From an optimization exercise on the open Yosys and OpenROAD flow, aimed at small area, a short achievable clock period and few clock cycles; shortcuts taken in it are not production practice.
Only simulation tests tie the RTL to the original design; equivalence was not proved.
Some runs may be left out. An edit can pass the tests and still lose a function that they never use.

--- flow/design.v: outline only ---
// module std_fp_smult_pipe: 3237 lines
// module mul_fa: 4 lines
// module mul_x: 3 lines
// module mul_s: 3 lines
// module mul_sn: 3 lines
// module mul_ha: 4 lines
module std_fp_smult_pipe #(
    parameter WIDTH = 32,
    parameter INT_WIDTH = 16,
    parameter FRAC_WIDTH = 16
) (
    input  [WIDTH-1:0]              left,
    input  [WIDTH-1:0]              right,
    input  logic                    reset,
    input  logic                    go,
    input  logic                    clk,
    output logic [WIDTH-1:0]        out,
    output logic                    done
);
  // ...
==> flow/run.sh <==
#!/bin/bash
# synth_recipe.tcl (not shown) runs the flow's synth.tcl, then flattens the netlist and writes it again
# the make line also repeats each setting of config.mk as NAME=value (left out here)
make -C /OpenROAD-flow-scripts/flow DESIGN_CONFIG=/design/flow/config.mk WORK_HOME=/design/flow/orfs CLKGATE_MAP_FILE= SYNTH_SCRIPT=/design/flow/synth_recipe.tcl finish
==> flow/config.mk <==
export PLATFORM = sky130hd
export DESIGN_NAME = std_fp_smult_pipe
export DESIGN_NICKNAME = std_fp_smult_pipe
export VERILOG_FILES = /design/flow/design.v
export SDC_FILE = /design/flow/constraint.sdc
export NUM_CORES = 4
export LEC_CHECK = 0
export CAP_MARGIN = 20
export CORE_MARGIN = 2
export CORE_UTILIZATION = 40
export SLEW_MARGIN = 20
export SYNTH_HIERARCHICAL = 1
==> flow/constraint.sdc <==
create_clock -name core_clock -period 7.5 [get_ports {clk}]
set_input_delay 1.5000 -clock core_clock [delete_from_list [all_inputs] [get_ports {clk}]]
set_output_delay 1.5000 -clock core_clock [all_outputs]
set_load 0.01 [all_outputs]
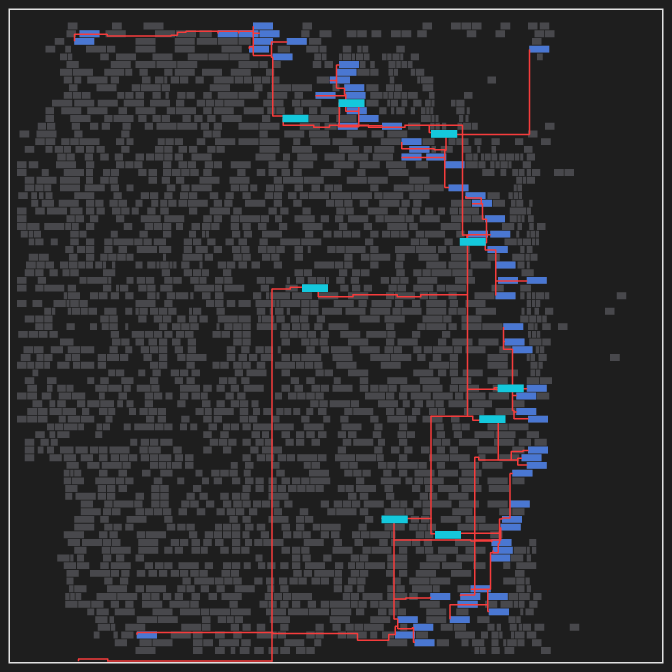
(run_1/clock_wires.png)
blue -> flip-flops  # count 66
red -> clock wires  # length 1390 um
cyan -> clock-net drivers  # count 9
routed clock nets = 10

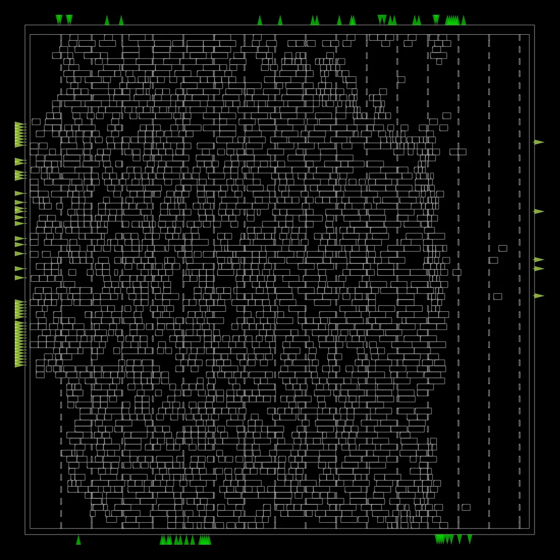
(run_1/placed.png)
number of standard cells in the layout, taps in and fillers out: 2697
sequential share of cell area: 0.0564
Core Rows: 82
core region area: 50300 um2
filler instances: 4821

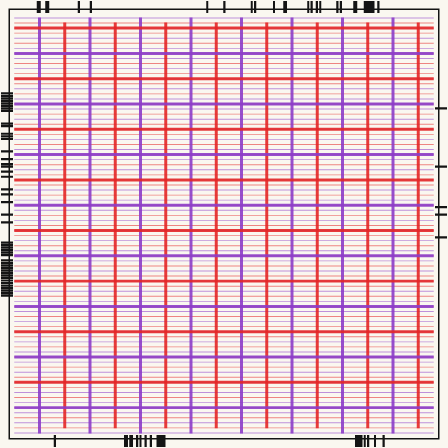
(run_1/floorplan.png)
Pins as bars on the die edge.
purple -> VSS
red -> VDD
met1 rails = 83
rows = 82

==> results.yml, run 1 <==
status:
  outcome: "timing/DRC/antenna clean"
clocking:
  h-tree-depth: 3
  clk_pin_slew_worst_paths_ns: 0.05
  cts_made_buffers: 9
setup_path:
  critical-path-slowest-cell: "nor2b_4"
  critPathCaptureType: "flop"
  critical_path_arrival_ns: 6.64
  worst_path_most_repeated_cell: "fa_1"
  timing.critical_path.from_type: "primary input"
cells_and_area:
  nNetsFinal: 2574
  area.sequential_um2: 1320
timing:
  max_slew.worst_pin.slew_ns: 1.07
  totalNegativeSetupSlack_ns: 0
  period_share: 0.855
  timing.final.hold_violations: 0
  slew_violations: 0
placement:
  port-buffer-count: 99
grt:
  grt_pass1_wl_um: 109000
  first_global_vias: 17645
  grt_start_max_net_pins: 34
  grt_antenna_before_repair: 0
  globalRouteMet2Util: 0.432
yosys:
  netlist-cell-type-count: 59
  synth_area_per_cell_um2: 11.3
  ys_seq_area_frac: 0.0646
  netlist_top_cells_area: "fa_1 37%, xor2_1 20%, a22o_1 20%"
  synth_area_leader_cell: "fa_1"
  proportion_of_netlist_area_held_by_the_largest_area_contributor: 0.370
  synth-adder-area-share: 0.435
  post_synth_edffs: 0
  synth-async-reset-ratio: 0
  synth.cell_area_um2: 20400
die:
  fp.dieH_um: 230
  die-area_um2: 52900
routing:
  avgViaCountPerCell: 6.20
  route.antenna.remaining_nets: 0
  routed_wl_um: 71300
  drtPass1Iterations: 5
Testbench counts for the RTL of run 1, summed over its fixed seeds: cycles 4,008.
-- run 1: metrics by stage --
step	instance area (um2)	setup WS, ns	utilization	hold slack [ns]	std cells
5_1_grt	23400	0.956	0.466	1.70	2697
6_report	23400	1.09	0.466	1.68	2697
4_1_cts	23400	1.14	0.466	1.67	2697
2_1_floorplan	20400	0.00257	-	1.57	1816
3_3_place_gp	23200	0.877	0.461	2.03	2684
3_5_place_dp	23200	0.797	0.461	2.05	2684
-- run 1: routing by layer --
layer / vias up / wire [um]
met5: - / 0
met4: 0 / 2300
met3: 131 / 5480
met2: 833 / 32400
met1: 8623 / 31200
li1: 7130 / -
-- run 1: final cells by class --
type                       count  share of cell area
inverter                      37             0.00593
multi-input combinational   1701               0.814
clock inverter                 4            0.000961
clock buffer                   9             0.00961
sequential                    66              0.0564
tap                          672              0.0359
timing repair buffer         208              0.0776
-- run 1: cell families (layout without fill, tap and decap cells) --
| group | count (synthesis) | count (layout) |
|---|---|---|
| AO/OA/AOI/OAI | 598 | 598 |
| XOR/XNOR | 493 | 493 |
| adder cells (fa/ha/maj) | 484 | 484 |
| AND/OR/NAND/NOR | 126 | 126 |
| flip-flops | 66 | 66 |
| buffers and inverters | 49 | 258 |
-- run 1: worst max-delay path, delay by kind of cell --
kind,cells,cell delay (ns)
simple gates,1,0.59
xor+xnor,1,0.11
fa+ha+maj,8,3.30
buf+inv,2,0.83
compound gates,1,0.29
-- run 1: placed cells by master, fill, tap and decap left out, types with 2 or more instances in the layout --
master,synthesis,final
a21oi_1,36,36
fa_1,378,378
a211oi_1,5,5
nor2b_2,0,5
o21ai_0,32,17
o211ai_1,2,2
nand2b_1,20,20
inv_1,37,37
a22o_1,456,456
a21oi_2,3,3
o21a_1,6,6
o31ai_1,2,2
clkdlybuf4s50_1,0,98
a21o_1,18,18
buf_4,1,108
nor2b_4,0,11
clkbuf_16,0,9
o21ai_1,5,8
nand3_1,7,7
a211oi_2,3,3
dfxtp_1,66,66
nor2b_1,19,3
nor3_1,3,3
ha_1,106,106
xor2_1,475,475
nand2_1,20,20
xnor2_1,18,18
nand3b_1,15,15
nand4_1,11,11
a22oi_2,8,8
o2bb2ai_1,2,2
o21ai_2,0,12
o2111ai_1,3,3
clkinv_2,0,3
nor2_1,20,20
and3_1,2,2
## Run 2: large edit since run 1, in outline
flow/design.v: 3254 -> 3399 lines; modules unchanged: 5
  std_fp_smult_pipe: edited, 3237 -> 3382 lines
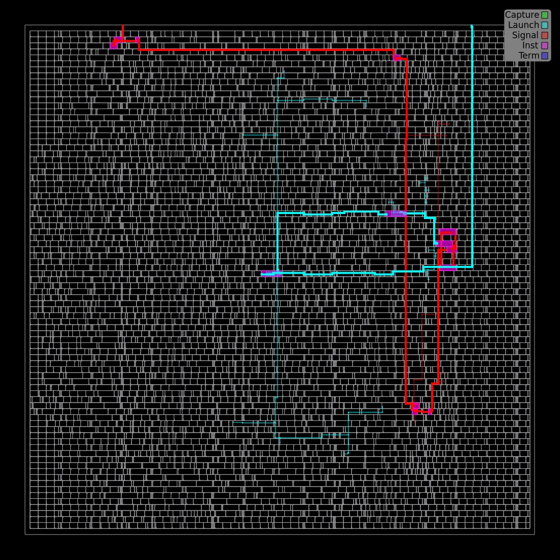
(run_2/critical_path.png)
final setup slack of the worst path: 1.46 ns
number of standard cells in the layout, taps in and fillers out: 2671
summed negative setup slack over all endpoints: 0 ns

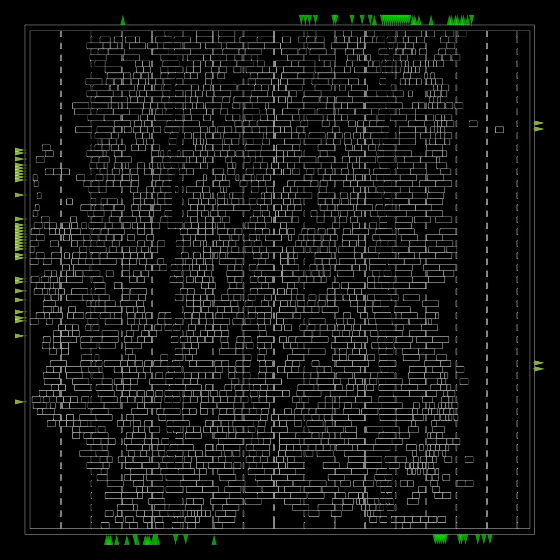
(run_2/placed.png)
sequential cell count of the final layout: 81
Core Rows: 83
post-route core utilization: 0.454

==> run 2 against run 1 <==
Final cell count is 0.96% lower. Fmax increased by 6.2%. Synthesized area is 0.98% higher. Global-route usage about the same. Still clean. Critical endpoint is now out[31]. Setup slack improved by 0.37 ns. Core utilization is 1.2 points lower.
==> results.yml, run 2 <==
yosys:
  synth.cell_area_um2: 20600
  proportion_of_netlist_area_held_by_the_largest_area_contributor: 0.366
  netlist-cell-type-count: 51
  synth-adder-area-share: 0.432
  ys_seq_area_frac: 0.0786
  muxShareOfSynthArea: 0
  netlist_top_cells_area: "fa_1 37%, xor2_1 20%, a22o_1 19%"
  synth-async-reset-ratio: 0
  synth_area_per_cell_um2: 11.3
  synth_area_leader_cell: "fa_1"
timing:
  setup_viol_count_final: 0
  slew_violations: 0
  fin_hold_ws_ns: 1.65
  unrepaired_setup_endpoints_after_global_routing: "false"
  timing.final.hold_violations: 0
routing:
  dr_wl_met2_um: 33100
  route.vias.total: 16512
  met3_wirelength_um: 4950
  detailedRoute.firstIterationViolations: 1542
  avgViaCountPerCell: 6.18
  routed_wl_um: 71100
  dr.max_layer_used: "met4"
  route.antenna.remaining_nets: 0
  wl_met1_um: 30400
  drtPass1Iterations: 7
placement:
  dp.final_hpwl_um: 58200
  dp_worst_setup_slack_ns: 1.35
  post-place-cells: 2655
  port-buffer-count: 99
cells_and_area:
  layout_commonest_cell: "xor2_1"
  nFillCells: 4802
  nNetsFinal: 2539
  final_cell_mix: "477 x xor2_1, 456 x a22o_1, 377 x fa_1, 104 x ha_1, 84 x clkdlybuf4s50_1"
  area.sequential_um2: 1620
setup_path:
  timing.critical_path.from_type: "flop"
  critical_path_arrival_ns: 4.54
  critPathCaptureType: "output port"
clocking:
  h-tree-depth: 3
  cts_made_buffers: 9
  clk_pin_slew_worst_paths_ns: 0.07
grt:
  grt_pass1_wl_um: 109000
  grt_start_max_net_pins: 39
  first_global_vias: 17232
  grt_antenna_before_repair: 1
die:
  fp.dieH_um: 231
  die-area_um2: 53400
  coreArea_um2: 51200
status:
  outcome: "timing/DRC/antenna clean"
Testbench counts for the RTL of run 2, summed over its fixed seeds: cycles 4,008.
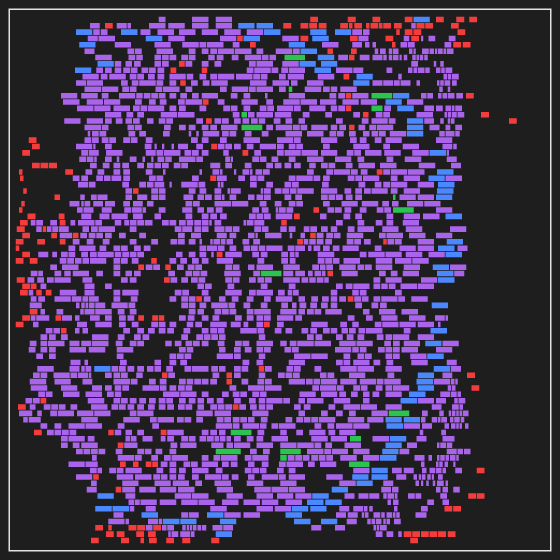
(run_2/class_map.png)
blue -> registers  # cells 81
red -> remaining buffers and delay cells  # cells 163
green -> clock drivers and dummy loads  # cells 16
purple -> remaining logic cells  # cells 1731

run 2: changes by cell type in the layout (fill, tap and decap cells not counted), moves of 5 or more:
cell             change
inv_1                +5
nand2b_1             -5
buf_4               -44
nor2b_4             -10
nor2_1               -9
nor2b_1             +17
a31oi_1              +5
buf_2               +14
ha_2                 +5
dfxtp_1             +15
clkdlybuf4s50_1     -14
nor3_1               +8
run 2: final cells by class:
| class | instances | area share |
|---|---|---|
| well taps | 680 | 0.0366 |
| clock inverters | 4 | 0.00221 |
| multi-input cells | 1689 | 0.813 |
| inverters | 42 | 0.00679 |
| clock buffers | 12 | 0.0110 |
| flip-flops and latches | 81 | 0.0698 |
| repair buffers | 163 | 0.0601 |
run 2: worst max-delay path, stage by stage, from the launching register on:
cell and delay (ns):
dfxtp_1 0.32, fa_1 0.45, fa_1 0.45, ha_1 0.54, nand2_1 0.15, or3_1 0.46
o211ai_1 0.63, a31o_2 0.36, a21oi_1 0.11, xnor2_1 0.14, clkdlybuf4s50_1 0.55
run 2: logic make-up (layout without fill, tap and decap cells):
family,after synthesis,after routing
compound gates,584,584
xor+xnor,496,496
fa+ha+maj,486,486
buf+inv,51,221
flops,81,81
simple gates,123,123
run 2: per-layer routing:
metal / global-route usage / up-vias
met3: 0.0415 / 145
met2: 0.440 / 805
met1: 0.366 / 8516
met4: 0.0970 / 0
li1: - / 7046
met5: 0 / -
run 2: through the flow:
stage	area [um2]
floorplan	20600
global placement	22900
detailed placement	22900
CTS	23200
global route	23200
finish	23200
--- run 3 (diff from run 2) ---
--- a/flow/config.mk
+++ b/flow/config.mk
@@ -10,2 +10,3 @@
 export CORE_UTILIZATION = 40
+export SETUP_SLACK_MARGIN = 2.0
 export SLEW_MARGIN = 20
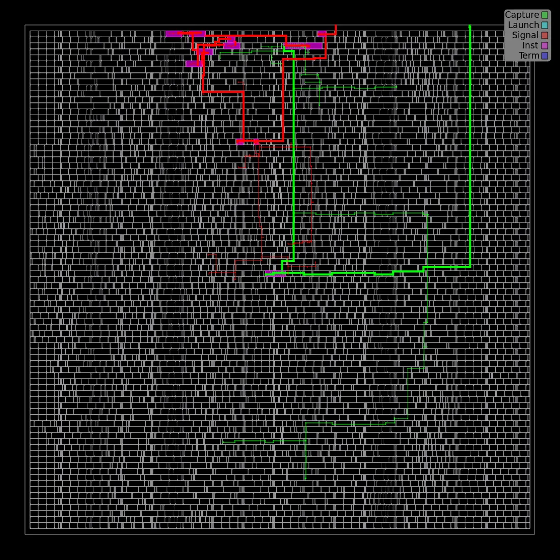
(run_3/critical_path.png)
number of standard cells in the layout, taps in and fillers out: 2690
final setup slack of the worst path: 2.08 ns
final critical path time including I/O delays and setup: 5.42 ns

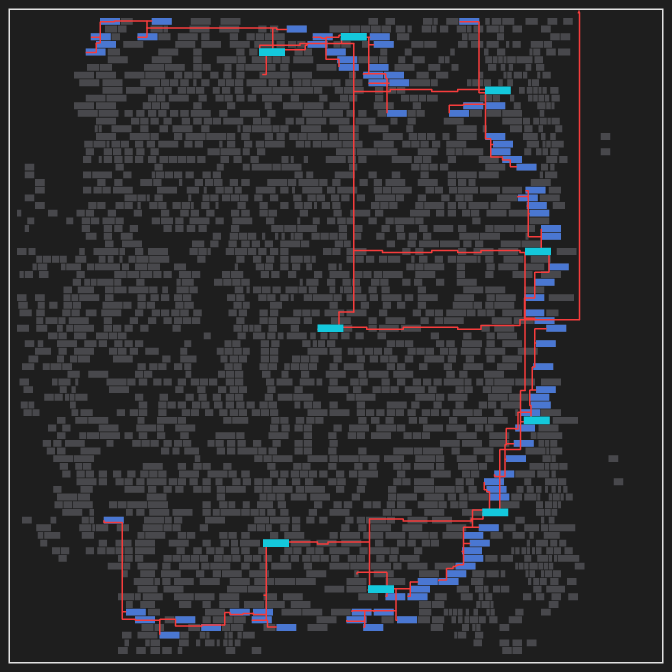
(run_3/clock_wires.png)
cyan -> clock-net drivers  # count 9
red -> clock wires  # length 1440 um
blue -> flip-flops  # count 81
routed clock nets = 10

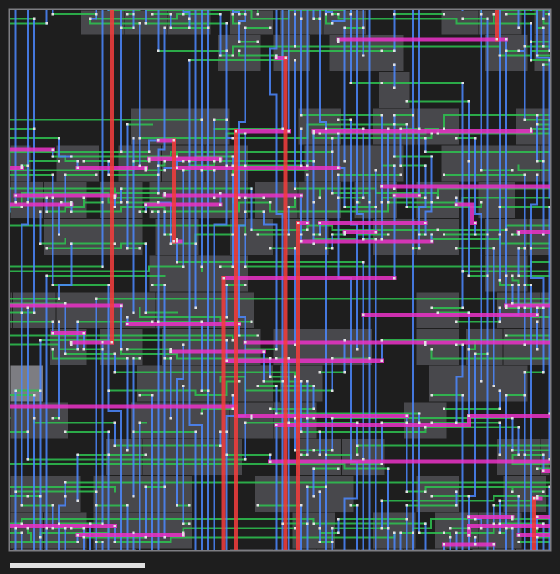
(run_3/closeup.png)
Scale bar: 10 um. Window x 38 to 78, y 38 to 78 um. Cells in grey, sequential cells in the stronger grey; small squares are vias.
blue -> M2
magenta -> M3
red -> M4
green -> M1
most frequent = a22o_1 (26), xor2_1 (25), fa_1 (16)
cells with their middle in the window = 79
sequential cells in the window = 0

==> run 3 against run 2 <==
Cell area increased by 1.9%. Still clean. Wire length increased by 3.3%. Fmax increased by 11%. Non-clock buffer count increased by 16. Core utilization increased by 0.88 points. Synthesized cell count unchanged. Global-route usage increased by 0.16 points. Critical endpoint is now r43_1$_DFF_P_. Setup slack improved by 0.62 ns. Sequential cell count unchanged.
==> results.yml, run 3 <==
cells_and_area:
  final_cell_mix: "477 x xor2_1, 456 x a22o_1, 377 x fa_1, 92 x ha_1, 81 x dfxtp_1"
  nFillCells: 4772
  layout_commonest_cell: "xor2_1"
setup_path:
  cp_top_family: "adder cells"
  crit_chain: "clkdlybuf4s50_1 > o21ai_1 > buf_4 > a22o_1 > fa_1 > fa_1 > fa_1 > fa_1 > fa_1"
  cp_num_buf_inv: 2
  worst_path_most_repeated_cell: "fa_1"
  cp.depth: 9
  slowest_delay_ns: 0.89
placement:
  dp.final_hpwl_um: 58200
  dp_worst_setup_slack_ns: 1.35
die:
  die-area_um2: 53400
timing:
  timing.final.hold_violations: 0
  unrepaired_setup_endpoints_after_global_routing: "true"
  fin_hold_ws_ns: 1.66
  setup_viol_count_final: 0
yosys:
  synth.cell_area_um2: 20600
  ys_seq_area_frac: 0.0786
  netlist-cell-type-count: 51
  synth_area_per_cell_um2: 11.3
  proportion_of_netlist_area_held_by_the_largest_area_contributor: 0.366
grt:
  grt_pass1_wl_um: 109000
  grt_antenna_before_repair: 0
status:
  outcome: "timing/DRC/antenna clean"
routing:
  route.antenna.remaining_nets: 0
  avgViaCountPerCell: 6.21
-- run 3: what timing repair did --
item | in CTS | in global routing
setup endpoints to repair | 22 | 33
pin swaps | 8 | 9
gates cloned | 1 | 2
buffers inserted | 8 | 9
resized for setup | 24 | 47
-- run 3: through the flow --
stage | cells | cell area, um2 | util
2_1_floorplan | 1821 | 20700 | -
3_3_place_gp | 2654 | 22900 | 0.448
3_5_place_dp | 2654 | 22900 | 0.447
4_1_cts | 2679 | 23400 | 0.456
5_1_grt | 2690 | 23700 | 0.463
6_report | 2690 | 23700 | 0.463
-- run 3: cells by family (layout without fill, tap and decap cells) --
| logic type | Yosys count | count (layout) | share of synthesized area |
|---|---|---|---|
| flops | 81 | 81 | 0.0786 |
| simple gates | 123 | 123 | 0.0333 |
| buf+inv | 51 | 237 | 0.0104 |
| compound gates | 584 | 587 | 0.236 |
| fa+ha+maj | 486 | 486 | 0.432 |
| xor+xnor | 496 | 496 | 0.210 |
-- run 3: area by class of cell --
| cell class | count | area share |
|---|---|---|
| clock buffers | 13 | 0.0106 |
| well taps | 680 | 0.0359 |
| inverters | 42 | 0.00666 |
| flip-flops and latches | 81 | 0.0685 |
| multi-input cells | 1692 | 0.809 |
| repair buffers | 179 | 0.0675 |
| clock inverters | 3 | 0.00169 |
-- run 3: routing by layer --
metal | wire [um] | share of wire | GRT usage | vias up
li1 | - | - | - | 7096
met1 | 31300 | 0.43 | 0.369 | 8568
met2 | 34100 | 0.46 | 0.444 | 910
met3 | 5490 | 0.075 | 0.0433 | 126
met4 | 2550 | 0.035 | 0.0889 | 0
met5 | 0 | 0 | 0 | -
--- run 4 (diff from run 3) ---
--- a/flow/config.mk
+++ b/flow/config.mk
@@ -10,3 +10,3 @@
 export CORE_UTILIZATION = 40
-export SETUP_SLACK_MARGIN = 2.0
+export SETUP_SLACK_MARGIN = 3.0
 export SLEW_MARGIN = 20
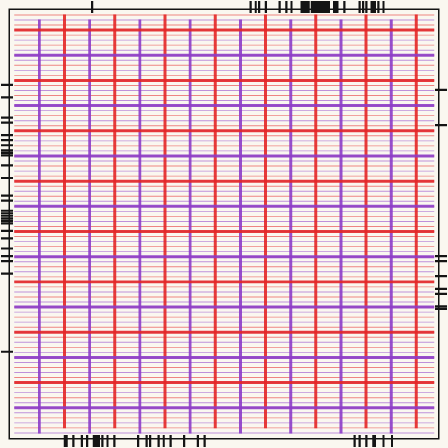
(run_4/floorplan.png)
Pins as bars on the die edge.
red -> VDD
purple -> VSS
signal pins = 100
met4 straps = 16
met1 rails = 84
rows = 83
met5 straps = 16
core region area: 51200 um2
Die Span Y: 231 um
floorplan die width: 231 um

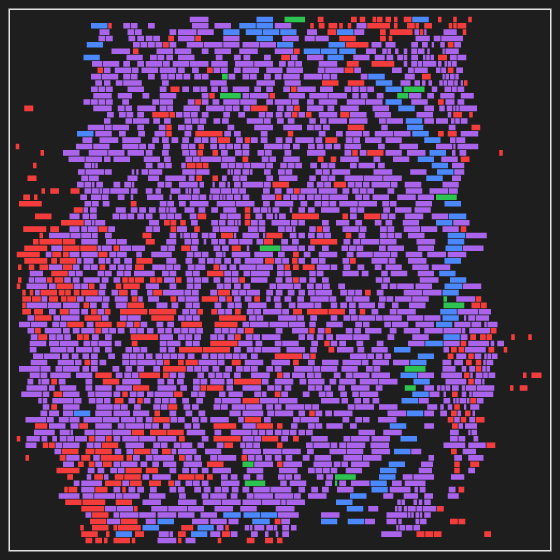
(run_4/class_map.png)
green -> clock drivers and dummy loads  # cells 15
red -> remaining buffers and delay cells  # cells 414
blue -> registers  # cells 81
purple -> remaining logic cells  # cells 1752

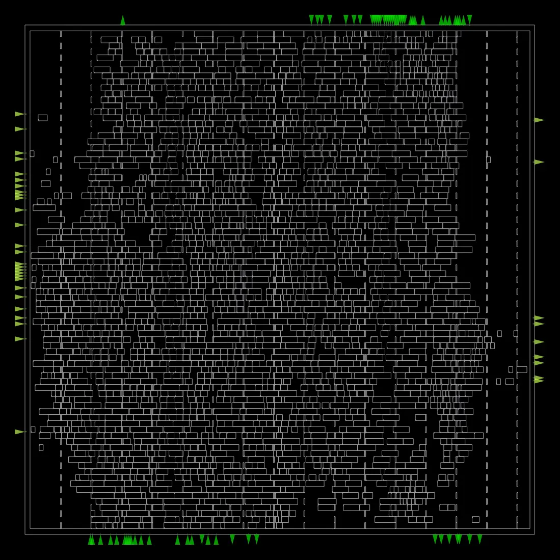
(run_4/placed.png)
number of standard cells in the layout, taps in and fillers out: 2942
tap cells: 680
filler instances: 4201
sequential share of cell area: 0.0568
post-route core utilization: 0.560

==> run 4 against run 3 <==
Still clean. Synthesized cell count stayed put. Final cell count is 9.4% higher. Fmax is 7.7% higher. Worst hold slack worse by 0.015 ns. Cell area is 21% higher.
==> results.yml, run 4 <==
placement:
  dp_worst_setup_slack_ns: 1.56
  port-buffer-count: 99
  dp.final_hpwl_um: 58400
  place.gp.congestion: 0.918
cells_and_area:
  share_of_cells_above_drive_strength_1: 0.345
  final_cell_mix: "471 x xor2_1, 450 x a22o_1, 206 x fa_1, 171 x fa_2, 167 x buf_4"
  syn_to_final_growth_pct: 38.9
  layout_commonest_cell: "xor2_1"
  nNetsFinal: 2811
clocking:
  clock_tree.buffer_depth: 2
  cts_num_sinks: 81
  clock_tree.root_cell: "clkbuf_16"
  cts_made_buffers: 9
  h-tree-depth: 3
  clk_pin_slew_worst_paths_ns: 0.06
routing:
  route.vias.total: 19181
  drc_errors: 0
  drtPass1Iterations: 8
  route.antenna.remaining_nets: 0
  avgViaCountPerCell: 6.52
die:
  pin_count: 100
  die-area_um2: 53400
  start_util: 0.403
  floorplan.rows: 83
yosys:
  synthCells: 1821
  synth_area_per_cell_um2: 11.3
  mapped_nets: 2374
  synth_area_leader_cell: "fa_1"
  yosysWarningCount: 7
  ys_seq_area_frac: 0.0786
  proportion_of_netlist_area_held_by_the_largest_area_contributor: 0.366
  dominantRegCellSynth: "dfxtp_1"
  synth.cell_area_um2: 20600
  post_synth_edffs: 0
  post-synth-top-count-cell: "xor2_1"
  netlist-cell-type-count: 51
grt:
  grt_antenna_before_repair: 1
  grt_pass1_wl_um: 131000
timing:
  setup_viol_count_final: 0
  slew_headroom: 0.520
  fin_hold_ws_ns: 1.65
  timing.final.hold_violations: 0
  unrepaired_setup_endpoints_after_global_routing: "true"
  slew_violations: 0
  max_freq_mhz: 199
  fin_crit_ns: 5.03
  period_share: 0.671
  setup_ws_ns: 2.47
setup_path:
  critPathCaptureType: "output port"
  critical_path_arrival_ns: 3.53
status:
  outcome: "timing/DRC/antenna clean"
job:
  cap_viol_max_count: 0
-- run 4: cell counts after synthesis --
No cell type changed its count.
-- run 4: kinds of logic (layout without fill, tap and decap cells) --
group	after synthesis	count (layout)	share of synthesized area
fa+ha+maj	486	486	0.432
compound gates	584	603	0.236
flops	81	81	0.0786
buf+inv	51	471	0.0104
simple gates	123	125	0.0333
xor+xnor	496	496	0.210
-- run 4: cell type report --
| cell class | instances | area, um2 |
|---|---|---|
| fill | 4201 | 22500 |
| multi-input combinational | 1710 | 20900 |
| timing repair buffer | 414 | 4880 |
| sequential | 81 | 1630 |
| tap | 680 | 851 |
| clock buffer | 13 | 270 |
| inverter | 42 | 158 |
| clock inverter | 2 | 12.5 |
-- run 4: stage by stage --
stage | utilization | cells | instance area, um2
2_1_floorplan | - | 1821 | 21100
3_3_place_gp | 0.453 | 2640 | 23200
3_5_place_dp | 0.454 | 2641 | 23200
4_1_cts | 0.537 | 2866 | 27500
5_1_grt | 0.560 | 2942 | 28700
6_report | 0.560 | 2942 | 28700
-- run 4: repair_timing --
item,4_1_cts,5_1_grt
cloned,37,4
setup buffers,173,72
pin swaps,180,131
hold buffers,0,0
setup endpoints to repair,105,73
resized for setup,698,138
-- run 4: worst max-delay path, stage by stage, from the launching register on --
cell and delay [ns]:
dfxtp_2 0.32, fa_2 0.38, fa_2 0.46, ha_4 0.31, nand4_1 0.18, or3_4 0.45
o2111ai_4 0.32, a31oi_1 0.17, o21bai_1 0.23, xor2_1 0.18, buf_2 0.15
-- run 4: routing by layer --
metal | vias up | global-route usage | routed length [um]
met4 | 2 | 0.210 | 7270
li1 | 7625 | - | -
met5 | - | 0 | 16
met1 | 9606 | 0.418 | 33700
met2 | 1519 | 0.516 | 40300
met3 | 429 | 0.0958 | 11100
--- run 5 (diff from run 4) ---
--- a/flow/config.mk
+++ b/flow/config.mk
@@ -10,3 +10,3 @@
 export CORE_UTILIZATION = 40
-export SETUP_SLACK_MARGIN = 3.0
+export SETUP_SLACK_MARGIN = 4.0
 export SLEW_MARGIN = 20
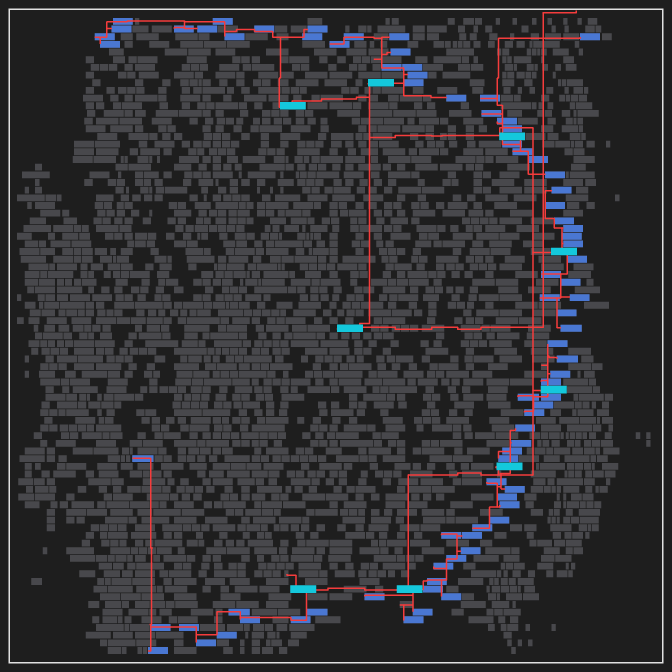
(run_5/clock_wires.png)
red -> clock wires  # length 1460 um
blue -> flip-flops  # count 81
cyan -> clock-net drivers  # count 9
routed clock nets = 10

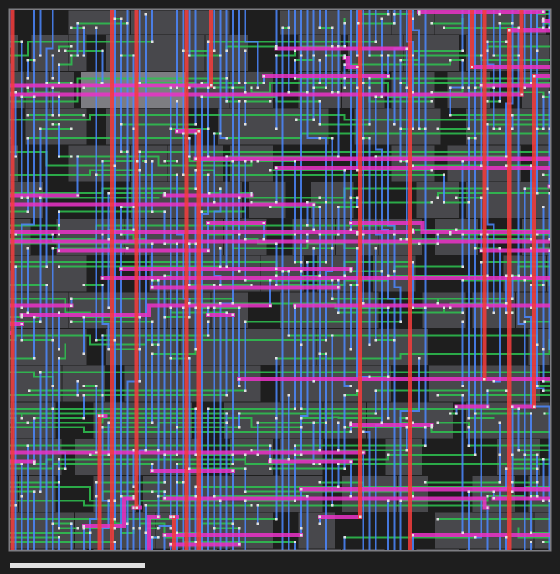
(run_5/closeup.png)
Scale bar: 10 um. Window x 38 to 78, y 38 to 78 um. Cells in grey, sequential cells in the stronger grey; small squares are vias.
green -> M1
red -> M4
blue -> M2
magenta -> M3
most frequent = a22o_1 (21), xor2_1 (21), fa_2 (11)
cells with their middle in the window = 98
sequential cells in the window = 1

==> run 5 against run 4 <==
Still clean. Synthesized area unchanged. Critical path depth up 3. Clock-buffer cell count fell by 2. Sequential cell count is the same. Wire length rose by 3.9%. Synthesized cell count did not move. Largest cell class unchanged.
==> results.yml, run 5 <==
status:
  outcome: "timing/DRC/antenna clean"
placement:
  dp.final_hpwl_um: 58400
routing:
  route.antenna.remaining_nets: 0
  dr_wl_met2_um: 41100
  drc_errors: 0
yosys:
  yosysWarningCount: 7
  dominantRegCellSynth: "dfxtp_1"
  post-synth-top-count-cell: "xor2_1"
  post_synth_edffs: 0
  synth_compound_gate_area_share: 0.236
  netlist-cell-type-count: 51
  muxShareOfSynthArea: 0
  synth_area_leader_cell: "fa_1"
timing:
  slew_headroom: 0.541
  max_freq_mhz: 201
  setup_ws_ns: 2.52
  slew_violations: 0
  timing.final.hold_violations: 0
  fin_crit_ns: 4.98
clocking:
  clock_tree.buffer_depth: 2
  clock_tree.root_cell: "clkbuf_16"
  cts_made_buffers: 9
cells_and_area:
  layout_commonest_cell: "xor2_1"
  share_of_cells_above_drive_strength_1: 0.397
  final_cell_mix: "472 x xor2_1, 434 x a22o_1, 232 x fa_2, 166 x buf_4, 145 x fa_1"
  syn_to_final_growth_pct: 42.7
grt:
  grt_antenna_before_repair: 2
setup_path:
  critPathCaptureType: "output port"
  critical_path_arrival_ns: 3.48
job:
  cap_viol_max_count: 0
die:
  coreArea_um2: 51200
  start_util: 0.403
  fp.dieH_um: 231
  pin_count: 100
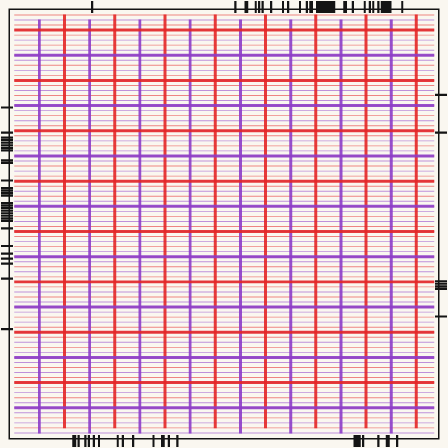
(run_5/floorplan.png)
Pins as bars on the die edge.
red -> VDD
purple -> VSS
met4 straps = 16
met1 rails = 84
met5 straps = 16

==> run 5: stage by stage <==
step | cells | instance area [um2] | hold slack, ns | util
global placement | 2643 | 23800 | 2.03 | 0.465
floorplan | 1821 | 21700 | 1.57 | -
CTS | 2922 | 28700 | 1.63 | 0.560
finish | 2962 | 29500 | 1.65 | 0.575
detailed placement | 2644 | 23800 | 2.05 | 0.465
global route | 2961 | 29400 | 1.65 | 0.575
==> run 5: repair_timing <==
item                       CTS  global route
cloned                      43             1
gates resized for setup    785           108
buffers inserted           219            38
setup endpoints to repair  110           109
pin swaps                  270           151
==> run 5: final cells by class <==
type | instances | area [um2] | area share
timing repair buffer | 431 | 5160 | 0.175
inverter | 42 | 160 | 0.00544
tap | 680 | 851 | 0.0289
multi-input combinational | 1711 | 21300 | 0.724
sequential | 81 | 1630 | 0.0553
antenna | 1 | 2.50 | 0.0000850
clock inverter | 5 | 77.6 | 0.00263
clock buffer | 11 | 253 | 0.00858
==> run 5: kinds of logic after synthesis <==
kind of cell | after synthesis
and+or+nand+nor | 123
buffers and inverters | 51
adders and majority gates | 486
DFF | 81
AOI/OAI and AO/OA | 584
xor gates and xnor gates | 496
==> run 5: per-layer routing <==
metal,vias up,track usage
met2,1520,0.535
met4,2,0.205
li1,7686,-
met3,342,0.102
met1,9853,0.455
met5,-,0.00919
--- run 6 (diff from run 5) ---
--- a/flow/config.mk
+++ b/flow/config.mk
@@ -10,4 +10,5 @@
 export CORE_UTILIZATION = 40
-export SETUP_SLACK_MARGIN = 4.0
+export SETUP_SLACK_MARGIN = 2.5
 export SLEW_MARGIN = 20
 export SYNTH_HIERARCHICAL = 1
+export TNS_END_PERCENT = 0
==> run 6 against run 5 <==
Critical path type is now primary input to flop. Clock-buffer cell count fell by 1. Highest routed layer is now met4. Die area did not move. Cell area fell by 18%. Wire length fell by 20%. Still clean.
==> results.yml, run 6 <==
status:
  outcome: "timing/DRC/antenna clean"
setup_path:
  critical_path_arrival_ns: 5.60
  timing.critical_path.from_type: "primary input"
yosys:
  dominantRegCellSynth: "dfxtp_1"
  post-synth-top-count-cell: "xor2_1"
  netlist-cell-type-count: 51
  post_synth_edffs: 0
  yosysWarningCount: 7
  synth_area_leader_cell: "fa_1"
placement:
  place_area_um2: 23000
  dp.final_hpwl_um: 57600
cells_and_area:
  finish.utilization: 0.470
  antenna_diode_count: 0
  syn_to_final_growth_pct: 16.6
  layout_commonest_cell: "xor2_1"
  finalInstanceArea_um2: 24100
  share_of_cells_above_drive_strength_1: 0.109
  final_cell_mix: "477 x xor2_1, 456 x a22o_1, 377 x fa_1, 97 x buf_4, 89 x ha_1"
die:
  pin_count: 100
  coreArea_um2: 51200
  start_util: 0.403
  fp.dieH_um: 231
clocking:
  clock_tree.buffer_depth: 2
  clock_tree.root_cell: "clkbuf_16"
  cts_made_buffers: 9
job:
  cap_viol_max_count: 0
grt:
  grt_most_used_layer: "met2"
  grt_antenna_before_repair: 0
  globalRouteMet2Util: 0.471
timing:
  max_freq_mhz: 187
  slew_headroom: 0.182
  fin_crit_ns: 5.34
  timing.final.hold_violations: 0
routing:
  drc_errors: 0
  route.antenna.remaining_nets: 0
-- run 6: cell counts after synthesis --
No cell type changed its count.
-- run 6: metal layers --
layer / part of all wire / wire length, um / up-vias
met3: 0.085 / 6530 / 180
met2: 0.47 / 35600 / 992
li1: - / - / 7162
met1: 0.41 / 31700 / 8893
met5: 0 / 0 / -
met4: 0.035 / 2660 / 0
-- run 6: repair_timing --
item / CTS / global route
hold buffers: 0 / 0
pin swaps: 25 / 1
buffers inserted: 39 / 2
endpoints found under the setup margin: 85 / 87
resized for setup: 112 / 12
cloned: 9 / 0
-- run 6: worst max-delay path, cell delays in order --
cell           delay (ns)
dlygate4sd2_1        0.92
buf_4                0.30
xor2_1               0.09
a22o_1               0.28
fa_1                 0.60
fa_1                 0.48
fa_1                 0.45
fa_1                 0.56
fa_1                 0.41
-- run 6: logic make-up (layout without fill, tap and decap cells) --
| family | Yosys count | count (layout) | share of synthesized area |
|---|---|---|---|
| flip-flops | 81 | 81 | 0.0786 |
| AND/OR/NAND/NOR | 123 | 124 | 0.0333 |
| buffers and inverters | 51 | 261 | 0.0104 |
| AO/OA/AOI/OAI | 584 | 592 | 0.236 |
| adder cells (fa/ha/maj) | 486 | 486 | 0.432 |
| XOR/XNOR | 496 | 496 | 0.210 |
-- run 6: stage by stage --
| stage | setup slack, ns | hold slack, ns | instances |
|---|---|---|---|
| 3_5_place_dp | 1.48 | 2.05 | 2655 |
| 6_report | 2.16 | 1.66 | 2720 |
| 5_1_grt | 2.11 | 1.66 | 2720 |
| 4_1_cts | 2.23 | 1.64 | 2718 |
| 2_1_floorplan | 2.47 | 1.57 | 1821 |
| 3_3_place_gp | 1.41 | 2.03 | 2655 |
-- run 6: layout make-up --
class	instances	area (um2)
inverters	42	158
flip-flops and latches	81	1620
well taps	680	851
repair buffers	204	1780
fillers	4659	27100
clock buffers	10	229
multi-input cells	1698	19400
clock inverters	5	33.8
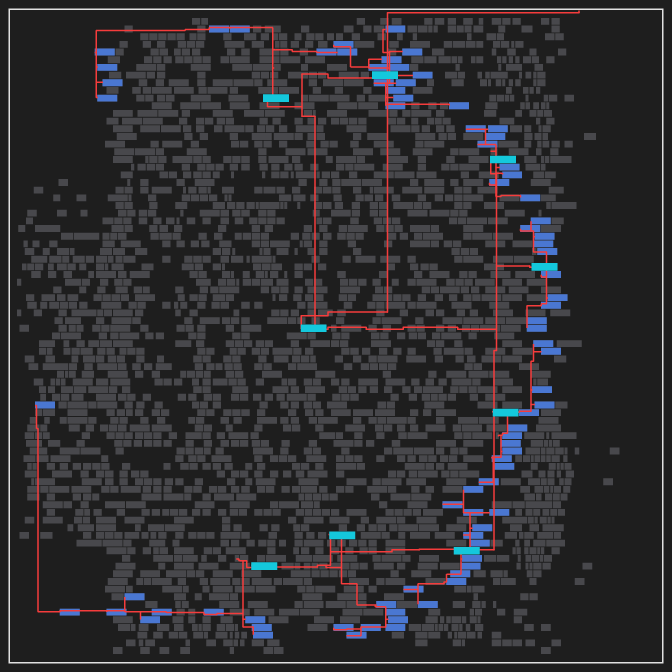
(run_6/clock_wires.png)
red -> clock wires  # length 1490 um
cyan -> clock-net drivers  # count 9
blue -> flip-flops  # count 81
flops lie = spread over the die
routed clock nets = 10

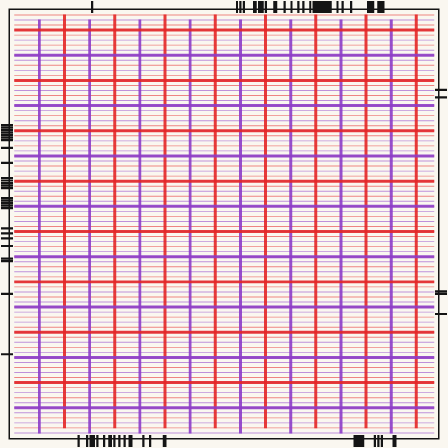
(run_6/floorplan.png)
Pins as bars on the die edge.
purple -> VSS
red -> VDD
met4 straps = 16
met1 rails = 84
met5 straps = 16

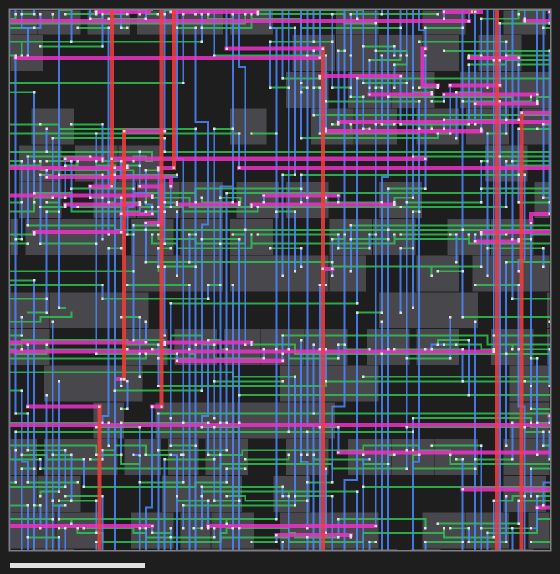
(run_6/closeup.png)
Scale bar: 10 um. Window x 38 to 78, y 38 to 78 um. Cells in grey, sequential cells in the stronger grey; small squares are vias.
green -> M1
magenta -> M3
red -> M4
blue -> M2
most frequent = a22o_1 (36), xor2_1 (29), fa_1 (9)
sequential cells in the window = 0
cells with their middle in the window = 88

--- run 7 (diff from run 6) ---
--- a/flow/config.mk
+++ b/flow/config.mk
@@ -9,6 +9,6 @@
 export CORE_MARGIN = 2
-export CORE_UTILIZATION = 40
-export SETUP_SLACK_MARGIN = 2.5
+export CORE_UTILIZATION = 60
+export PLACE_DENSITY = 0.7
+export SETUP_SLACK_MARGIN = 2.0
 export SLEW_MARGIN = 20
 export SYNTH_HIERARCHICAL = 1
-export TNS_END_PERCENT = 0
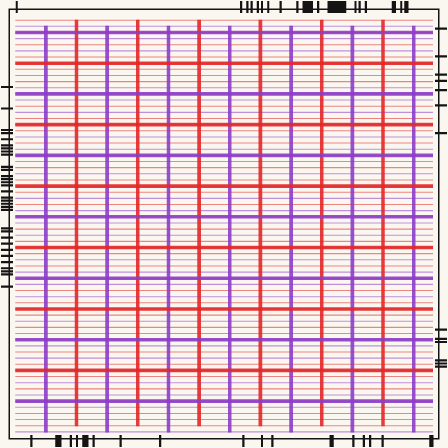
(run_7/floorplan.png)
Pins as bars on the die edge.
purple -> VSS
red -> VDD
signal pins = 100
met1 rails = 68
rows = 67
met5 straps = 13

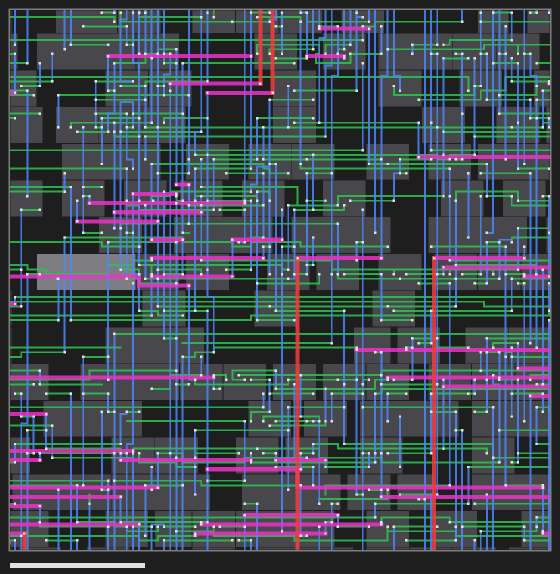
(run_7/closeup.png)
Scale bar: 10 um. Window x 27 to 67, y 27 to 67 um. Cells in grey, sequential cells in the stronger grey; small squares are vias.
blue -> M2
magenta -> M3
red -> M4
green -> M1
most frequent = a22o_1 (36), xor2_1 (34), fa_1 (16)
sequential cells in the window = 1
cells with their middle in the window = 95

==> run 7 against run 6 <==
Sequential cell count did not move. Die area down 33%. Sequential share of layout area up 0.21 points. Final cell count down 9.8%. Via count decreased by 0.75%. First-iteration DRC count rose by 7.3%. Critical path type unchanged. Highest routed layer unchanged.
==> results.yml, run 7 <==
setup_path:
  slowest_delay_ns: 1.18
  cp_top_family: "adder cells"
  critical_path_arrival_ns: 5.75
  worst_path_most_repeated_cell: "fa_1"
  crit_chain: "clkdlybuf4s50_1 > xor2_1 > a22o_1 > fa_1 > fa_1 > fa_1 > fa_1 > fa_1"
routing:
  drc_errors: 0
  route.antenna.remaining_nets: 0
die:
  coreArea_um2: 33700
  start_util: 0.612
  pin_count: 100
timing:
  slew_headroom: 0.201
  fin_hold_ws_ns: 1.66
  fin_crit_ns: 5.51
cells_and_area:
  syn_to_final_growth_pct: 13.1
  final_cell_mix: "477 x xor2_1, 456 x a22o_1, 377 x fa_1, 94 x ha_1, 81 x dfxtp_1"
  share_of_cells_above_drive_strength_1: 0.0818
yosys:
  post_synth_edffs: 0
  yosysWarningCount: 7
  post-synth-top-count-cell: "xor2_1"
grt:
  grt_antenna_before_repair: 1
clocking:
  clock_tree.buffer_depth: 2
  cts_made_buffers: 9
placement:
  post-place-cells: 2424
  dp.final_hpwl_um: 54900
status:
  outcome: "timing/DRC/antenna clean"
job:
  cap_viol_max_count: 0
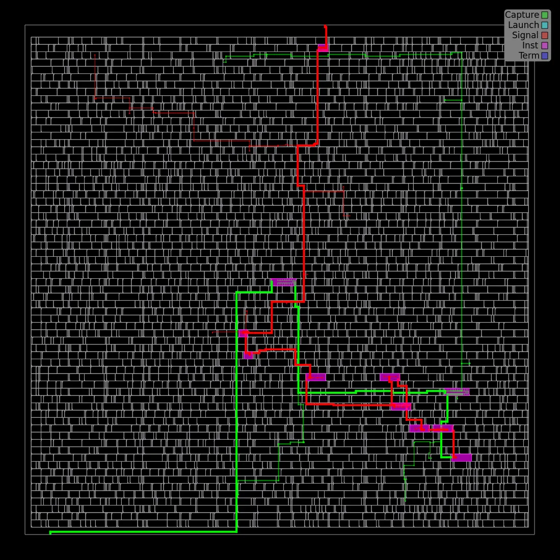
(run_7/critical_path.png)
post-route core utilization: 0.692
number of standard cells in the layout, taps in and fillers out: 2454

[run 7: changes by cell type in the layout (fill, tap and decap cells not counted), sizes merged, moves of 5 or more]
cell,change
buf,-34
clkbuf,+5
clkdlybuf4s50,+12
dlygate4sd2,-16
dlymetal6s2s,+9
o21ai,-7
[run 7: repair_timing]
| item | CTS | global route |
|---|---|---|
| hold buffers | 0 | 0 |
| gates resized for setup | 33 | 36 |
| setup buffers | 7 | 4 |
| gates cloned | 1 | 0 |
| hold endpoints to repair | 0 | 0 |
| endpoints found under the setup margin | 37 | 24 |
| pin swaps | 12 | 6 |
[run 7: layer usage]
metal,global-route usage,up-vias,part of all wire
met5,0,-,0
met4,0.198,0,0.055
met3,0.0966,200,0.11
met2,0.599,1211,0.43
met1,0.545,8610,0.41
li1,-,7077,-
[run 7: cells by family after synthesis]
logic type,Yosys count,synth area share
DFF,81,0.0786
buffers and inverters,51,0.0104
AOI/OAI and AO/OA,584,0.236
xor gates and xnor gates,496,0.210
and+or+nand+nor,123,0.0333
adders and majority gates,486,0.432
[run 7: metrics by stage]
stage	setup WS [ns]	instance area, um2	util
floorplan	2.05	20700	-
global placement	1.12	22700	0.672
detailed placement	1.09	22700	0.672
CTS	1.92	23200	0.687
global route	1.90	23300	0.692
finish	1.99	23300	0.692
[run 7: cell type report]
cell class / count / area, um2
tap: 448 / 561
fill: 2695 / 10400
inverter: 42 / 158
clock buffer: 14 / 274
antenna: 2 / 5.00
clock inverter: 2 / 35.0
timing repair buffer: 175 / 1570
multi-input combinational: 1690 / 19100
sequential: 81 / 1620
--- run 8 (diff from run 7) ---
==> flow/flow/run.sh (new file) <==
#!/bin/bash
# Layout flow: the standard ORFS flow (standard.sh, unchanged synthesis),
# with extra ORFS variables from flow/extra.env (port buffer cell choice and
# timing-repair options). Each tool's full output is in orfs/logs/...; the
# make output is in standard.log.
set -euo pipefail
here=$(pwd)
set -a
source "$here/flow/extra.env"
set +a
bash "$here/standard.sh" > "$here/standard.log" 2>&1
==> flow/flow/extra.env (new file) <==
BUFFER_PORTS_ARGS="-buffer_cell sky130_fd_sc_hd__buf_2"
==> flow/standard.sh (new file) <==
#!/bin/bash
# synth_recipe.tcl (not shown) runs the flow's synth.tcl, then flattens the netlist and writes it again
# the make line also repeats each setting of config.mk as NAME=value (left out here)
make -C /OpenROAD-flow-scripts/flow DESIGN_CONFIG=/design/flow/config.mk WORK_HOME=/design/flow/orfs CLKGATE_MAP_FILE= SYNTH_SCRIPT=/design/flow/synth_recipe.tcl "${@:-finish}"
--- a/flow/config.mk
+++ b/flow/config.mk
@@ -9,4 +9,3 @@
 export CORE_MARGIN = 2
-export CORE_UTILIZATION = 60
-export PLACE_DENSITY = 0.7
+export CORE_UTILIZATION = 40
 export SETUP_SLACK_MARGIN = 2.0
removed: flow/run.sh
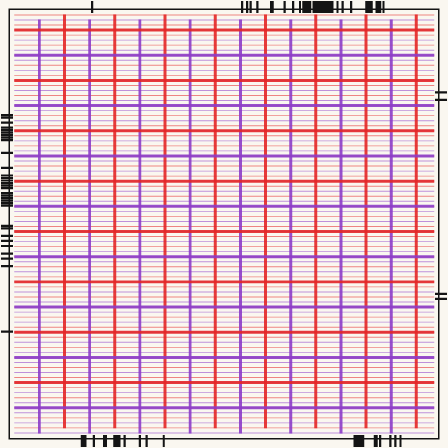
(run_8/floorplan.png)
Pins as bars on the die edge.
purple -> VSS
red -> VDD
met1 rails = 84
rows = 83
signal pins = 100
met5 straps = 16
met4 straps = 16

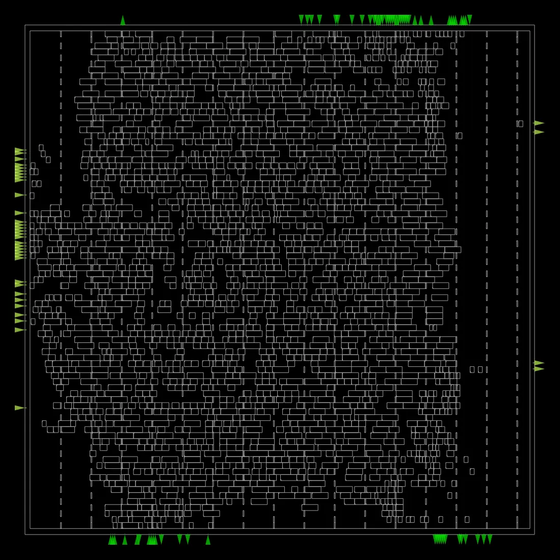
(run_8/placed.png)
post-route core utilization: 0.444
number of standard cells in the layout, taps in and fillers out: 2653
sequential share of cell area: 0.0713
filler instances: 4755

==> run 8 against run 7 <==
Still clean. Setup slack gained 0.13 ns. Core utilization shrank 25 points. Fmax grew 2.3%. Sequential share of layout area grew 0.18 points. Cell area shrank 2.6%. Worst hold slack lost 0.39 ns. Final cell count grew 8.1%. Critical path type unchanged. Highest routed layer unchanged.
==> results.yml, run 8 <==
timing:
  timing.final.hold_violations: 0
  totalNegativeSetupSlack_ns: 0
  fin_crit_ns: 5.38
  fin_hold_ws_ns: 1.27
  setup_ws_ns: 2.12
  slew_headroom: 0.220
die:
  start_util: 0.403
  die-area_um2: 53400
  pin_count: 100
  coreArea_um2: 51200
  fp.dieH_um: 231
clocking:
  cts_made_buffers: 9
  post_cts_hold_buffer_count: 0
  h-tree-depth: 3
  clock_tree.buffer_depth: 2
  cts_tree: "built"
job:
  cap_viol_max_count: 0
yosys:
  post-synth-top-count-cell: "xor2_1"
  post_synth_edffs: 0
  netlist_top_cells_area: "fa_1 37%, xor2_1 20%, a22o_1 19%"
  synth_area_leader_cell: "fa_1"
  ys_top_cells_by_count: "477 x xor2_1, 456 x a22o_1, 377 x fa_1"
  yosysWarningCount: 7
routing:
  routedWlPerCell_um: 26.7
  route.antenna.remaining_nets: 0
  route.vias.total: 16424
  drc_errors: 0
  routed_wl_um: 70800
setup_path:
  critical-path-slowest-cell: "fa_1"
  critical_path_arrival_ns: 5.69
  slowest_delay_ns: 0.52
  critPathMaxFanout: 19
  worst_path_most_repeated_cell: "fa_1"
  worst-setup-path-type: "primary input to flop"
  crit_chain: "buf_2 > nand2b_1 > o21ai_4 > buf_4 > a22o_1 > fa_1 > fa_1 > fa_1 > ha_1 > ha_1 > nand3_1 > nor3_1 > o31ai_1 > a211oi_1"
  timing.critical_path.from_type: "primary input"
  critPathCaptureType: "flop"
cells_and_area:
  final_cell_mix: "477 x xor2_1, 456 x a22o_1, 377 x fa_1, 105 x ha_1, 98 x buf_2"
  syn_to_final_growth_pct: 10.2
  nNetsFinal: 2520
  finalInstanceArea_um2: 22700
  share_of_cells_above_drive_strength_1: 0.0984
placement:
  place.gp.congestion: 0.905
  dp_worst_setup_slack_ns: 1.04
  dp.final_hpwl_um: 55800
  place_area_um2: 22300
grt:
  first_global_vias: 17330
  grt_antenna_before_repair: 1
status:
  outcome: "timing/DRC/antenna clean"
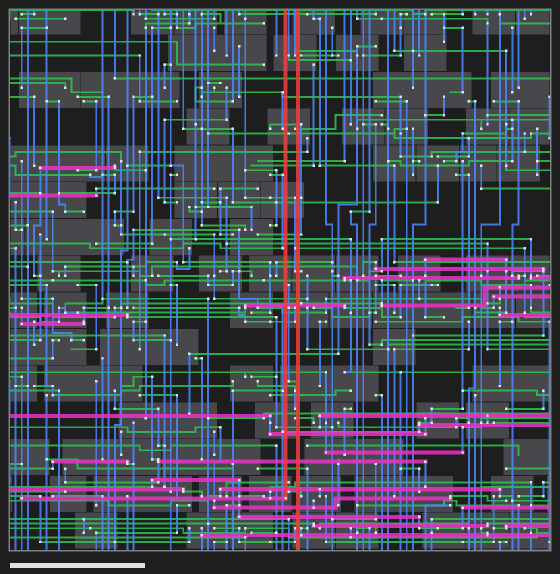
(run_8/closeup.png)
Scale bar: 10 um. Window x 38 to 78, y 38 to 78 um. Cells in grey, sequential cells in the stronger grey; small squares are vias.
magenta -> M3
green -> M1
red -> M4
blue -> M2
most frequent = a22o_1 (32), xor2_1 (31), fa_1 (20)
sequential cells in the window = 0
cells with their middle in the window = 87

[run 8: cell families after synthesis]
| kind of cell | Yosys count | share of synthesized area |
|---|---|---|
| adders and majority gates | 486 | 0.432 |
| buffers and inverters | 51 | 0.0104 |
| AOI/OAI and AO/OA | 584 | 0.236 |
| DFF | 81 | 0.0786 |
| and+or+nand+nor | 123 | 0.0333 |
| xor gates and xnor gates | 496 | 0.210 |
[run 8: final cells by class]
type | instances | area, um2
tap | 680 | 851
antenna | 1 | 2.50
sequential | 81 | 1620
fill | 4755 | 28500
clock inverter | 7 | 93.8
inverter | 42 | 158
clock buffer | 9 | 225
timing repair buffer | 144 | 843
multi-input combinational | 1689 | 18900
[run 8: per-layer routing]
layer | track usage | wire length (um) | part of all wire
met5 | 0 | 0 | 0
met4 | 0.100 | 2680 | 0.038
met1 | 0.364 | 30500 | 0.43
met3 | 0.0442 | 5180 | 0.073
met2 | 0.432 | 32400 | 0.46
[run 8: metrics by stage]
step                      std cells
final                          2653
after detailed placement       2634
after floorplan                1821
after CTS                      2652
after global placement         2634
after global routing           2653
[run 8: repair_timing]
item	4_1_cts	5_1_grt
buffers inserted	2	0
gates resized for setup	2	10
pin swaps	1	0
endpoints found under the setup margin	27	27
[run 8: worst max-delay path, delay by kind of cell]
family,cells,cell delay [ns]
AO/OA/AOI/OAI,4,0.96
buffers and inverters,2,0.80
AND/OR/NAND/NOR,3,0.46
adder cells (fa/ha/maj),5,1.97
--- run 9 (diff from run 8) ---
--- a/flow/config.mk
+++ b/flow/config.mk
@@ -10,3 +10,3 @@
 export CORE_UTILIZATION = 40
-export SETUP_SLACK_MARGIN = 2.0
+export SETUP_SLACK_MARGIN = 3.0
 export SLEW_MARGIN = 20
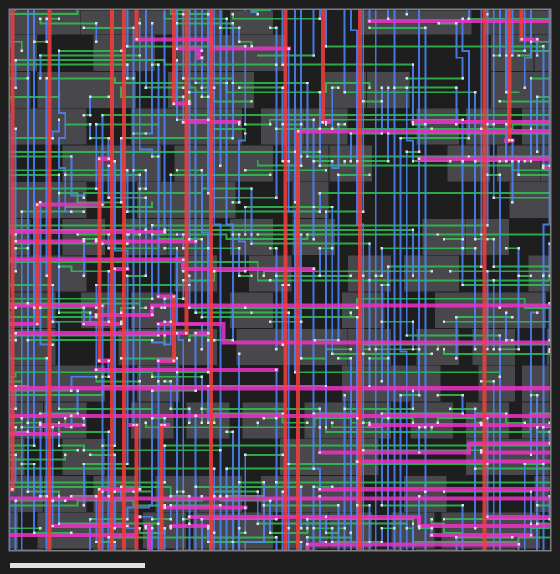
(run_9/closeup.png)
Scale bar: 10 um. Window x 38 to 78, y 38 to 78 um. Cells in grey, sequential cells in the stronger grey; small squares are vias.
green -> M1
red -> M4
blue -> M2
magenta -> M3
sequential cells in the window = 0
cells with their middle in the window = 86
most frequent = a22o_1 (31), xor2_1 (25), fa_1 (13)

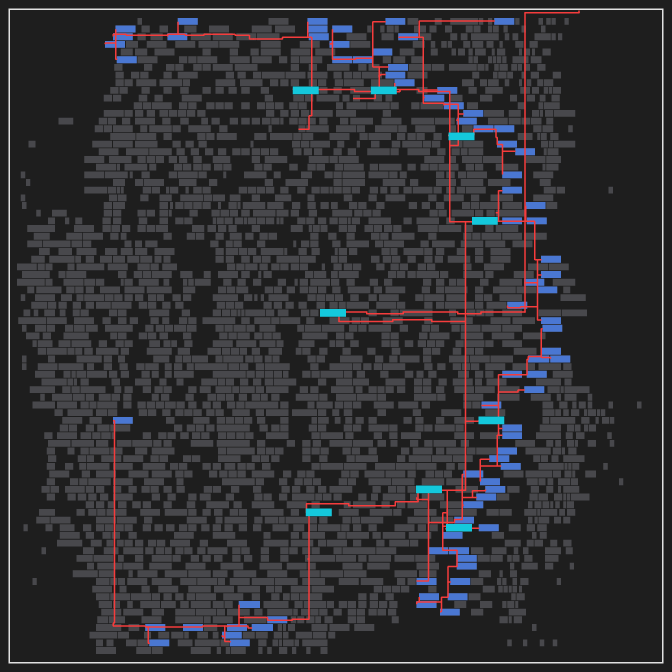
(run_9/clock_wires.png)
red -> clock wires  # length 1480 um
cyan -> clock-net drivers  # count 9
blue -> flip-flops  # count 81
routed clock nets = 10

==> run 9 against run 8 <==
Cell area is 18% higher. Wire length is 21% higher. Synthesized area stayed put.
==> results.yml, run 9 <==
die:
  coreArea_um2: 51200
  start_util: 0.403
  die-area_um2: 53400
grt:
  first_global_vias: 18773
  grt_antenna_before_repair: 0
setup_path:
  timing.critical_path.from_type: "flop"
  slowest_delay_ns: 0.48
  critPathCaptureType: "output port"
  worst_path_most_repeated_cell: "buf_4"
  critPathMaxFanout: 5
  critical-path-slowest-cell: "fa_1"
  worst-setup-path-type: "flop to output port"
yosys:
  post_synth_edffs: 0
  yosysWarningCount: 7
  netlist_top_cells_area: "fa_1 37%, xor2_1 20%, a22o_1 19%"
cells_and_area:
  syn_to_final_growth_pct: 29.9
  nFillCells: 4424
  share_of_cells_above_drive_strength_1: 0.294
  final_cell_mix: "476 x xor2_1, 452 x a22o_1, 219 x fa_1, 158 x fa_2, 117 x buf_4"
job:
  cap_viol_max_count: 0
clocking:
  clock_tree.buffer_depth: 2
  cts_tree: "built"
  h-tree-depth: 3
  cts_made_buffers: 9
status:
  outcome: "timing/DRC/antenna clean"
routing:
  routedWlPerCell_um: 30.3
  route.vias.total: 18139
  routed_wl_um: 85400
timing:
  timing.final.hold_violations: 0
  totalNegativeSetupSlack_ns: 0
  fin_hold_ws_ns: 1.27
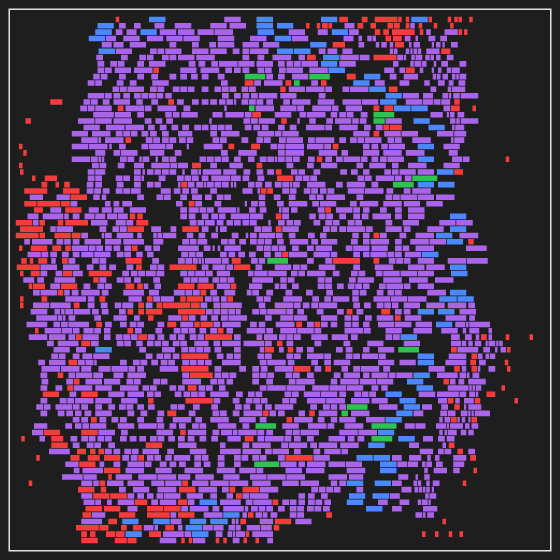
(run_9/class_map.png)
red -> remaining buffers and delay cells  # cells 297
purple -> remaining logic cells  # cells 1744
blue -> registers  # cells 81
green -> clock drivers and dummy loads  # cells 16

==> run 9: cell counts after synthesis <==
No cell type changed its count.
==> run 9: area by class of cell <==
type	count	area, um2	share of cell area
clock buffer	10	239	0.00892
clock inverter	6	114	0.00425
inverter	42	158	0.00588
multi-input combinational	1702	20500	0.764
sequential	81	1630	0.0606
tap	680	851	0.0317
timing repair buffer	297	3330	0.124
==> run 9: what timing repair did <==
item	CTS	global route
cloned	23	0
setup buffers	137	26
gates resized for setup	305	119
pin swaps	124	79
setup endpoints to repair	101	73
==> run 9: worst max-delay path: cells and delay by family, from the launching register on <==
family | cells | cell delay, ns
and+or+nand+nor | 2 | 0.30
AOI/OAI and AO/OA | 4 | 0.59
DFF | 1 | 0.32
adders and majority gates | 3 | 1.18
xor gates and xnor gates | 1 | 0.15
buffers and inverters | 3 | 0.54
==> run 9: through the flow <==
stage	instances	setup slack [ns]	area [um2]	utilization
after floorplan	1821	2.53	21100	-
after global placement	2616	1.53	22600	0.441
after detailed placement	2616	1.41	22600	0.441
after CTS	2792	2.46	26000	0.509
after global routing	2818	2.41	26800	0.523
final	2818	2.54	26800	0.523
==> run 9: kinds of logic (layout without fill, tap and decap cells) <==
kind of cell	after synthesis	count (layout)	share of synthesized area
XOR/XNOR	496	496	0.210
AND/OR/NAND/NOR	123	123	0.0333
adder cells (fa/ha/maj)	486	486	0.432
flip-flops	81	81	0.0786
AO/OA/AOI/OAI	584	597	0.236
buffers and inverters	51	355	0.0104
==> run 9: layer usage <==
layer / vias to the layer above / global-route usage / routed length [um]
met2: 1182 / 0.495 / 38000
met3: 276 / 0.0833 / 8510
li1: 7386 / - / -
met5: - / 0 / 0
met1: 9295 / 0.395 / 33200
met4: 0 / 0.190 / 5700
--- run 10 (diff from run 9) ---
--- a/flow/config.mk
+++ b/flow/config.mk
@@ -10,3 +10,3 @@
 export CORE_UTILIZATION = 40
-export SETUP_SLACK_MARGIN = 3.0
+export SETUP_SLACK_MARGIN = 2.5
 export SLEW_MARGIN = 20
==> run 10 against run 9 <==
Final cell count decreased by 4.0%. Worst hold slack improved by 0.018 ns. Still clean on timing, DRC and antenna.
==> results.yml, run 10 <==
status:
  outcome: "timing/DRC/antenna clean"
yosys:
  mapped_nets: 2374
  post_synth_edffs: 0
  synth-async-reset-ratio: 0
  proportion_of_netlist_area_held_by_the_largest_area_contributor: 0.366
  synth.cell_area_um2: 20600
  netlist-cell-type-count: 51
  ys_top_cells_by_count: "477 x xor2_1, 456 x a22o_1, 377 x fa_1"
  yosysWarningCount: 7
  netlist_top_cells_area: "fa_1 37%, xor2_1 20%, a22o_1 19%"
  ys_seq_area_frac: 0.0786
setup_path:
  critical-path-slowest-cell: "fa_1"
  worst-setup-path-type: "flop to output port"
  cp_top_family: "adder cells"
  crit_chain: "fa_2 > fa_1 > ha_4 > nand4_1 > or3_4 > o211ai_1 > buf_4 > buf_6 > o21ai_4 > o21ai_1 > xor2_1 > buf_2"
  cp_num_buf_inv: 3
  critPathMaxFanout: 7
  critPathCaptureType: "output port"
  cp.depth: 12
  slowest_delay_ns: 0.51
  timing.critical_path.from_type: "flop"
routing:
  routedWlPerCell_um: 28.0
  routed_wl_um: 75700
  detailedRoute.firstIterationViolations: 1616
  route.vias.total: 17145
timing:
  timing.final.hold_violations: 0
  totalNegativeSetupSlack_ns: 0
  slew_headroom: 0.361
  unrepaired_setup_endpoints_after_global_routing: "true"
  max_freq_mhz: 198
cells_and_area:
  final_cell_mix: "477 x xor2_1, 456 x a22o_1, 376 x fa_1, 87 x ha_1, 80 x dfxtp_1"
  syn_to_final_growth_pct: 15.9
  share_of_cells_above_drive_strength_1: 0.145
  antenna_diode_count: 0
  layout_commonest_cell: "xor2_1"
placement:
  place.gp.congestion: 0.931
  dp.final_hpwl_um: 55600
  dp_worst_setup_slack_ns: 1.35
grt:
  grt_start_max_net_pins: 41
  remaining_global_route_overflow: 0
  first_global_vias: 17812
  grt_use_total: 0.281
  grt_antenna_before_repair: 0
clocking:
  cts_tree: "built"
  clock_tree.buffer_depth: 2
  h-tree-depth: 3
  cts_made_buffers: 9
die:
  start_util: 0.403
  fp.dieH_um: 231
  floorplan.rows: 83
  die-area_um2: 53400
  floorplan_die_width_um: 231
  coreArea_um2: 51200
min_path:
  worstHoldPathCells: 2
job:
  cap_viol_max_count: 0
==> run 10: routing by layer <==
| layer | wire, um | global-route usage | part of all wire | up-vias |
|---|---|---|---|---|
| met5 | 64 | 0.00919 | 0.00085 | - |
| met3 | 6010 | 0.0508 | 0.079 | 203 |
| li1 | - | - | - | 7143 |
| met2 | 34600 | 0.443 | 0.46 | 968 |
| met4 | 3540 | 0.125 | 0.047 | 2 |
| met1 | 31500 | 0.377 | 0.42 | 8829 |
==> run 10: repair_timing <==
action                                  in CTS  in global routing
endpoints found under the setup margin      83                 35
buffers inserted                            30                 22
gates cloned                                10                  1
pin swaps                                   15                 30
endpoints found under the hold margin        0                  0
gates resized for setup                     77                 65
==> run 10: cells by family after synthesis <==
logic type               after synthesis  share of synthesized area
AO/OA/AOI/OAI                        584                      0.236
XOR/XNOR                             496                      0.210
adder cells (fa/ha/maj)              486                      0.432
buffers and inverters                 51                     0.0104
flip-flops                            81                     0.0786
AND/OR/NAND/NOR                      123                     0.0333
==> run 10: layout make-up <==
| type | instances | area, um2 |
|---|---|---|
| multi-input combinational | 1695 | 19300 |
| inverter | 42 | 158 |
| timing repair buffer | 193 | 1630 |
| tap | 680 | 851 |
| sequential | 81 | 1620 |
| clock inverter | 5 | 81.3 |
| clock buffer | 10 | 229 |
| fill | 4765 | 27300 |
==> run 10: metrics by stage <==
step	hold slack [ns]	util	std cells	cell area, um2
5_1_grt	1.28	0.467	2706	23900
4_1_cts	1.27	0.458	2683	23500
3_5_place_dp	1.66	0.436	2628	22300
3_3_place_gp	1.65	0.436	2628	22300
2_1_floorplan	1.57	-	1821	20700
6_report	1.29	0.467	2706	23900
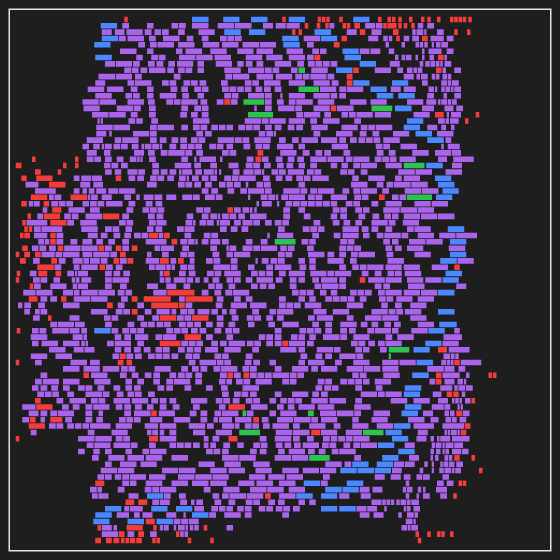
(run_10/class_map.png)
green -> clock drivers and dummy loads  # cells 15
red -> remaining buffers and delay cells  # cells 193
purple -> remaining logic cells  # cells 1737
blue -> registers  # cells 81

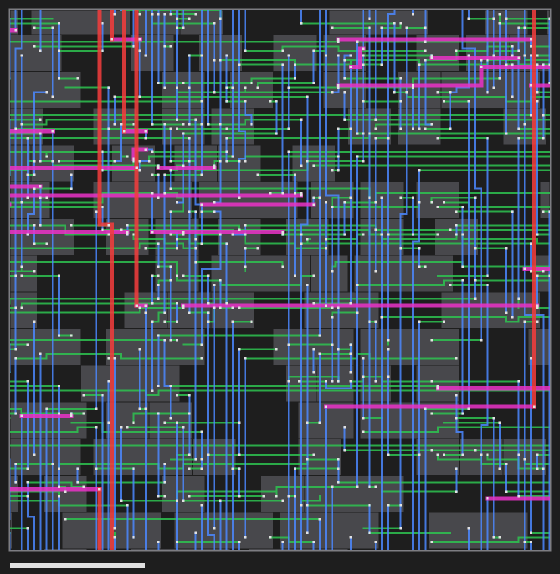
(run_10/closeup.png)
Scale bar: 10 um. Window x 38 to 78, y 38 to 78 um. Cells in grey, sequential cells in the stronger grey; small squares are vias.
red -> M4
green -> M1
magenta -> M3
blue -> M2
sequential cells in the window = 0
cells with their middle in the window = 84
most frequent = xor2_1 (27), a22o_1 (25), fa_1 (23)

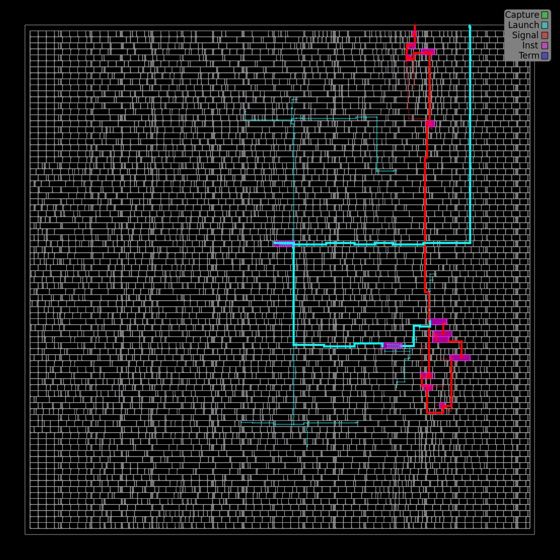
(run_10/critical_path.png)
final setup slack of the worst path: 2.45 ns
number of standard cells in the layout, taps in and fillers out: 2706

==> run 11: too many edits to list; what changed since run 10 <==
flow/design.v: 3399 -> 3697 lines; modules unchanged: 5
  std_fp_smult_pipe: edited, 3382 -> 3670 lines
  mul_xor2: new, 3 lines
  mul_and2: new, 3 lines
  mul_enc: new, 4 lines
==> module mul_xor2 as of run 11 <==
module mul_xor2 (input a, input b, output y);
  assign y = a ^ b;
endmodule
==> module mul_enc as of run 11 <==
module mul_enc (input b2, input b1, input b0, output one, output two);
  assign one = b1 ^ b0;
  assign two = (b2 & ~b1 & ~b0) | (~b2 & b1 & b0);
endmodule
==> module mul_and2 as of run 11 <==
module mul_and2 (input a, input b, output y);
  assign y = a & b;
endmodule
--- a/flow/config.mk
+++ b/flow/config.mk
@@ -9,5 +9,5 @@
 export CORE_MARGIN = 2
 export CORE_UTILIZATION = 40
-export SETUP_SLACK_MARGIN = 2.5
+export SETUP_SLACK_MARGIN = 2.75
 export SLEW_MARGIN = 20
 export SYNTH_HIERARCHICAL = 1
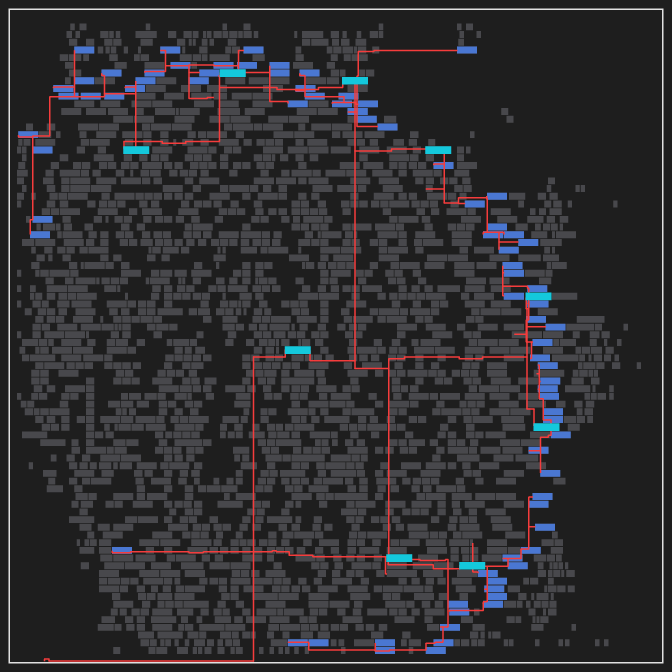
(run_11/clock_wires.png)
red -> clock wires  # length 1560 um
cyan -> clock-net drivers  # count 9
blue -> flip-flops  # count 81
routed clock nets = 10

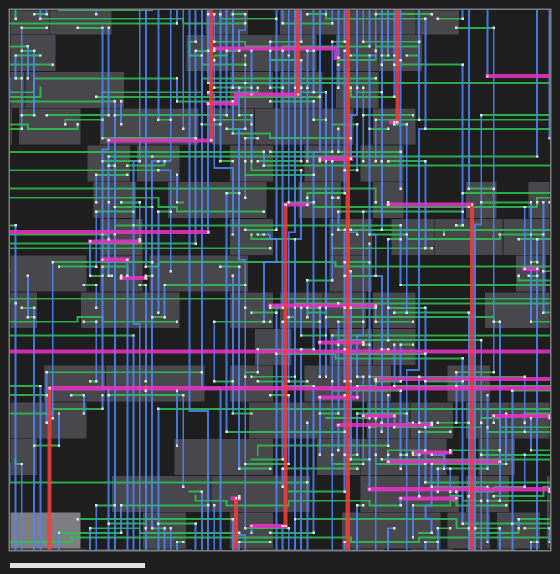
(run_11/closeup.png)
Scale bar: 10 um. Window x 38 to 78, y 38 to 78 um. Cells in grey, sequential cells in the stronger grey; small squares are vias.
magenta -> M3
blue -> M2
red -> M4
green -> M1
most frequent = a22o_1 (27), xor2_1 (21), fa_1 (15)
sequential cells in the window = 1
cells with their middle in the window = 79

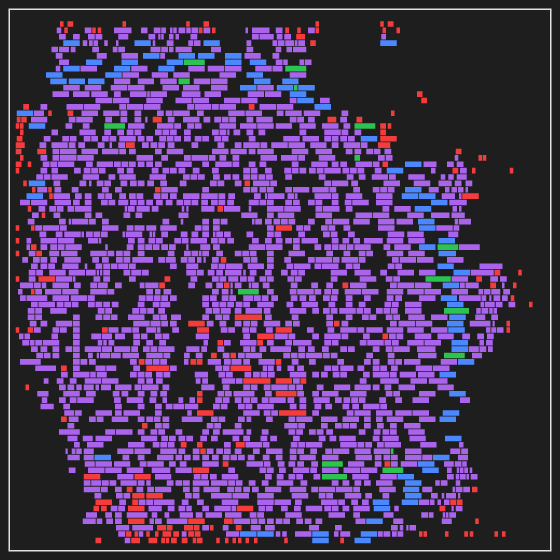
(run_11/class_map.png)
red -> remaining buffers and delay cells  # cells 186
purple -> remaining logic cells  # cells 1683
blue -> registers  # cells 81
green -> clock drivers and dummy loads  # cells 16

==> run 11 against run 10 <==
Worst hold slack got worse by 0.026 ns. Die area down 0.68%. Critical path type unchanged. Critical path depth is 1 higher. Cell area down 0.58%. Sequential cell count unchanged. Clock-buffer cell count is 1 higher.
==> results.yml, run 11 <==
timing:
  timing.final.hold_violations: 0
  unrepaired_setup_endpoints_after_global_routing: "true"
  totalNegativeSetupSlack_ns: 0
  fin_hold_ws_ns: 1.26
  slew_headroom: 0.492
  max_freq_mhz: 203
  setup_ws_ns: 2.58
cells_and_area:
  antenna_diode_count: 0
  multi_input_area_um2: 19200
  layout_commonest_cell: "xor2_1"
  finalInstanceArea_um2: 23800
  share_of_cells_above_drive_strength_1: 0.155
  final_cell_mix: "496 x xor2_1, 456 x a22o_1, 367 x fa_1, 80 x dfxtp_1, 72 x buf_2"
  layout.cells.non_filler: 2638
  area.sequential_um2: 1620
status:
  outcome: "timing/DRC/antenna clean"
clocking:
  clock_tree.buffer_depth: 2
  cts_tree: "built"
  cts_made_buffers: 9
yosys:
  proportion_of_netlist_area_held_by_the_largest_area_contributor: 0.367
  synth-async-reset-ratio: 0
  post_synth_edffs: 0
  ys_top_cells_by_count: "503 x xor2_1, 456 x a22o_1, 376 x fa_1"
  mapped_nets: 2314
  synth.cell_area_um2: 20500
  yosysWarningCount: 7
  netlist_top_cells_area: "fa_1 37%, xor2_1 21%, a22o_1 19%"
  ys_seq_area_frac: 0.0791
  netlist-cell-type-count: 46
grt:
  first_global_vias: 17789
  remaining_global_route_overflow: 0
  grt_start_max_net_pins: 42
placement:
  post-place-cells: 2557
  dp_worst_setup_slack_ns: 1.40
  place.gp.congestion: 0.903
  dp.final_hpwl_um: 52300
setup_path:
  worst-setup-path-type: "flop to output port"
  critPathMaxFanout: 3
die:
  floorplan.rows: 82
  fp.dieH_um: 230
  die-area_um2: 53100
routing:
  route.vias.total: 16722
  detailedRoute.firstIterationViolations: 1869
  routedWlPerCell_um: 28.2
  routed_wl_um: 74400
min_path:
  worstHoldPathCells: 2
job:
  cap_viol_max_count: 0
Testbench counts for the RTL of run 11, summed over its fixed seeds: cycles 4,008.
==> run 11: cell count changes in the layout (fill, tap and decap cells not counted), sizes merged, moves of 5 or more <==
cell	delta
and2	+29
xor2	+26
ha	-25
nand2	-16
a21oi	-15
o21ai	-11
nor3	-9
a21o	-8
nand4	-6
nand3	-5
==> run 11: worst max-delay path, cell delays in order (launching register included) <==
cell and delay (ns):
dfxtp_1 0.32, fa_1 0.43, fa_1 0.50, xor2_2 0.22, buf_4 0.15, a21o_1 0.17, a21oi_2 0.20, o211ai_4 0.11
buf_12 0.15, a31oi_4 0.21, nor2b_2 0.08, a31o_1 0.22, xor2_1 0.14, buf_2 0.15
==> run 11: layer usage <==
metal,vias to the layer above,wire [um],track usage
met4,2,3200,0.120
met2,1045,34500,0.458
li1,6848,-,-
met5,-,13,0
met1,8623,29700,0.356
met3,204,6980,0.0634
==> run 11: final cells by class <==
| cell class | instances | area share |
|---|---|---|
| inverters | 41 | 0.00647 |
| clock inverters | 5 | 0.00432 |
| clock buffers | 11 | 0.0102 |
| multi-input cells | 1642 | 0.806 |
| repair buffers | 186 | 0.0691 |
| flip-flops and latches | 81 | 0.0683 |
| well taps | 672 | 0.0354 |
==> run 11: what timing repair did <==
item	in CTS	in global routing
endpoints found under the setup margin	92	53
setup buffers	36	15
gates resized for setup	99	35
gates cloned	11	3
endpoints found under the hold margin	0	0
pin swaps	24	9
==> run 11: through the flow <==
| stage | util |
|---|---|
| final | 0.472 |
| after global routing | 0.472 |
| after CTS | 0.465 |
| after detailed placement | 0.438 |
| after global placement | 0.438 |
| after floorplan | - |
==> run 11: logic make-up after synthesis <==
| family | synth area share |
|---|---|
| simple gates | 0.0345 |
| compound gates | 0.225 |
| flops | 0.0791 |
| buf+inv | 0.0192 |
| xor+xnor | 0.223 |
| fa+ha+maj | 0.419 |
--- run 12 (diff from run 11) ---
--- a/flow/config.mk
+++ b/flow/config.mk
@@ -7,2 +7,3 @@
 export LEC_CHECK = 0
+export ABC_CLOCK_PERIOD_IN_PS = 2500
 export CAP_MARGIN = 20
@@ -10,3 +11,3 @@
 export CORE_UTILIZATION = 40
-export SETUP_SLACK_MARGIN = 2.75
+export SETUP_SLACK_MARGIN = 2.5
 export SLEW_MARGIN = 20
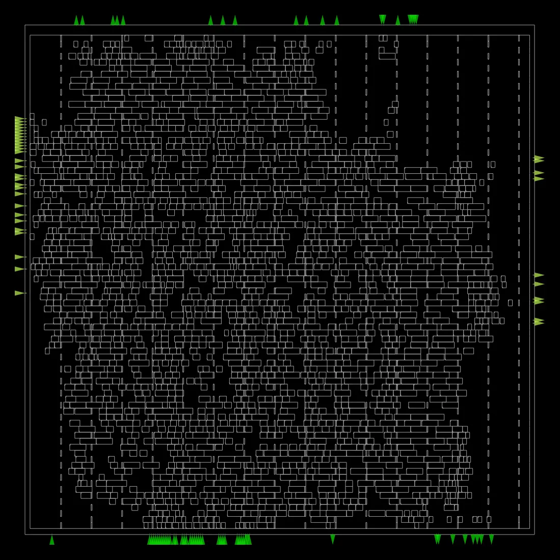
(run_12/placed.png)
tap cells: 672
filler instances: 4650

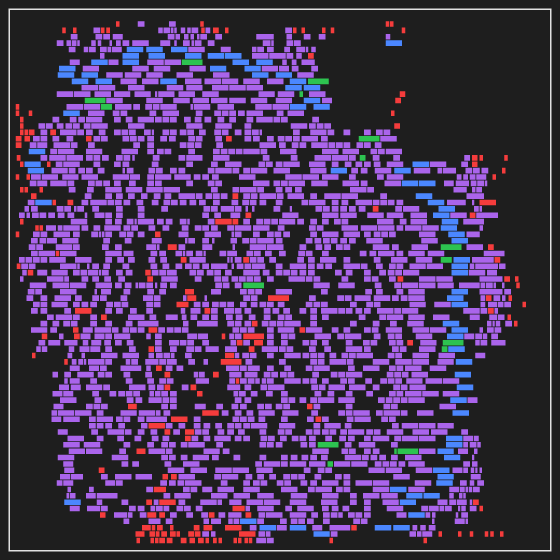
(run_12/class_map.png)
red -> remaining buffers and delay cells  # cells 179
green -> clock drivers and dummy loads  # cells 16
purple -> remaining logic cells  # cells 1680
blue -> registers  # cells 81
Design Area, Final: 23300 um2
core region area: 50400 um2

==> run 12 against run 11 <==
Still clean on timing, DRC and antenna. Die area did not move. Via count fell by 2.8%. Sequential share of layout area rose by 0.14 points. Synthesized area did not move. Fmax fell by 1.4%. Worst hold slack improved by 0.013 ns. Critical path type is now primary input to flop. Largest cell class unchanged.
==> results.yml, run 12 <==
setup_path:
  critPathMaxFanout: 18
  worst-setup-path-type: "primary input to flop"
  critPathCaptureType: "flop"
timing:
  setup_ws_ns: 2.50
  fin_hold_ws_ns: 1.27
  slew_headroom: 0.473
  max_freq_mhz: 200
  timing.final.hold_violations: 0
  totalNegativeSetupSlack_ns: 0
  unrepaired_setup_endpoints_after_global_routing: "true"
yosys:
  synth-async-reset-ratio: 0
  netlist-cell-type-count: 46
  combinational_family_with_the_most_area_after_synthesis: "adder cells"
  synth_xor_area_frac: 0.223
  synth.cell_area_um2: 20500
  yosysWarningCount: 7
  proportion_of_netlist_area_held_by_the_largest_area_contributor: 0.367
  synth-adder-area-share: 0.419
  ys_seq_area_frac: 0.0791
  netlist_top_cells_area: "fa_1 37%, xor2_1 21%, a22o_1 19%"
  synth-simple-area-share: 0.0345
  ys_top_cells_by_count: "503 x xor2_1, 456 x a22o_1, 376 x fa_1"
  synth_compound_gate_area_share: 0.225
die:
  fp.dieH_um: 230
  pin_count: 100
  start_util: 0.407
  floorplan.rows: 82
cells_and_area:
  syn_to_final_growth_pct: 13.5
  layout_commonest_cell: "xor2_1"
  layout.cells.non_filler: 2628
  finish.utilization: 0.462
  final_cell_mix: "496 x xor2_1, 456 x a22o_1, 375 x fa_1, 81 x dfxtp_1, 75 x buf_2"
routing:
  routedWlPerCell_um: 27.1
  routed_wl_um: 71300
  detailedRoute.firstIterationViolations: 1572
  route.vias.total: 16259
clocking:
  clk_pin_slew_worst_paths_ns: 0.06
  clock_tree.buffer_depth: 2
  cts_tree: "built"
job:
  cap_viol_max_count: 0
grt:
  grt_start_max_net_pins: 41
  first_global_vias: 17464
  remaining_global_route_overflow: 0
  grt_use_total: 0.268
placement:
  dp_worst_setup_slack_ns: 1.61
  dp.final_hpwl_um: 52300
  place.gp.congestion: 0.933
  post-place-cells: 2564
status:
  outcome: "timing/DRC/antenna clean"
min_path:
  worstHoldPathCells: 2
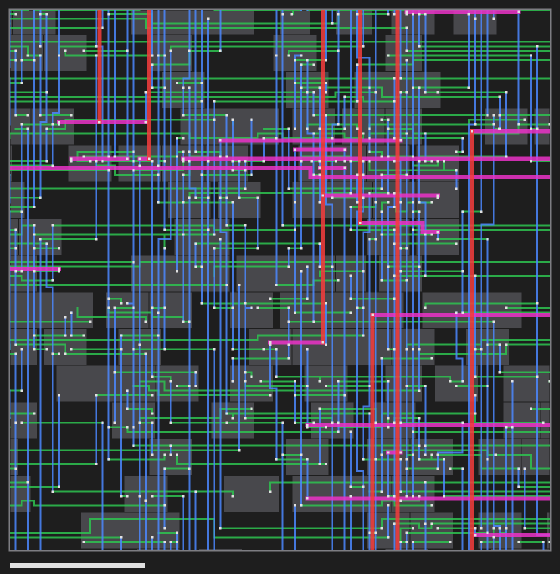
(run_12/closeup.png)
Scale bar: 10 um. Window x 38 to 78, y 38 to 78 um. Cells in grey, sequential cells in the stronger grey; small squares are vias.
red -> M4
blue -> M2
magenta -> M3
green -> M1
sequential cells in the window = 0
most frequent = a22o_1 (29), xor2_1 (29), fa_1 (7)
cells with their middle in the window = 82

[run 12: cell counts after synthesis]
Identical to the previous run, type by type.
[run 12: cell type report]
type,instances,area [um2],share of cell area
Clock inverter,4,27.5,0.00118
Sequential cell,81,1620,0.0697
Tap cell,672,841,0.0361
Multi-Input combinational cell,1639,19000,0.815
Clock buffer,12,256,0.0110
Inverter,41,154,0.00662
Timing Repair Buffer,179,1390,0.0599
[run 12: timing repair]
item,in CTS,in global routing
setup buffers,24,15
hold buffers,0,0
gates cloned,6,3
resized for setup,41,65
endpoints found under the setup margin,50,43
pin swaps,9,20
[run 12: routing by layer]
metal	vias to the layer above	GRT usage	routed length, um
li1	6817	-	-
met1	8417	0.348	29200
met5	-	0	0
met3	162	0.0551	5790
met2	863	0.438	33400
met4	0	0.109	2910
[run 12: stage by stage]
stage	instance area [um2]
after floorplan	20600
after global placement	22000
after detailed placement	22000
after CTS	22800
after global routing	23300
final	23300
[run 12: worst max-delay path, cell delays in order]
cell and delay (ns):
buf_4 0.29, nand2b_1 0.26, o21ai_4 0.61, a22o_1 0.25, fa_1 0.45, fa_1 0.50, fa_1 0.40, fa_1 0.54
fa_1 0.41
[run 12: kinds of logic after synthesis]
kind of cell | after synthesis
buf+inv | 73
simple gates | 116
fa+ha+maj | 460
flops | 81
compound gates | 534
xor+xnor | 523
--- run 13 (diff from run 12) ---
--- a/flow/config.mk
+++ b/flow/config.mk
@@ -7,3 +7,2 @@
 export LEC_CHECK = 0
-export ABC_CLOCK_PERIOD_IN_PS = 2500
 export CAP_MARGIN = 20
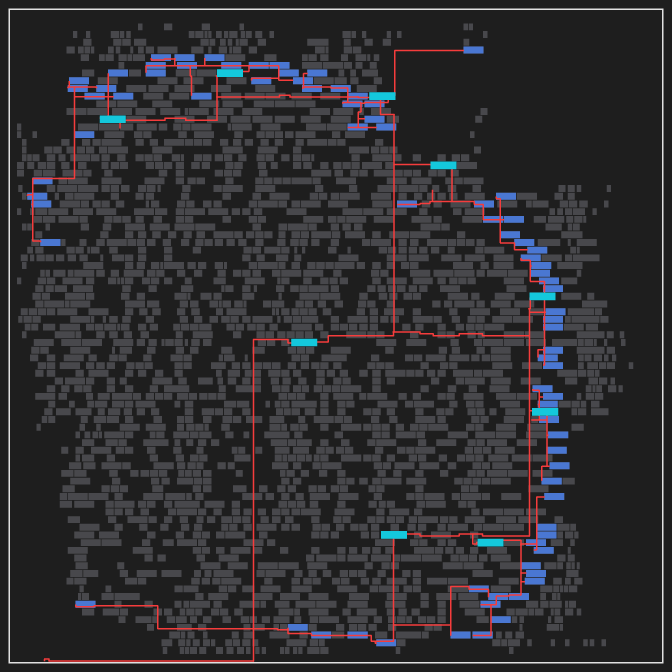
(run_13/clock_wires.png)
cyan -> clock-net drivers  # count 9
blue -> flip-flops  # count 81
red -> clock wires  # length 1510 um
routed clock nets = 10
flops lie = spread over the die

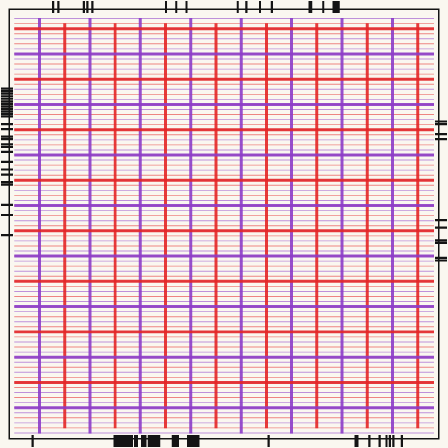
(run_13/floorplan.png)
Pins as bars on the die edge.
red -> VDD
purple -> VSS
met1 rails = 83
met4 straps = 16
met5 straps = 16
Die Span Y: 230 um
floorplan die width: 230 um

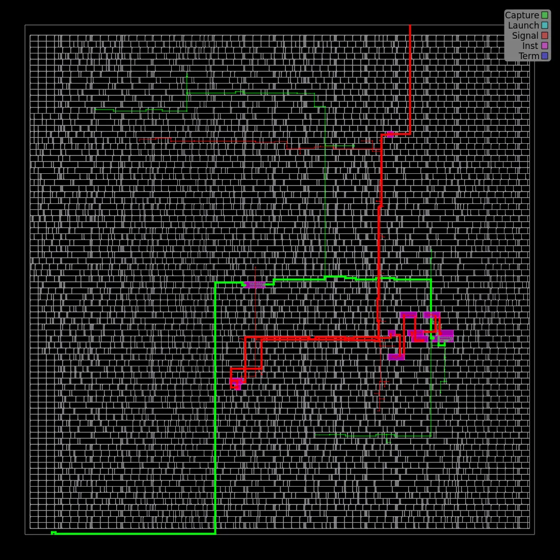
(run_13/critical_path.png)
number of standard cells in the layout, taps in and fillers out: 2628
final setup slack of the worst path: 2.50 ns
final critical path time including I/O delays and setup: 5.00 ns

==> run 13 against run 12 <==
Core utilization is the same. Synthesized area did not move. Critical path type unchanged. Fmax unchanged. Final cell count unchanged. First-iteration DRC count unchanged. Synthesized cell count did not move. Global-route usage unchanged. Wire length unchanged. Via count unchanged. Critical path depth is the same.
==> results.yml, run 13 <==
yosys:
  netlist-cell-type-count: 46
  proportion_of_netlist_area_held_by_the_largest_area_contributor: 0.367
  ys_top_cells_by_count: "503 x xor2_1, 456 x a22o_1, 376 x fa_1"
  mapped_nets: 2314
  synth-async-reset-ratio: 0
  synth.cell_area_um2: 20500
  ys_seq_area_frac: 0.0791
  yosysWarningCount: 7
  netlist_top_cells_area: "fa_1 37%, xor2_1 21%, a22o_1 19%"
die:
  start_util: 0.407
  pin_count: 100
  coreArea_um2: 50400
grt:
  grt_start_max_net_pins: 41
  first_global_vias: 17464
  grt_use_total: 0.268
  remaining_global_route_overflow: 0
cells_and_area:
  nFillCells: 4650
  syn_to_final_growth_pct: 13.5
  layout_commonest_cell: "xor2_1"
  share_of_cells_above_drive_strength_1: 0.140
  final_cell_mix: "496 x xor2_1, 456 x a22o_1, 375 x fa_1, 81 x dfxtp_1, 75 x buf_2"
routing:
  route.vias.total: 16259
  routed_wl_um: 71300
  routedWlPerCell_um: 27.1
  detailedRoute.firstIterationViolations: 1572
placement:
  dp_worst_setup_slack_ns: 1.61
  place.gp.congestion: 0.933
  dp.final_hpwl_um: 52300
timing:
  totalNegativeSetupSlack_ns: 0
  max_freq_mhz: 200
  unrepaired_setup_endpoints_after_global_routing: "true"
  timing.final.hold_violations: 0
  slew_headroom: 0.473
clocking:
  clock_tree.buffer_depth: 2
  post_cts_hold_buffer_count: 0
  cts_tree: "built"
setup_path:
  critPathCaptureType: "flop"
status:
  outcome: "timing/DRC/antenna clean"
min_path:
  worstHoldPathCells: 2
==> run 13: cell counts after synthesis <==
No cell type changed its count.
==> run 13: timing repair <==
action                     in CTS  in global routing
gates cloned                    6                  3
pin swaps                       9                 20
gates resized for setup        41                 65
setup endpoints to repair      50                 43
buffers inserted               24                 15
==> run 13: final cells by class <==
cell class                 instances  area [um2]  share of cell area
clock buffer                      12         256              0.0110
clock inverter                     4        27.5             0.00118
inverter                          41         154             0.00662
multi-input combinational       1639       19000               0.815
sequential                        81        1620              0.0697
tap                              672         841              0.0361
timing repair buffer             179        1390              0.0599
==> run 13: stage by stage <==
step | instance area (um2) | cells | util | hold WS (ns)
3_3_place_gp | 22000 | 2564 | 0.437 | 1.66
6_report | 23300 | 2628 | 0.462 | 1.27
3_5_place_dp | 22000 | 2564 | 0.437 | 1.66
4_1_cts | 22800 | 2610 | 0.452 | 1.25
2_1_floorplan | 20600 | 1787 | - | 1.57
5_1_grt | 23300 | 2628 | 0.462 | 1.25
==> run 13: kinds of logic after synthesis <==
logic type                 count (synthesis)  synth area share
AOI/OAI and AO/OA                        534             0.225
xor gates and xnor gates                 523             0.223
adders and majority gates                460             0.419
buffers and inverters                     73            0.0192
DFF                                       81            0.0791
and+or+nand+nor                          116            0.0345
==> run 13: critical path, cell delays in order <==
cell and delay (ns):
buf_4 0.29, nand2b_1 0.26, o21ai_4 0.61, a22o_1 0.25
fa_1 0.45, fa_1 0.50, fa_1 0.40, fa_1 0.54
fa_1 0.41
==> run 13: routing by layer <==
| layer | track usage | vias to the layer above | share of wire |
|---|---|---|---|
| li1 | - | 6817 | - |
| met1 | 0.348 | 8417 | 0.41 |
| met2 | 0.438 | 863 | 0.47 |
| met3 | 0.0551 | 162 | 0.081 |
| met4 | 0.109 | 0 | 0.041 |
| met5 | 0 | - | 0 |
--- run 14 (diff from run 13) ---
--- a/flow/config.mk
+++ b/flow/config.mk
@@ -9,3 +9,3 @@
 export CORE_MARGIN = 2
-export CORE_UTILIZATION = 40
+export CORE_UTILIZATION = 55
 export SETUP_SLACK_MARGIN = 2.5
==> run 14 against run 13 <==
Largest cell class unchanged. Still clean on timing, DRC and antenna. Worst hold slack worse by 0.0045 ns. Die area down 27%. Final cell count down 7.6%.
==> results.yml, run 14 <==
routing:
  routedWlPerCell_um: 29.9
  route.vias.total: 16566
cells_and_area:
  nFillCells: 3033
  area.sequential_um2: 1620
  multi_input_area_um2: 18900
  nNetsFinal: 2484
  final_cell_mix: "498 x xor2_1, 456 x a22o_1, 376 x fa_1, 88 x buf_2, 80 x dfxtp_1"
  layout_commonest_cell: "xor2_1"
  syn_to_final_growth_pct: 12.4
  share_of_cells_above_drive_strength_1: 0.142
timing:
  slew_headroom: 0.341
  unrepaired_setup_endpoints_after_global_routing: "true"
  totalNegativeSetupSlack_ns: 0
  fin_crit_ns: 5.00
  timing.final.hold_violations: 0
  max_freq_mhz: 200
placement:
  place_area_um2: 21800
  dp.final_hpwl_um: 52700
yosys:
  yosysWarningCount: 7
  netlist-cell-type-count: 46
  ys_top_cells_by_count: "503 x xor2_1, 456 x a22o_1, 376 x fa_1"
  ys_seq_area_frac: 0.0791
  mapped_nets: 2314
  synth-async-reset-ratio: 0
  synth.cell_area_um2: 20500
  netlist_top_cells_area: "fa_1 37%, xor2_1 21%, a22o_1 19%"
setup_path:
  cp.depth: 11
  cp_top_family: "adder cells"
  critical-path-slowest-cell: "fa_1"
  slowest_delay_ns: 0.57
  critPathCaptureType: "flop"
  cp_num_buf_inv: 1
die:
  pin_count: 100
  fp.dieH_um: 197
  coreArea_um2: 36700
grt:
  first_global_vias: 17147
  grt_pass1_wl_um: 107000
  grt_use_total: 0.378
  remaining_global_route_overflow: 0
  grt_start_max_net_pins: 41
clocking:
  cts_tree: "built"
  clock_tree.buffer_depth: 2
  post_cts_hold_buffer_count: 0
min_path:
  worstHoldPathCells: 2
status:
  outcome: "timing/DRC/antenna clean"
==> run 14: cell counts after synthesis <==
Identical to the previous run, type by type.
==> run 14: cell families after synthesis <==
family / synth area share
AOI/OAI and AO/OA: 0.225
and+or+nand+nor: 0.0345
adders and majority gates: 0.419
xor gates and xnor gates: 0.223
buffers and inverters: 0.0192
DFF: 0.0791
==> run 14: cell type report <==
class                      count  share of cell area
multi-input combinational   1638               0.822
sequential                    81              0.0704
clock inverter                 5             0.00244
inverter                      41             0.00668
timing repair buffer         186              0.0626
clock buffer                  10              0.0104
tap                          468              0.0254
==> run 14: stage by stage <==
step                      setup WS, ns  utilization  hold WS [ns]  cells
after floorplan                   2.47            -          1.57   1787
after global placement            1.40        0.594          1.66   2365
after detailed placement          1.38        0.594          1.66   2365
after CTS                         2.36        0.616          1.26   2406
after global routing              2.36        0.628          1.26   2429
final                             2.50        0.628          1.27   2429
==> run 14: metal layers <==
metal | vias to the layer above | track usage | part of all wire
met4 | 0 | 0.152 | 0.042
met2 | 1061 | 0.572 | 0.43
li1 | 6823 | - | -
met5 | - | 0 | 0
met1 | 8511 | 0.520 | 0.41
met3 | 171 | 0.0966 | 0.11
==> run 14: timing repair <==
| item | 4_1_cts | 5_1_grt |
|---|---|---|
| setup buffers | 19 | 21 |
| cloned | 7 | 2 |
| endpoints found under the setup margin | 79 | 32 |
| pin swaps | 16 | 20 |
| gates resized for setup | 53 | 45 |
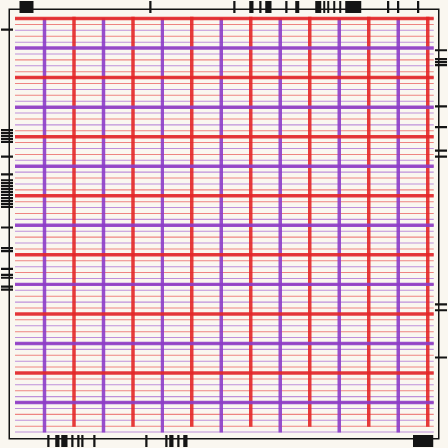
(run_14/floorplan.png)
Pins as bars on the die edge.
red -> VDD
purple -> VSS
signal pins = 100
met5 straps = 14
met1 rails = 71

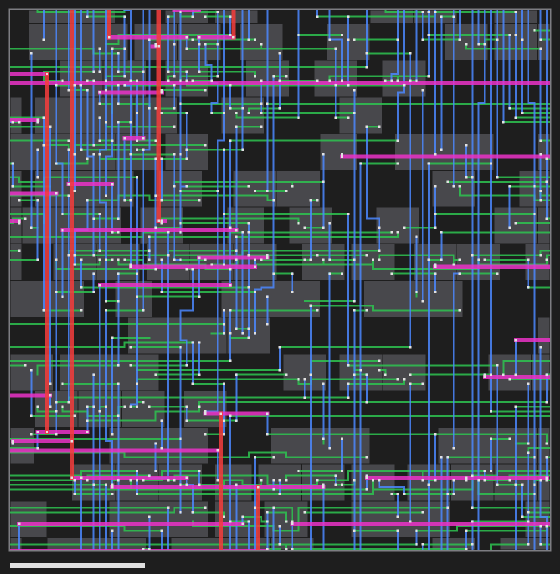
(run_14/closeup.png)
Scale bar: 10 um. Window x 29 to 69, y 29 to 69 um. Cells in grey, sequential cells in the stronger grey; small squares are vias.
blue -> M2
magenta -> M3
red -> M4
green -> M1
sequential cells in the window = 0
most frequent = a22o_1 (32), xor2_1 (27), fa_1 (16)
cells with their middle in the window = 79

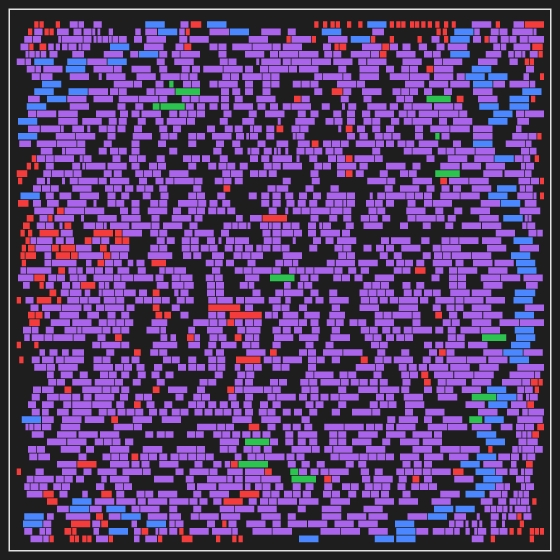
(run_14/class_map.png)
purple -> remaining logic cells  # cells 1679
red -> remaining buffers and delay cells  # cells 186
blue -> registers  # cells 81
green -> clock drivers and dummy loads  # cells 15
Design Area, Final: 23000 um2
Core Rows: 70
post-route core utilization: 0.628

==> run_14/placed.png <==
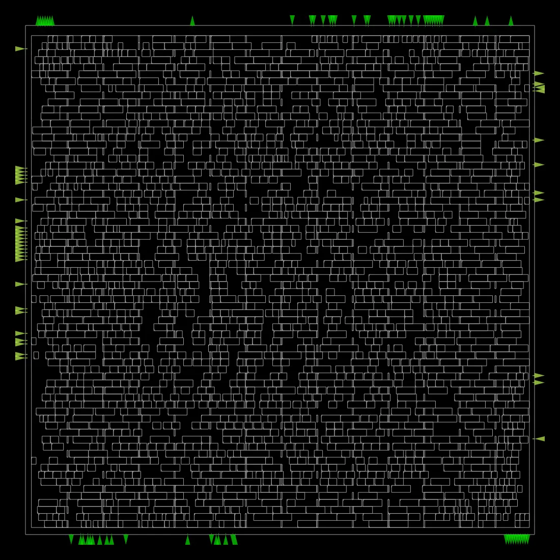

--- run 15 (diff from run 14) ---
==> flow/flow/extra.env (replaced) <==
BUFFER_PORTS_ARGS="-buffer_cell sky130_fd_sc_hd__buf_2"
SETUP_MOVE_SEQUENCE="unbuffer,sizeup,swap,vt_swap"
--- a/flow/config.mk
+++ b/flow/config.mk
@@ -9,3 +9,3 @@
 export CORE_MARGIN = 2
-export CORE_UTILIZATION = 55
+export CORE_UTILIZATION = 40
 export SETUP_SLACK_MARGIN = 2.5
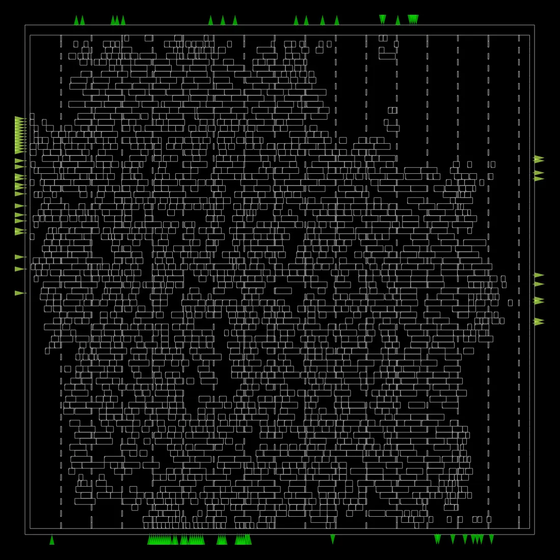
(run_15/placed.png)
post-route core utilization: 0.452
number of standard cells in the layout, taps in and fillers out: 2580

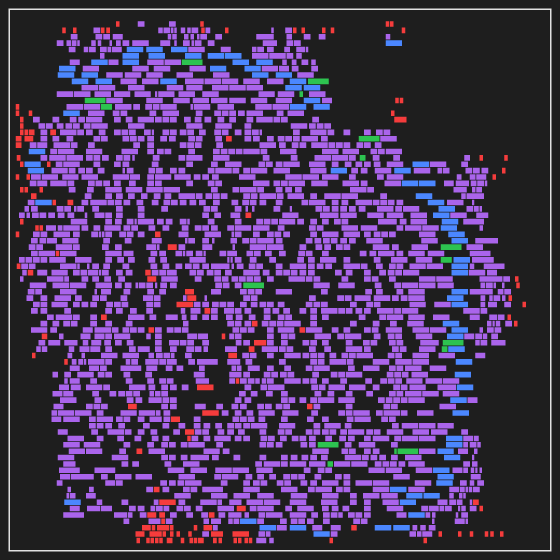
(run_15/class_map.png)
purple -> remaining logic cells  # cells 1674
green -> clock drivers and dummy loads  # cells 16
blue -> registers  # cells 81
red -> remaining buffers and delay cells  # cells 137

==> run 15 against run 14 <==
Wire length shrank 7.3%. Final cell count grew 6.2%. Critical path depth is the same. Sequential cell count is the same. Synthesized cell count is the same. Fmax shrank 3.1%. Non-clock buffer count shrank 49. Clock-buffer cell count grew 2. Worst hold slack gained 0.0034 ns. Critical endpoint unchanged.
==> results.yml, run 15 <==
grt:
  grt_start_max_net_pins: 40
  grt_pass1_wl_um: 104000
  first_global_vias: 17158
  remaining_global_route_overflow: 0
clocking:
  cts_tree: "built"
  post_cts_hold_buffer_count: 0
  postCtsSetupBuffers: 0
  clk_pin_slew_worst_paths_ns: 0.08
  clock_tree.buffer_depth: 2
cells_and_area:
  syn_to_final_growth_pct: 11.1
  nNetsFinal: 2430
  share_of_cells_above_drive_strength_1: 0.122
  layout_commonest_cell: "xor2_1"
  final_cell_mix: "498 x xor2_1, 456 x a22o_1, 369 x fa_1, 86 x buf_2, 81 x dfxtp_1"
yosys:
  ys_seq_area_frac: 0.0791
  netlist-cell-type-count: 46
  synth.cell_area_um2: 20500
  synth-async-reset-ratio: 0
  netlist_top_cells_area: "fa_1 37%, xor2_1 21%, a22o_1 19%"
  ys_top_cells_by_count: "503 x xor2_1, 456 x a22o_1, 376 x fa_1"
  yosysWarningCount: 7
  mapped_nets: 2314
die:
  floorplan.rows: 82
  pin_count: 100
  fp.dieH_um: 230
  coreArea_um2: 50400
placement:
  dp_worst_setup_slack_ns: 1.61
  dp.final_hpwl_um: 52300
min_path:
  worstHoldPathCells: 2
  worst_hold_path_type: "primary input to flop"
setup_path:
  slowest_delay_ns: 0.59
  critical-path-slowest-cell: "buf_2"
  critPathCaptureType: "flop"
timing:
  max_freq_mhz: 194
  unrepaired_setup_endpoints_after_global_routing: "true"
  timing.final.hold_violations: 0
  totalNegativeSetupSlack_ns: 0
  slew_headroom: 0.242
routing:
  route.vias.total: 15843
  routedWlPerCell_um: 26.1
status:
  outcome: "timing/DRC/antenna clean"
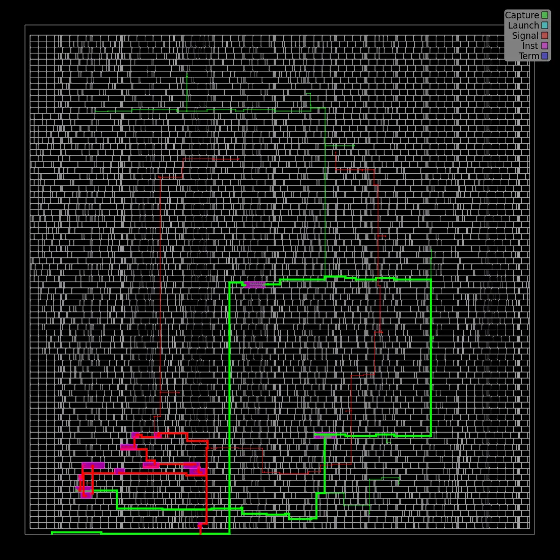
(run_15/critical_path.png)
final setup slack of the worst path: 2.34 ns
final critical path time including I/O delays and setup: 5.16 ns

==> run 15: what timing repair did <==
item                                    CTS  global route
endpoints found under the hold margin     0             0
resized for setup                        56            48
pin swaps                                30            37
endpoints found under the setup margin   50            31
==> run 15: cell families after synthesis <==
group / count (synthesis) / share of synthesized area
compound gates: 534 / 0.225
xor+xnor: 523 / 0.223
fa+ha+maj: 460 / 0.419
buf+inv: 73 / 0.0192
flops: 81 / 0.0791
simple gates: 116 / 0.0345
==> run 15: final cells by class <==
type / instances / area [um2]
timing repair buffer: 137 / 966
clock buffer: 12 / 256
tap: 672 / 841
fill: 4688 / 27600
multi-input combinational: 1633 / 18900
inverter: 41 / 154
sequential: 81 / 1620
clock inverter: 4 / 27.5
==> run 15: metrics by stage <==
stage               std cells  hold slack [ns]  cell area, um2   util
finish                   2580             1.27           22800  0.452
global route             2580             1.25           22800  0.452
CTS                      2580             1.25           22600  0.448
detailed placement       2564             1.66           22000  0.437
global placement         2564             1.66           22000  0.437
floorplan                1787             1.57           20600      -
==> run 15: worst max-delay path: cells and delay by family <==
kind | cells | cell delay [ns]
XOR/XNOR | 1 | 0.21
buffers and inverters | 1 | 0.59
AO/OA/AOI/OAI | 3 | 0.72
adder cells (fa/ha/maj) | 6 | 2.41
==> run 15: per-layer routing <==
layer  vias up  global-route usage  wire length, um
met5         -                   0                0
met1      8193               0.335            27900
li1       6710                   -                -
met3       139              0.0498             5250
met4         0              0.0972             2460
met2       801               0.426            31800
--- run 16 (diff from run 15) ---
==> flow/flow/extra.env (replaced) <==
BUFFER_PORTS_ARGS="-buffer_cell sky130_fd_sc_hd__buf_2"
--- a/flow/config.mk
+++ b/flow/config.mk
@@ -7,3 +7,3 @@
 export LEC_CHECK = 0
-export CAP_MARGIN = 20
+export CAP_MARGIN = 5
 export CORE_MARGIN = 2
@@ -11,3 +11,3 @@
 export SETUP_SLACK_MARGIN = 2.5
-export SLEW_MARGIN = 20
+export SLEW_MARGIN = 5
 export SYNTH_HIERARCHICAL = 1
==> run 16 against run 15 <==
Still clean on timing, DRC and antenna. Sequential share of layout area fell by 0.15 points. Critical path depth fell by 2. Cell area grew 2.2%. Critical endpoint is now r27_1$_DFF_P_.
==> results.yml, run 16 <==
timing:
  fin_hold_ws_ns: 1.27
  totalNegativeSetupSlack_ns: 0
  max_freq_mhz: 200
  fin_crit_ns: 5.00
clocking:
  post_cts_hold_buffer_count: 0
  cts_tree: "built"
  clock_tree.buffer_depth: 2
  clk_pin_slew_worst_paths_ns: 0.06
placement:
  dp.final_hpwl_um: 52300
yosys:
  synth.cell_area_um2: 20500
  mapped_nets: 2314
setup_path:
  cp.depth: 9
  cp_top_family: "adder cells"
cells_and_area:
  layout_commonest_cell: "xor2_1"
  nFillCells: 4650
status:
  outcome: "timing/DRC/antenna clean"
grt:
  grt_pass1_wl_um: 107000
  grt_start_max_net_pins: 41
  remaining_global_route_overflow: 0
die:
  fp.dieH_um: 230
  floorplan.rows: 82
min_path:
  worstHoldPathCells: 2
-- run 16: cell counts after synthesis --
Identical to the previous run, type by type.
-- run 16: cell families (layout without fill, tap and decap cells) --
logic type	after synthesis	in the layout	share of synthesized area
adders and majority gates	460	460	0.419
AOI/OAI and AO/OA	534	540	0.225
and+or+nand+nor	116	116	0.0345
DFF	81	81	0.0791
xor gates and xnor gates	523	523	0.223
buffers and inverters	73	236	0.0192
-- run 16: cell type report --
class                      count  area, um2  share of cell area
inverter                      41        154             0.00662
tap                          672        841              0.0361
sequential                    81       1620              0.0697
clock buffer                  12        256              0.0110
timing repair buffer         179       1390              0.0599
clock inverter                 4       27.5             0.00118
multi-input combinational   1639      19000               0.815
-- run 16: layer usage --
metal  vias up  global-route usage  wire, um
met5         -                   0         0
met4         0               0.109      2910
met3       162              0.0551      5790
met2       863               0.438     33400
met1      8417               0.348     29200
li1       6817                   -         -
-- run 16: stage by stage --
step            util  setup WS (ns)  area [um2]  std cells
3_5_place_dp   0.437           1.61       22000       2564
3_3_place_gp   0.437           1.66       22000       2564
4_1_cts        0.452           2.33       22800       2610
6_report       0.462           2.50       23300       2628
5_1_grt        0.462           2.43       23300       2628
2_1_floorplan      -           2.47       20600       1787
-- run 16: repair_timing --
action,4_1_cts,5_1_grt
gates resized for setup,41,65
pin swaps,9,20
setup endpoints to repair,50,43
cloned,6,3
setup buffers,24,15

## Gallery

Cell classes on the final placement.
picture 1
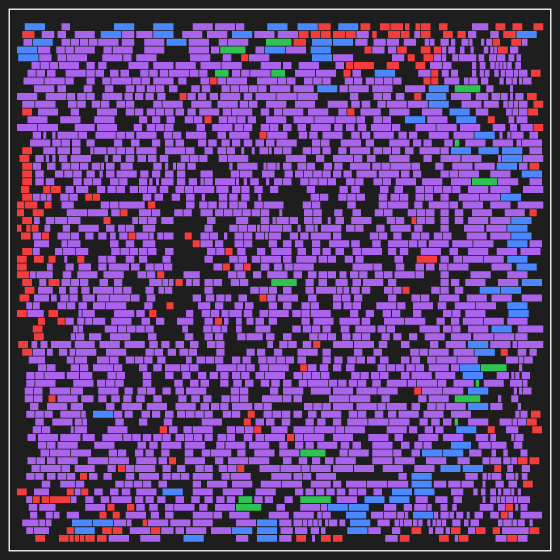
picture 2
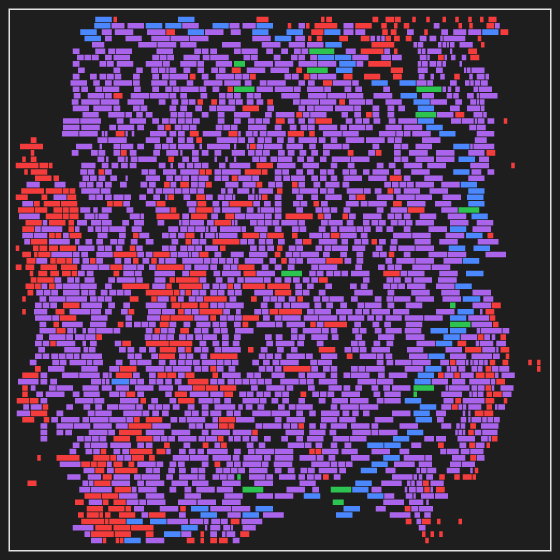
picture 3
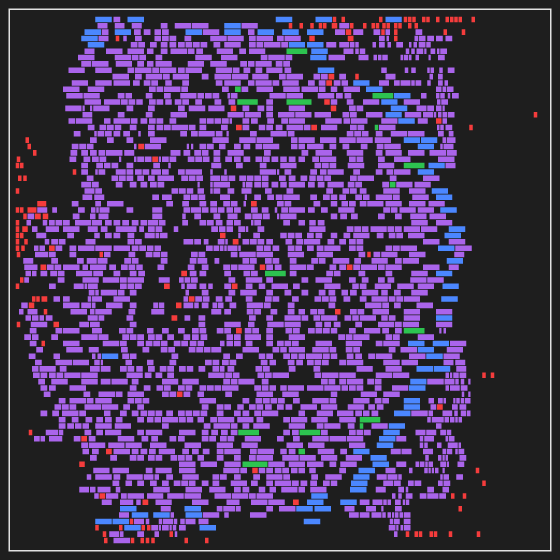
picture 4
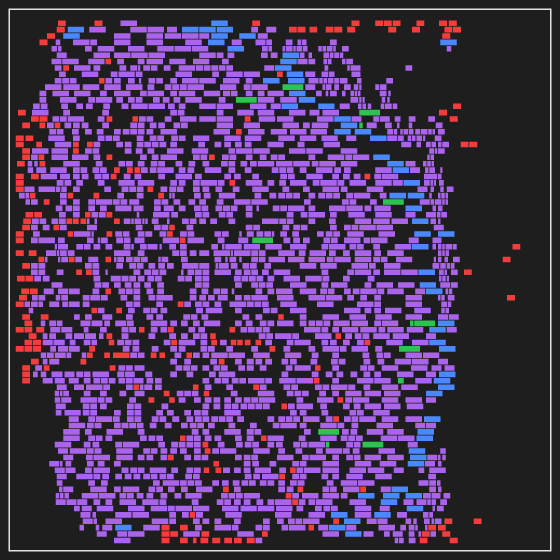
picture 5
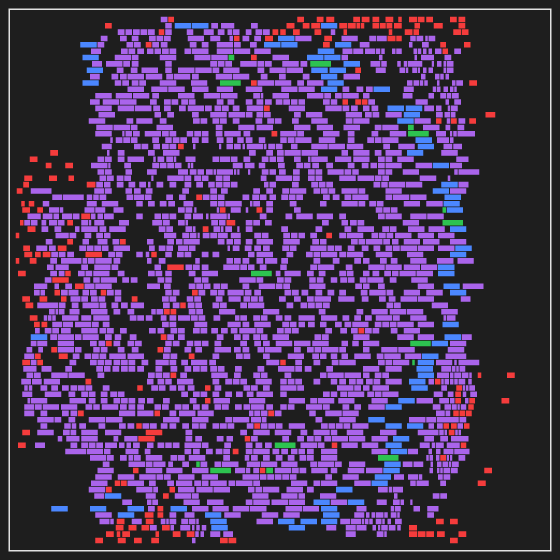
run 6 -> picture 5
run 1 -> picture 4
run 5 -> picture 2
run 7 -> picture 1
run 8 -> picture 3


## Gallery

Routed clock nets over the placement.
image #1
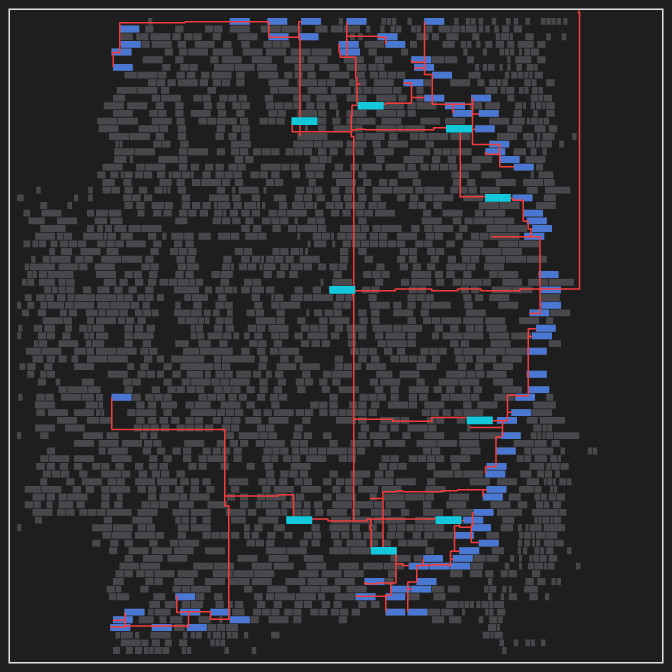
image #2
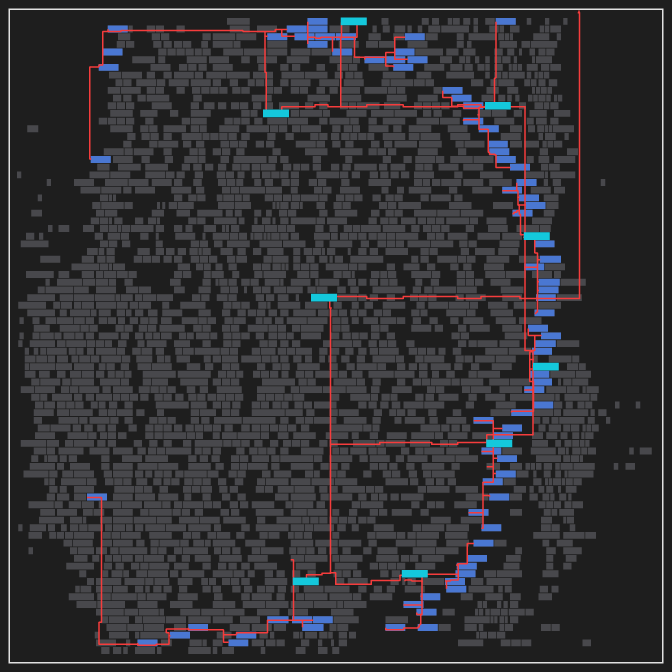
image #3
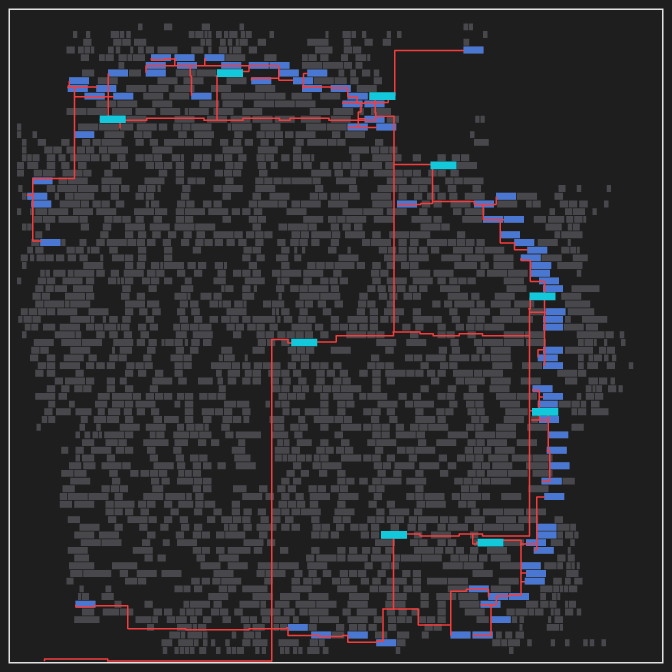
image #4
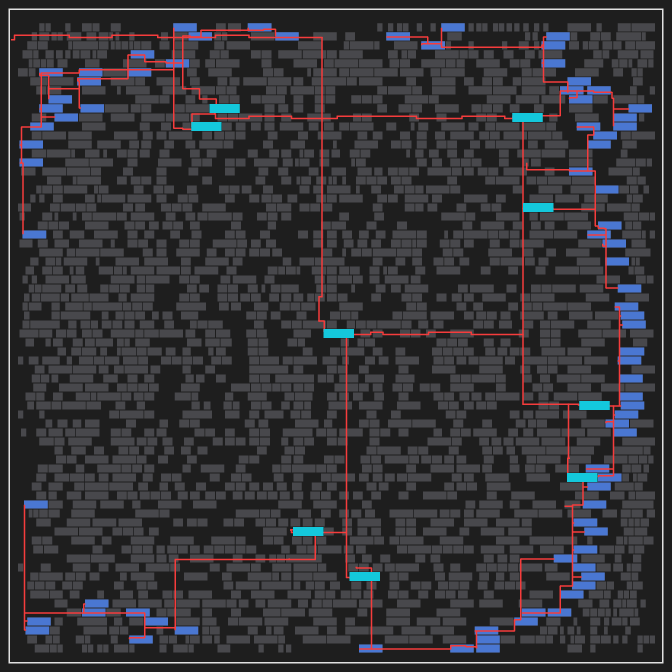
image #5
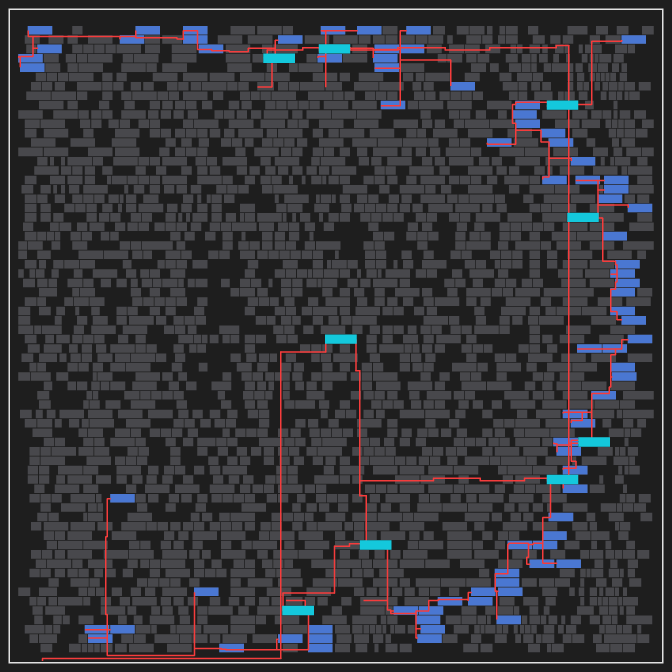
| picture | from |
|---|---|
| image #4 | run 14 |
| image #1 | run 10 |
| image #2 | run 4 |
| image #5 | run 7 |
| image #3 | run 15 |

[port drivers added, routing unchanged]
The results above use ideal ports. As a check the final layouts listed here were re-extracted and re-timed, cells and wires unchanged. Step 1: set_driving_cell puts a clkbuf_16 on clk and a buf_2 on each other input, an assumption about the parent block. Step 2 adds t to the input delays and takes it off the output delays; t is the mean of the earliest and latest rising clock arrival at the registers after step 1. Input paths then give back, and output paths get back, about the clock's delay inside the block. a / b / c = ideal / step 1 / step 2; a / b = the first two.
run	t, ns	setup slack, ns	worst slew at a driven data input, ns	cell pins on the clock port's net
run 1	0.415	1.090 / 1.125 / 0.710	0.05	1
run 2	0.432	1.462 / 1.406 / 1.475	0.11	1
run 3	0.439	2.081 / 2.033 / 1.658	0.06	1
run 4	0.442	2.470 / 2.415 / 2.266	0.26	1
run 5	0.439	2.518 / 2.462 / 2.251	0.19	1
run 6	0.442	2.158 / 2.192 / 1.750	0.06	1
run 7	0.429	1.993 / 1.949 / 1.591	0.09	1
run 8	0.434	2.119 / 2.153 / 1.720	0.13	1
run 9	0.433	2.535 / 2.477 / 2.233	0.28	1
run 10	0.424	2.446 / 2.393 / 2.124	0.09	1
run 11	0.441	2.576 / 2.522 / 2.138	0.10	1
run 12	0.438	2.505 / 2.507 / 2.069	0.10	1
run 13	0.438	2.505 / 2.507 / 2.069	0.10	1
run 14	0.431	2.498 / 2.449 / 2.101	0.07	1
run 15	0.438	2.337 / 2.368 / 1.931	0.10	1
run 16	0.438	2.505 / 2.507 / 2.069	0.10	1
After both steps every run listed still meets setup and hold. The setup slack of run 11, which loses most, moves by -0.054 ns with the drivers and by -0.438 ns with both steps.
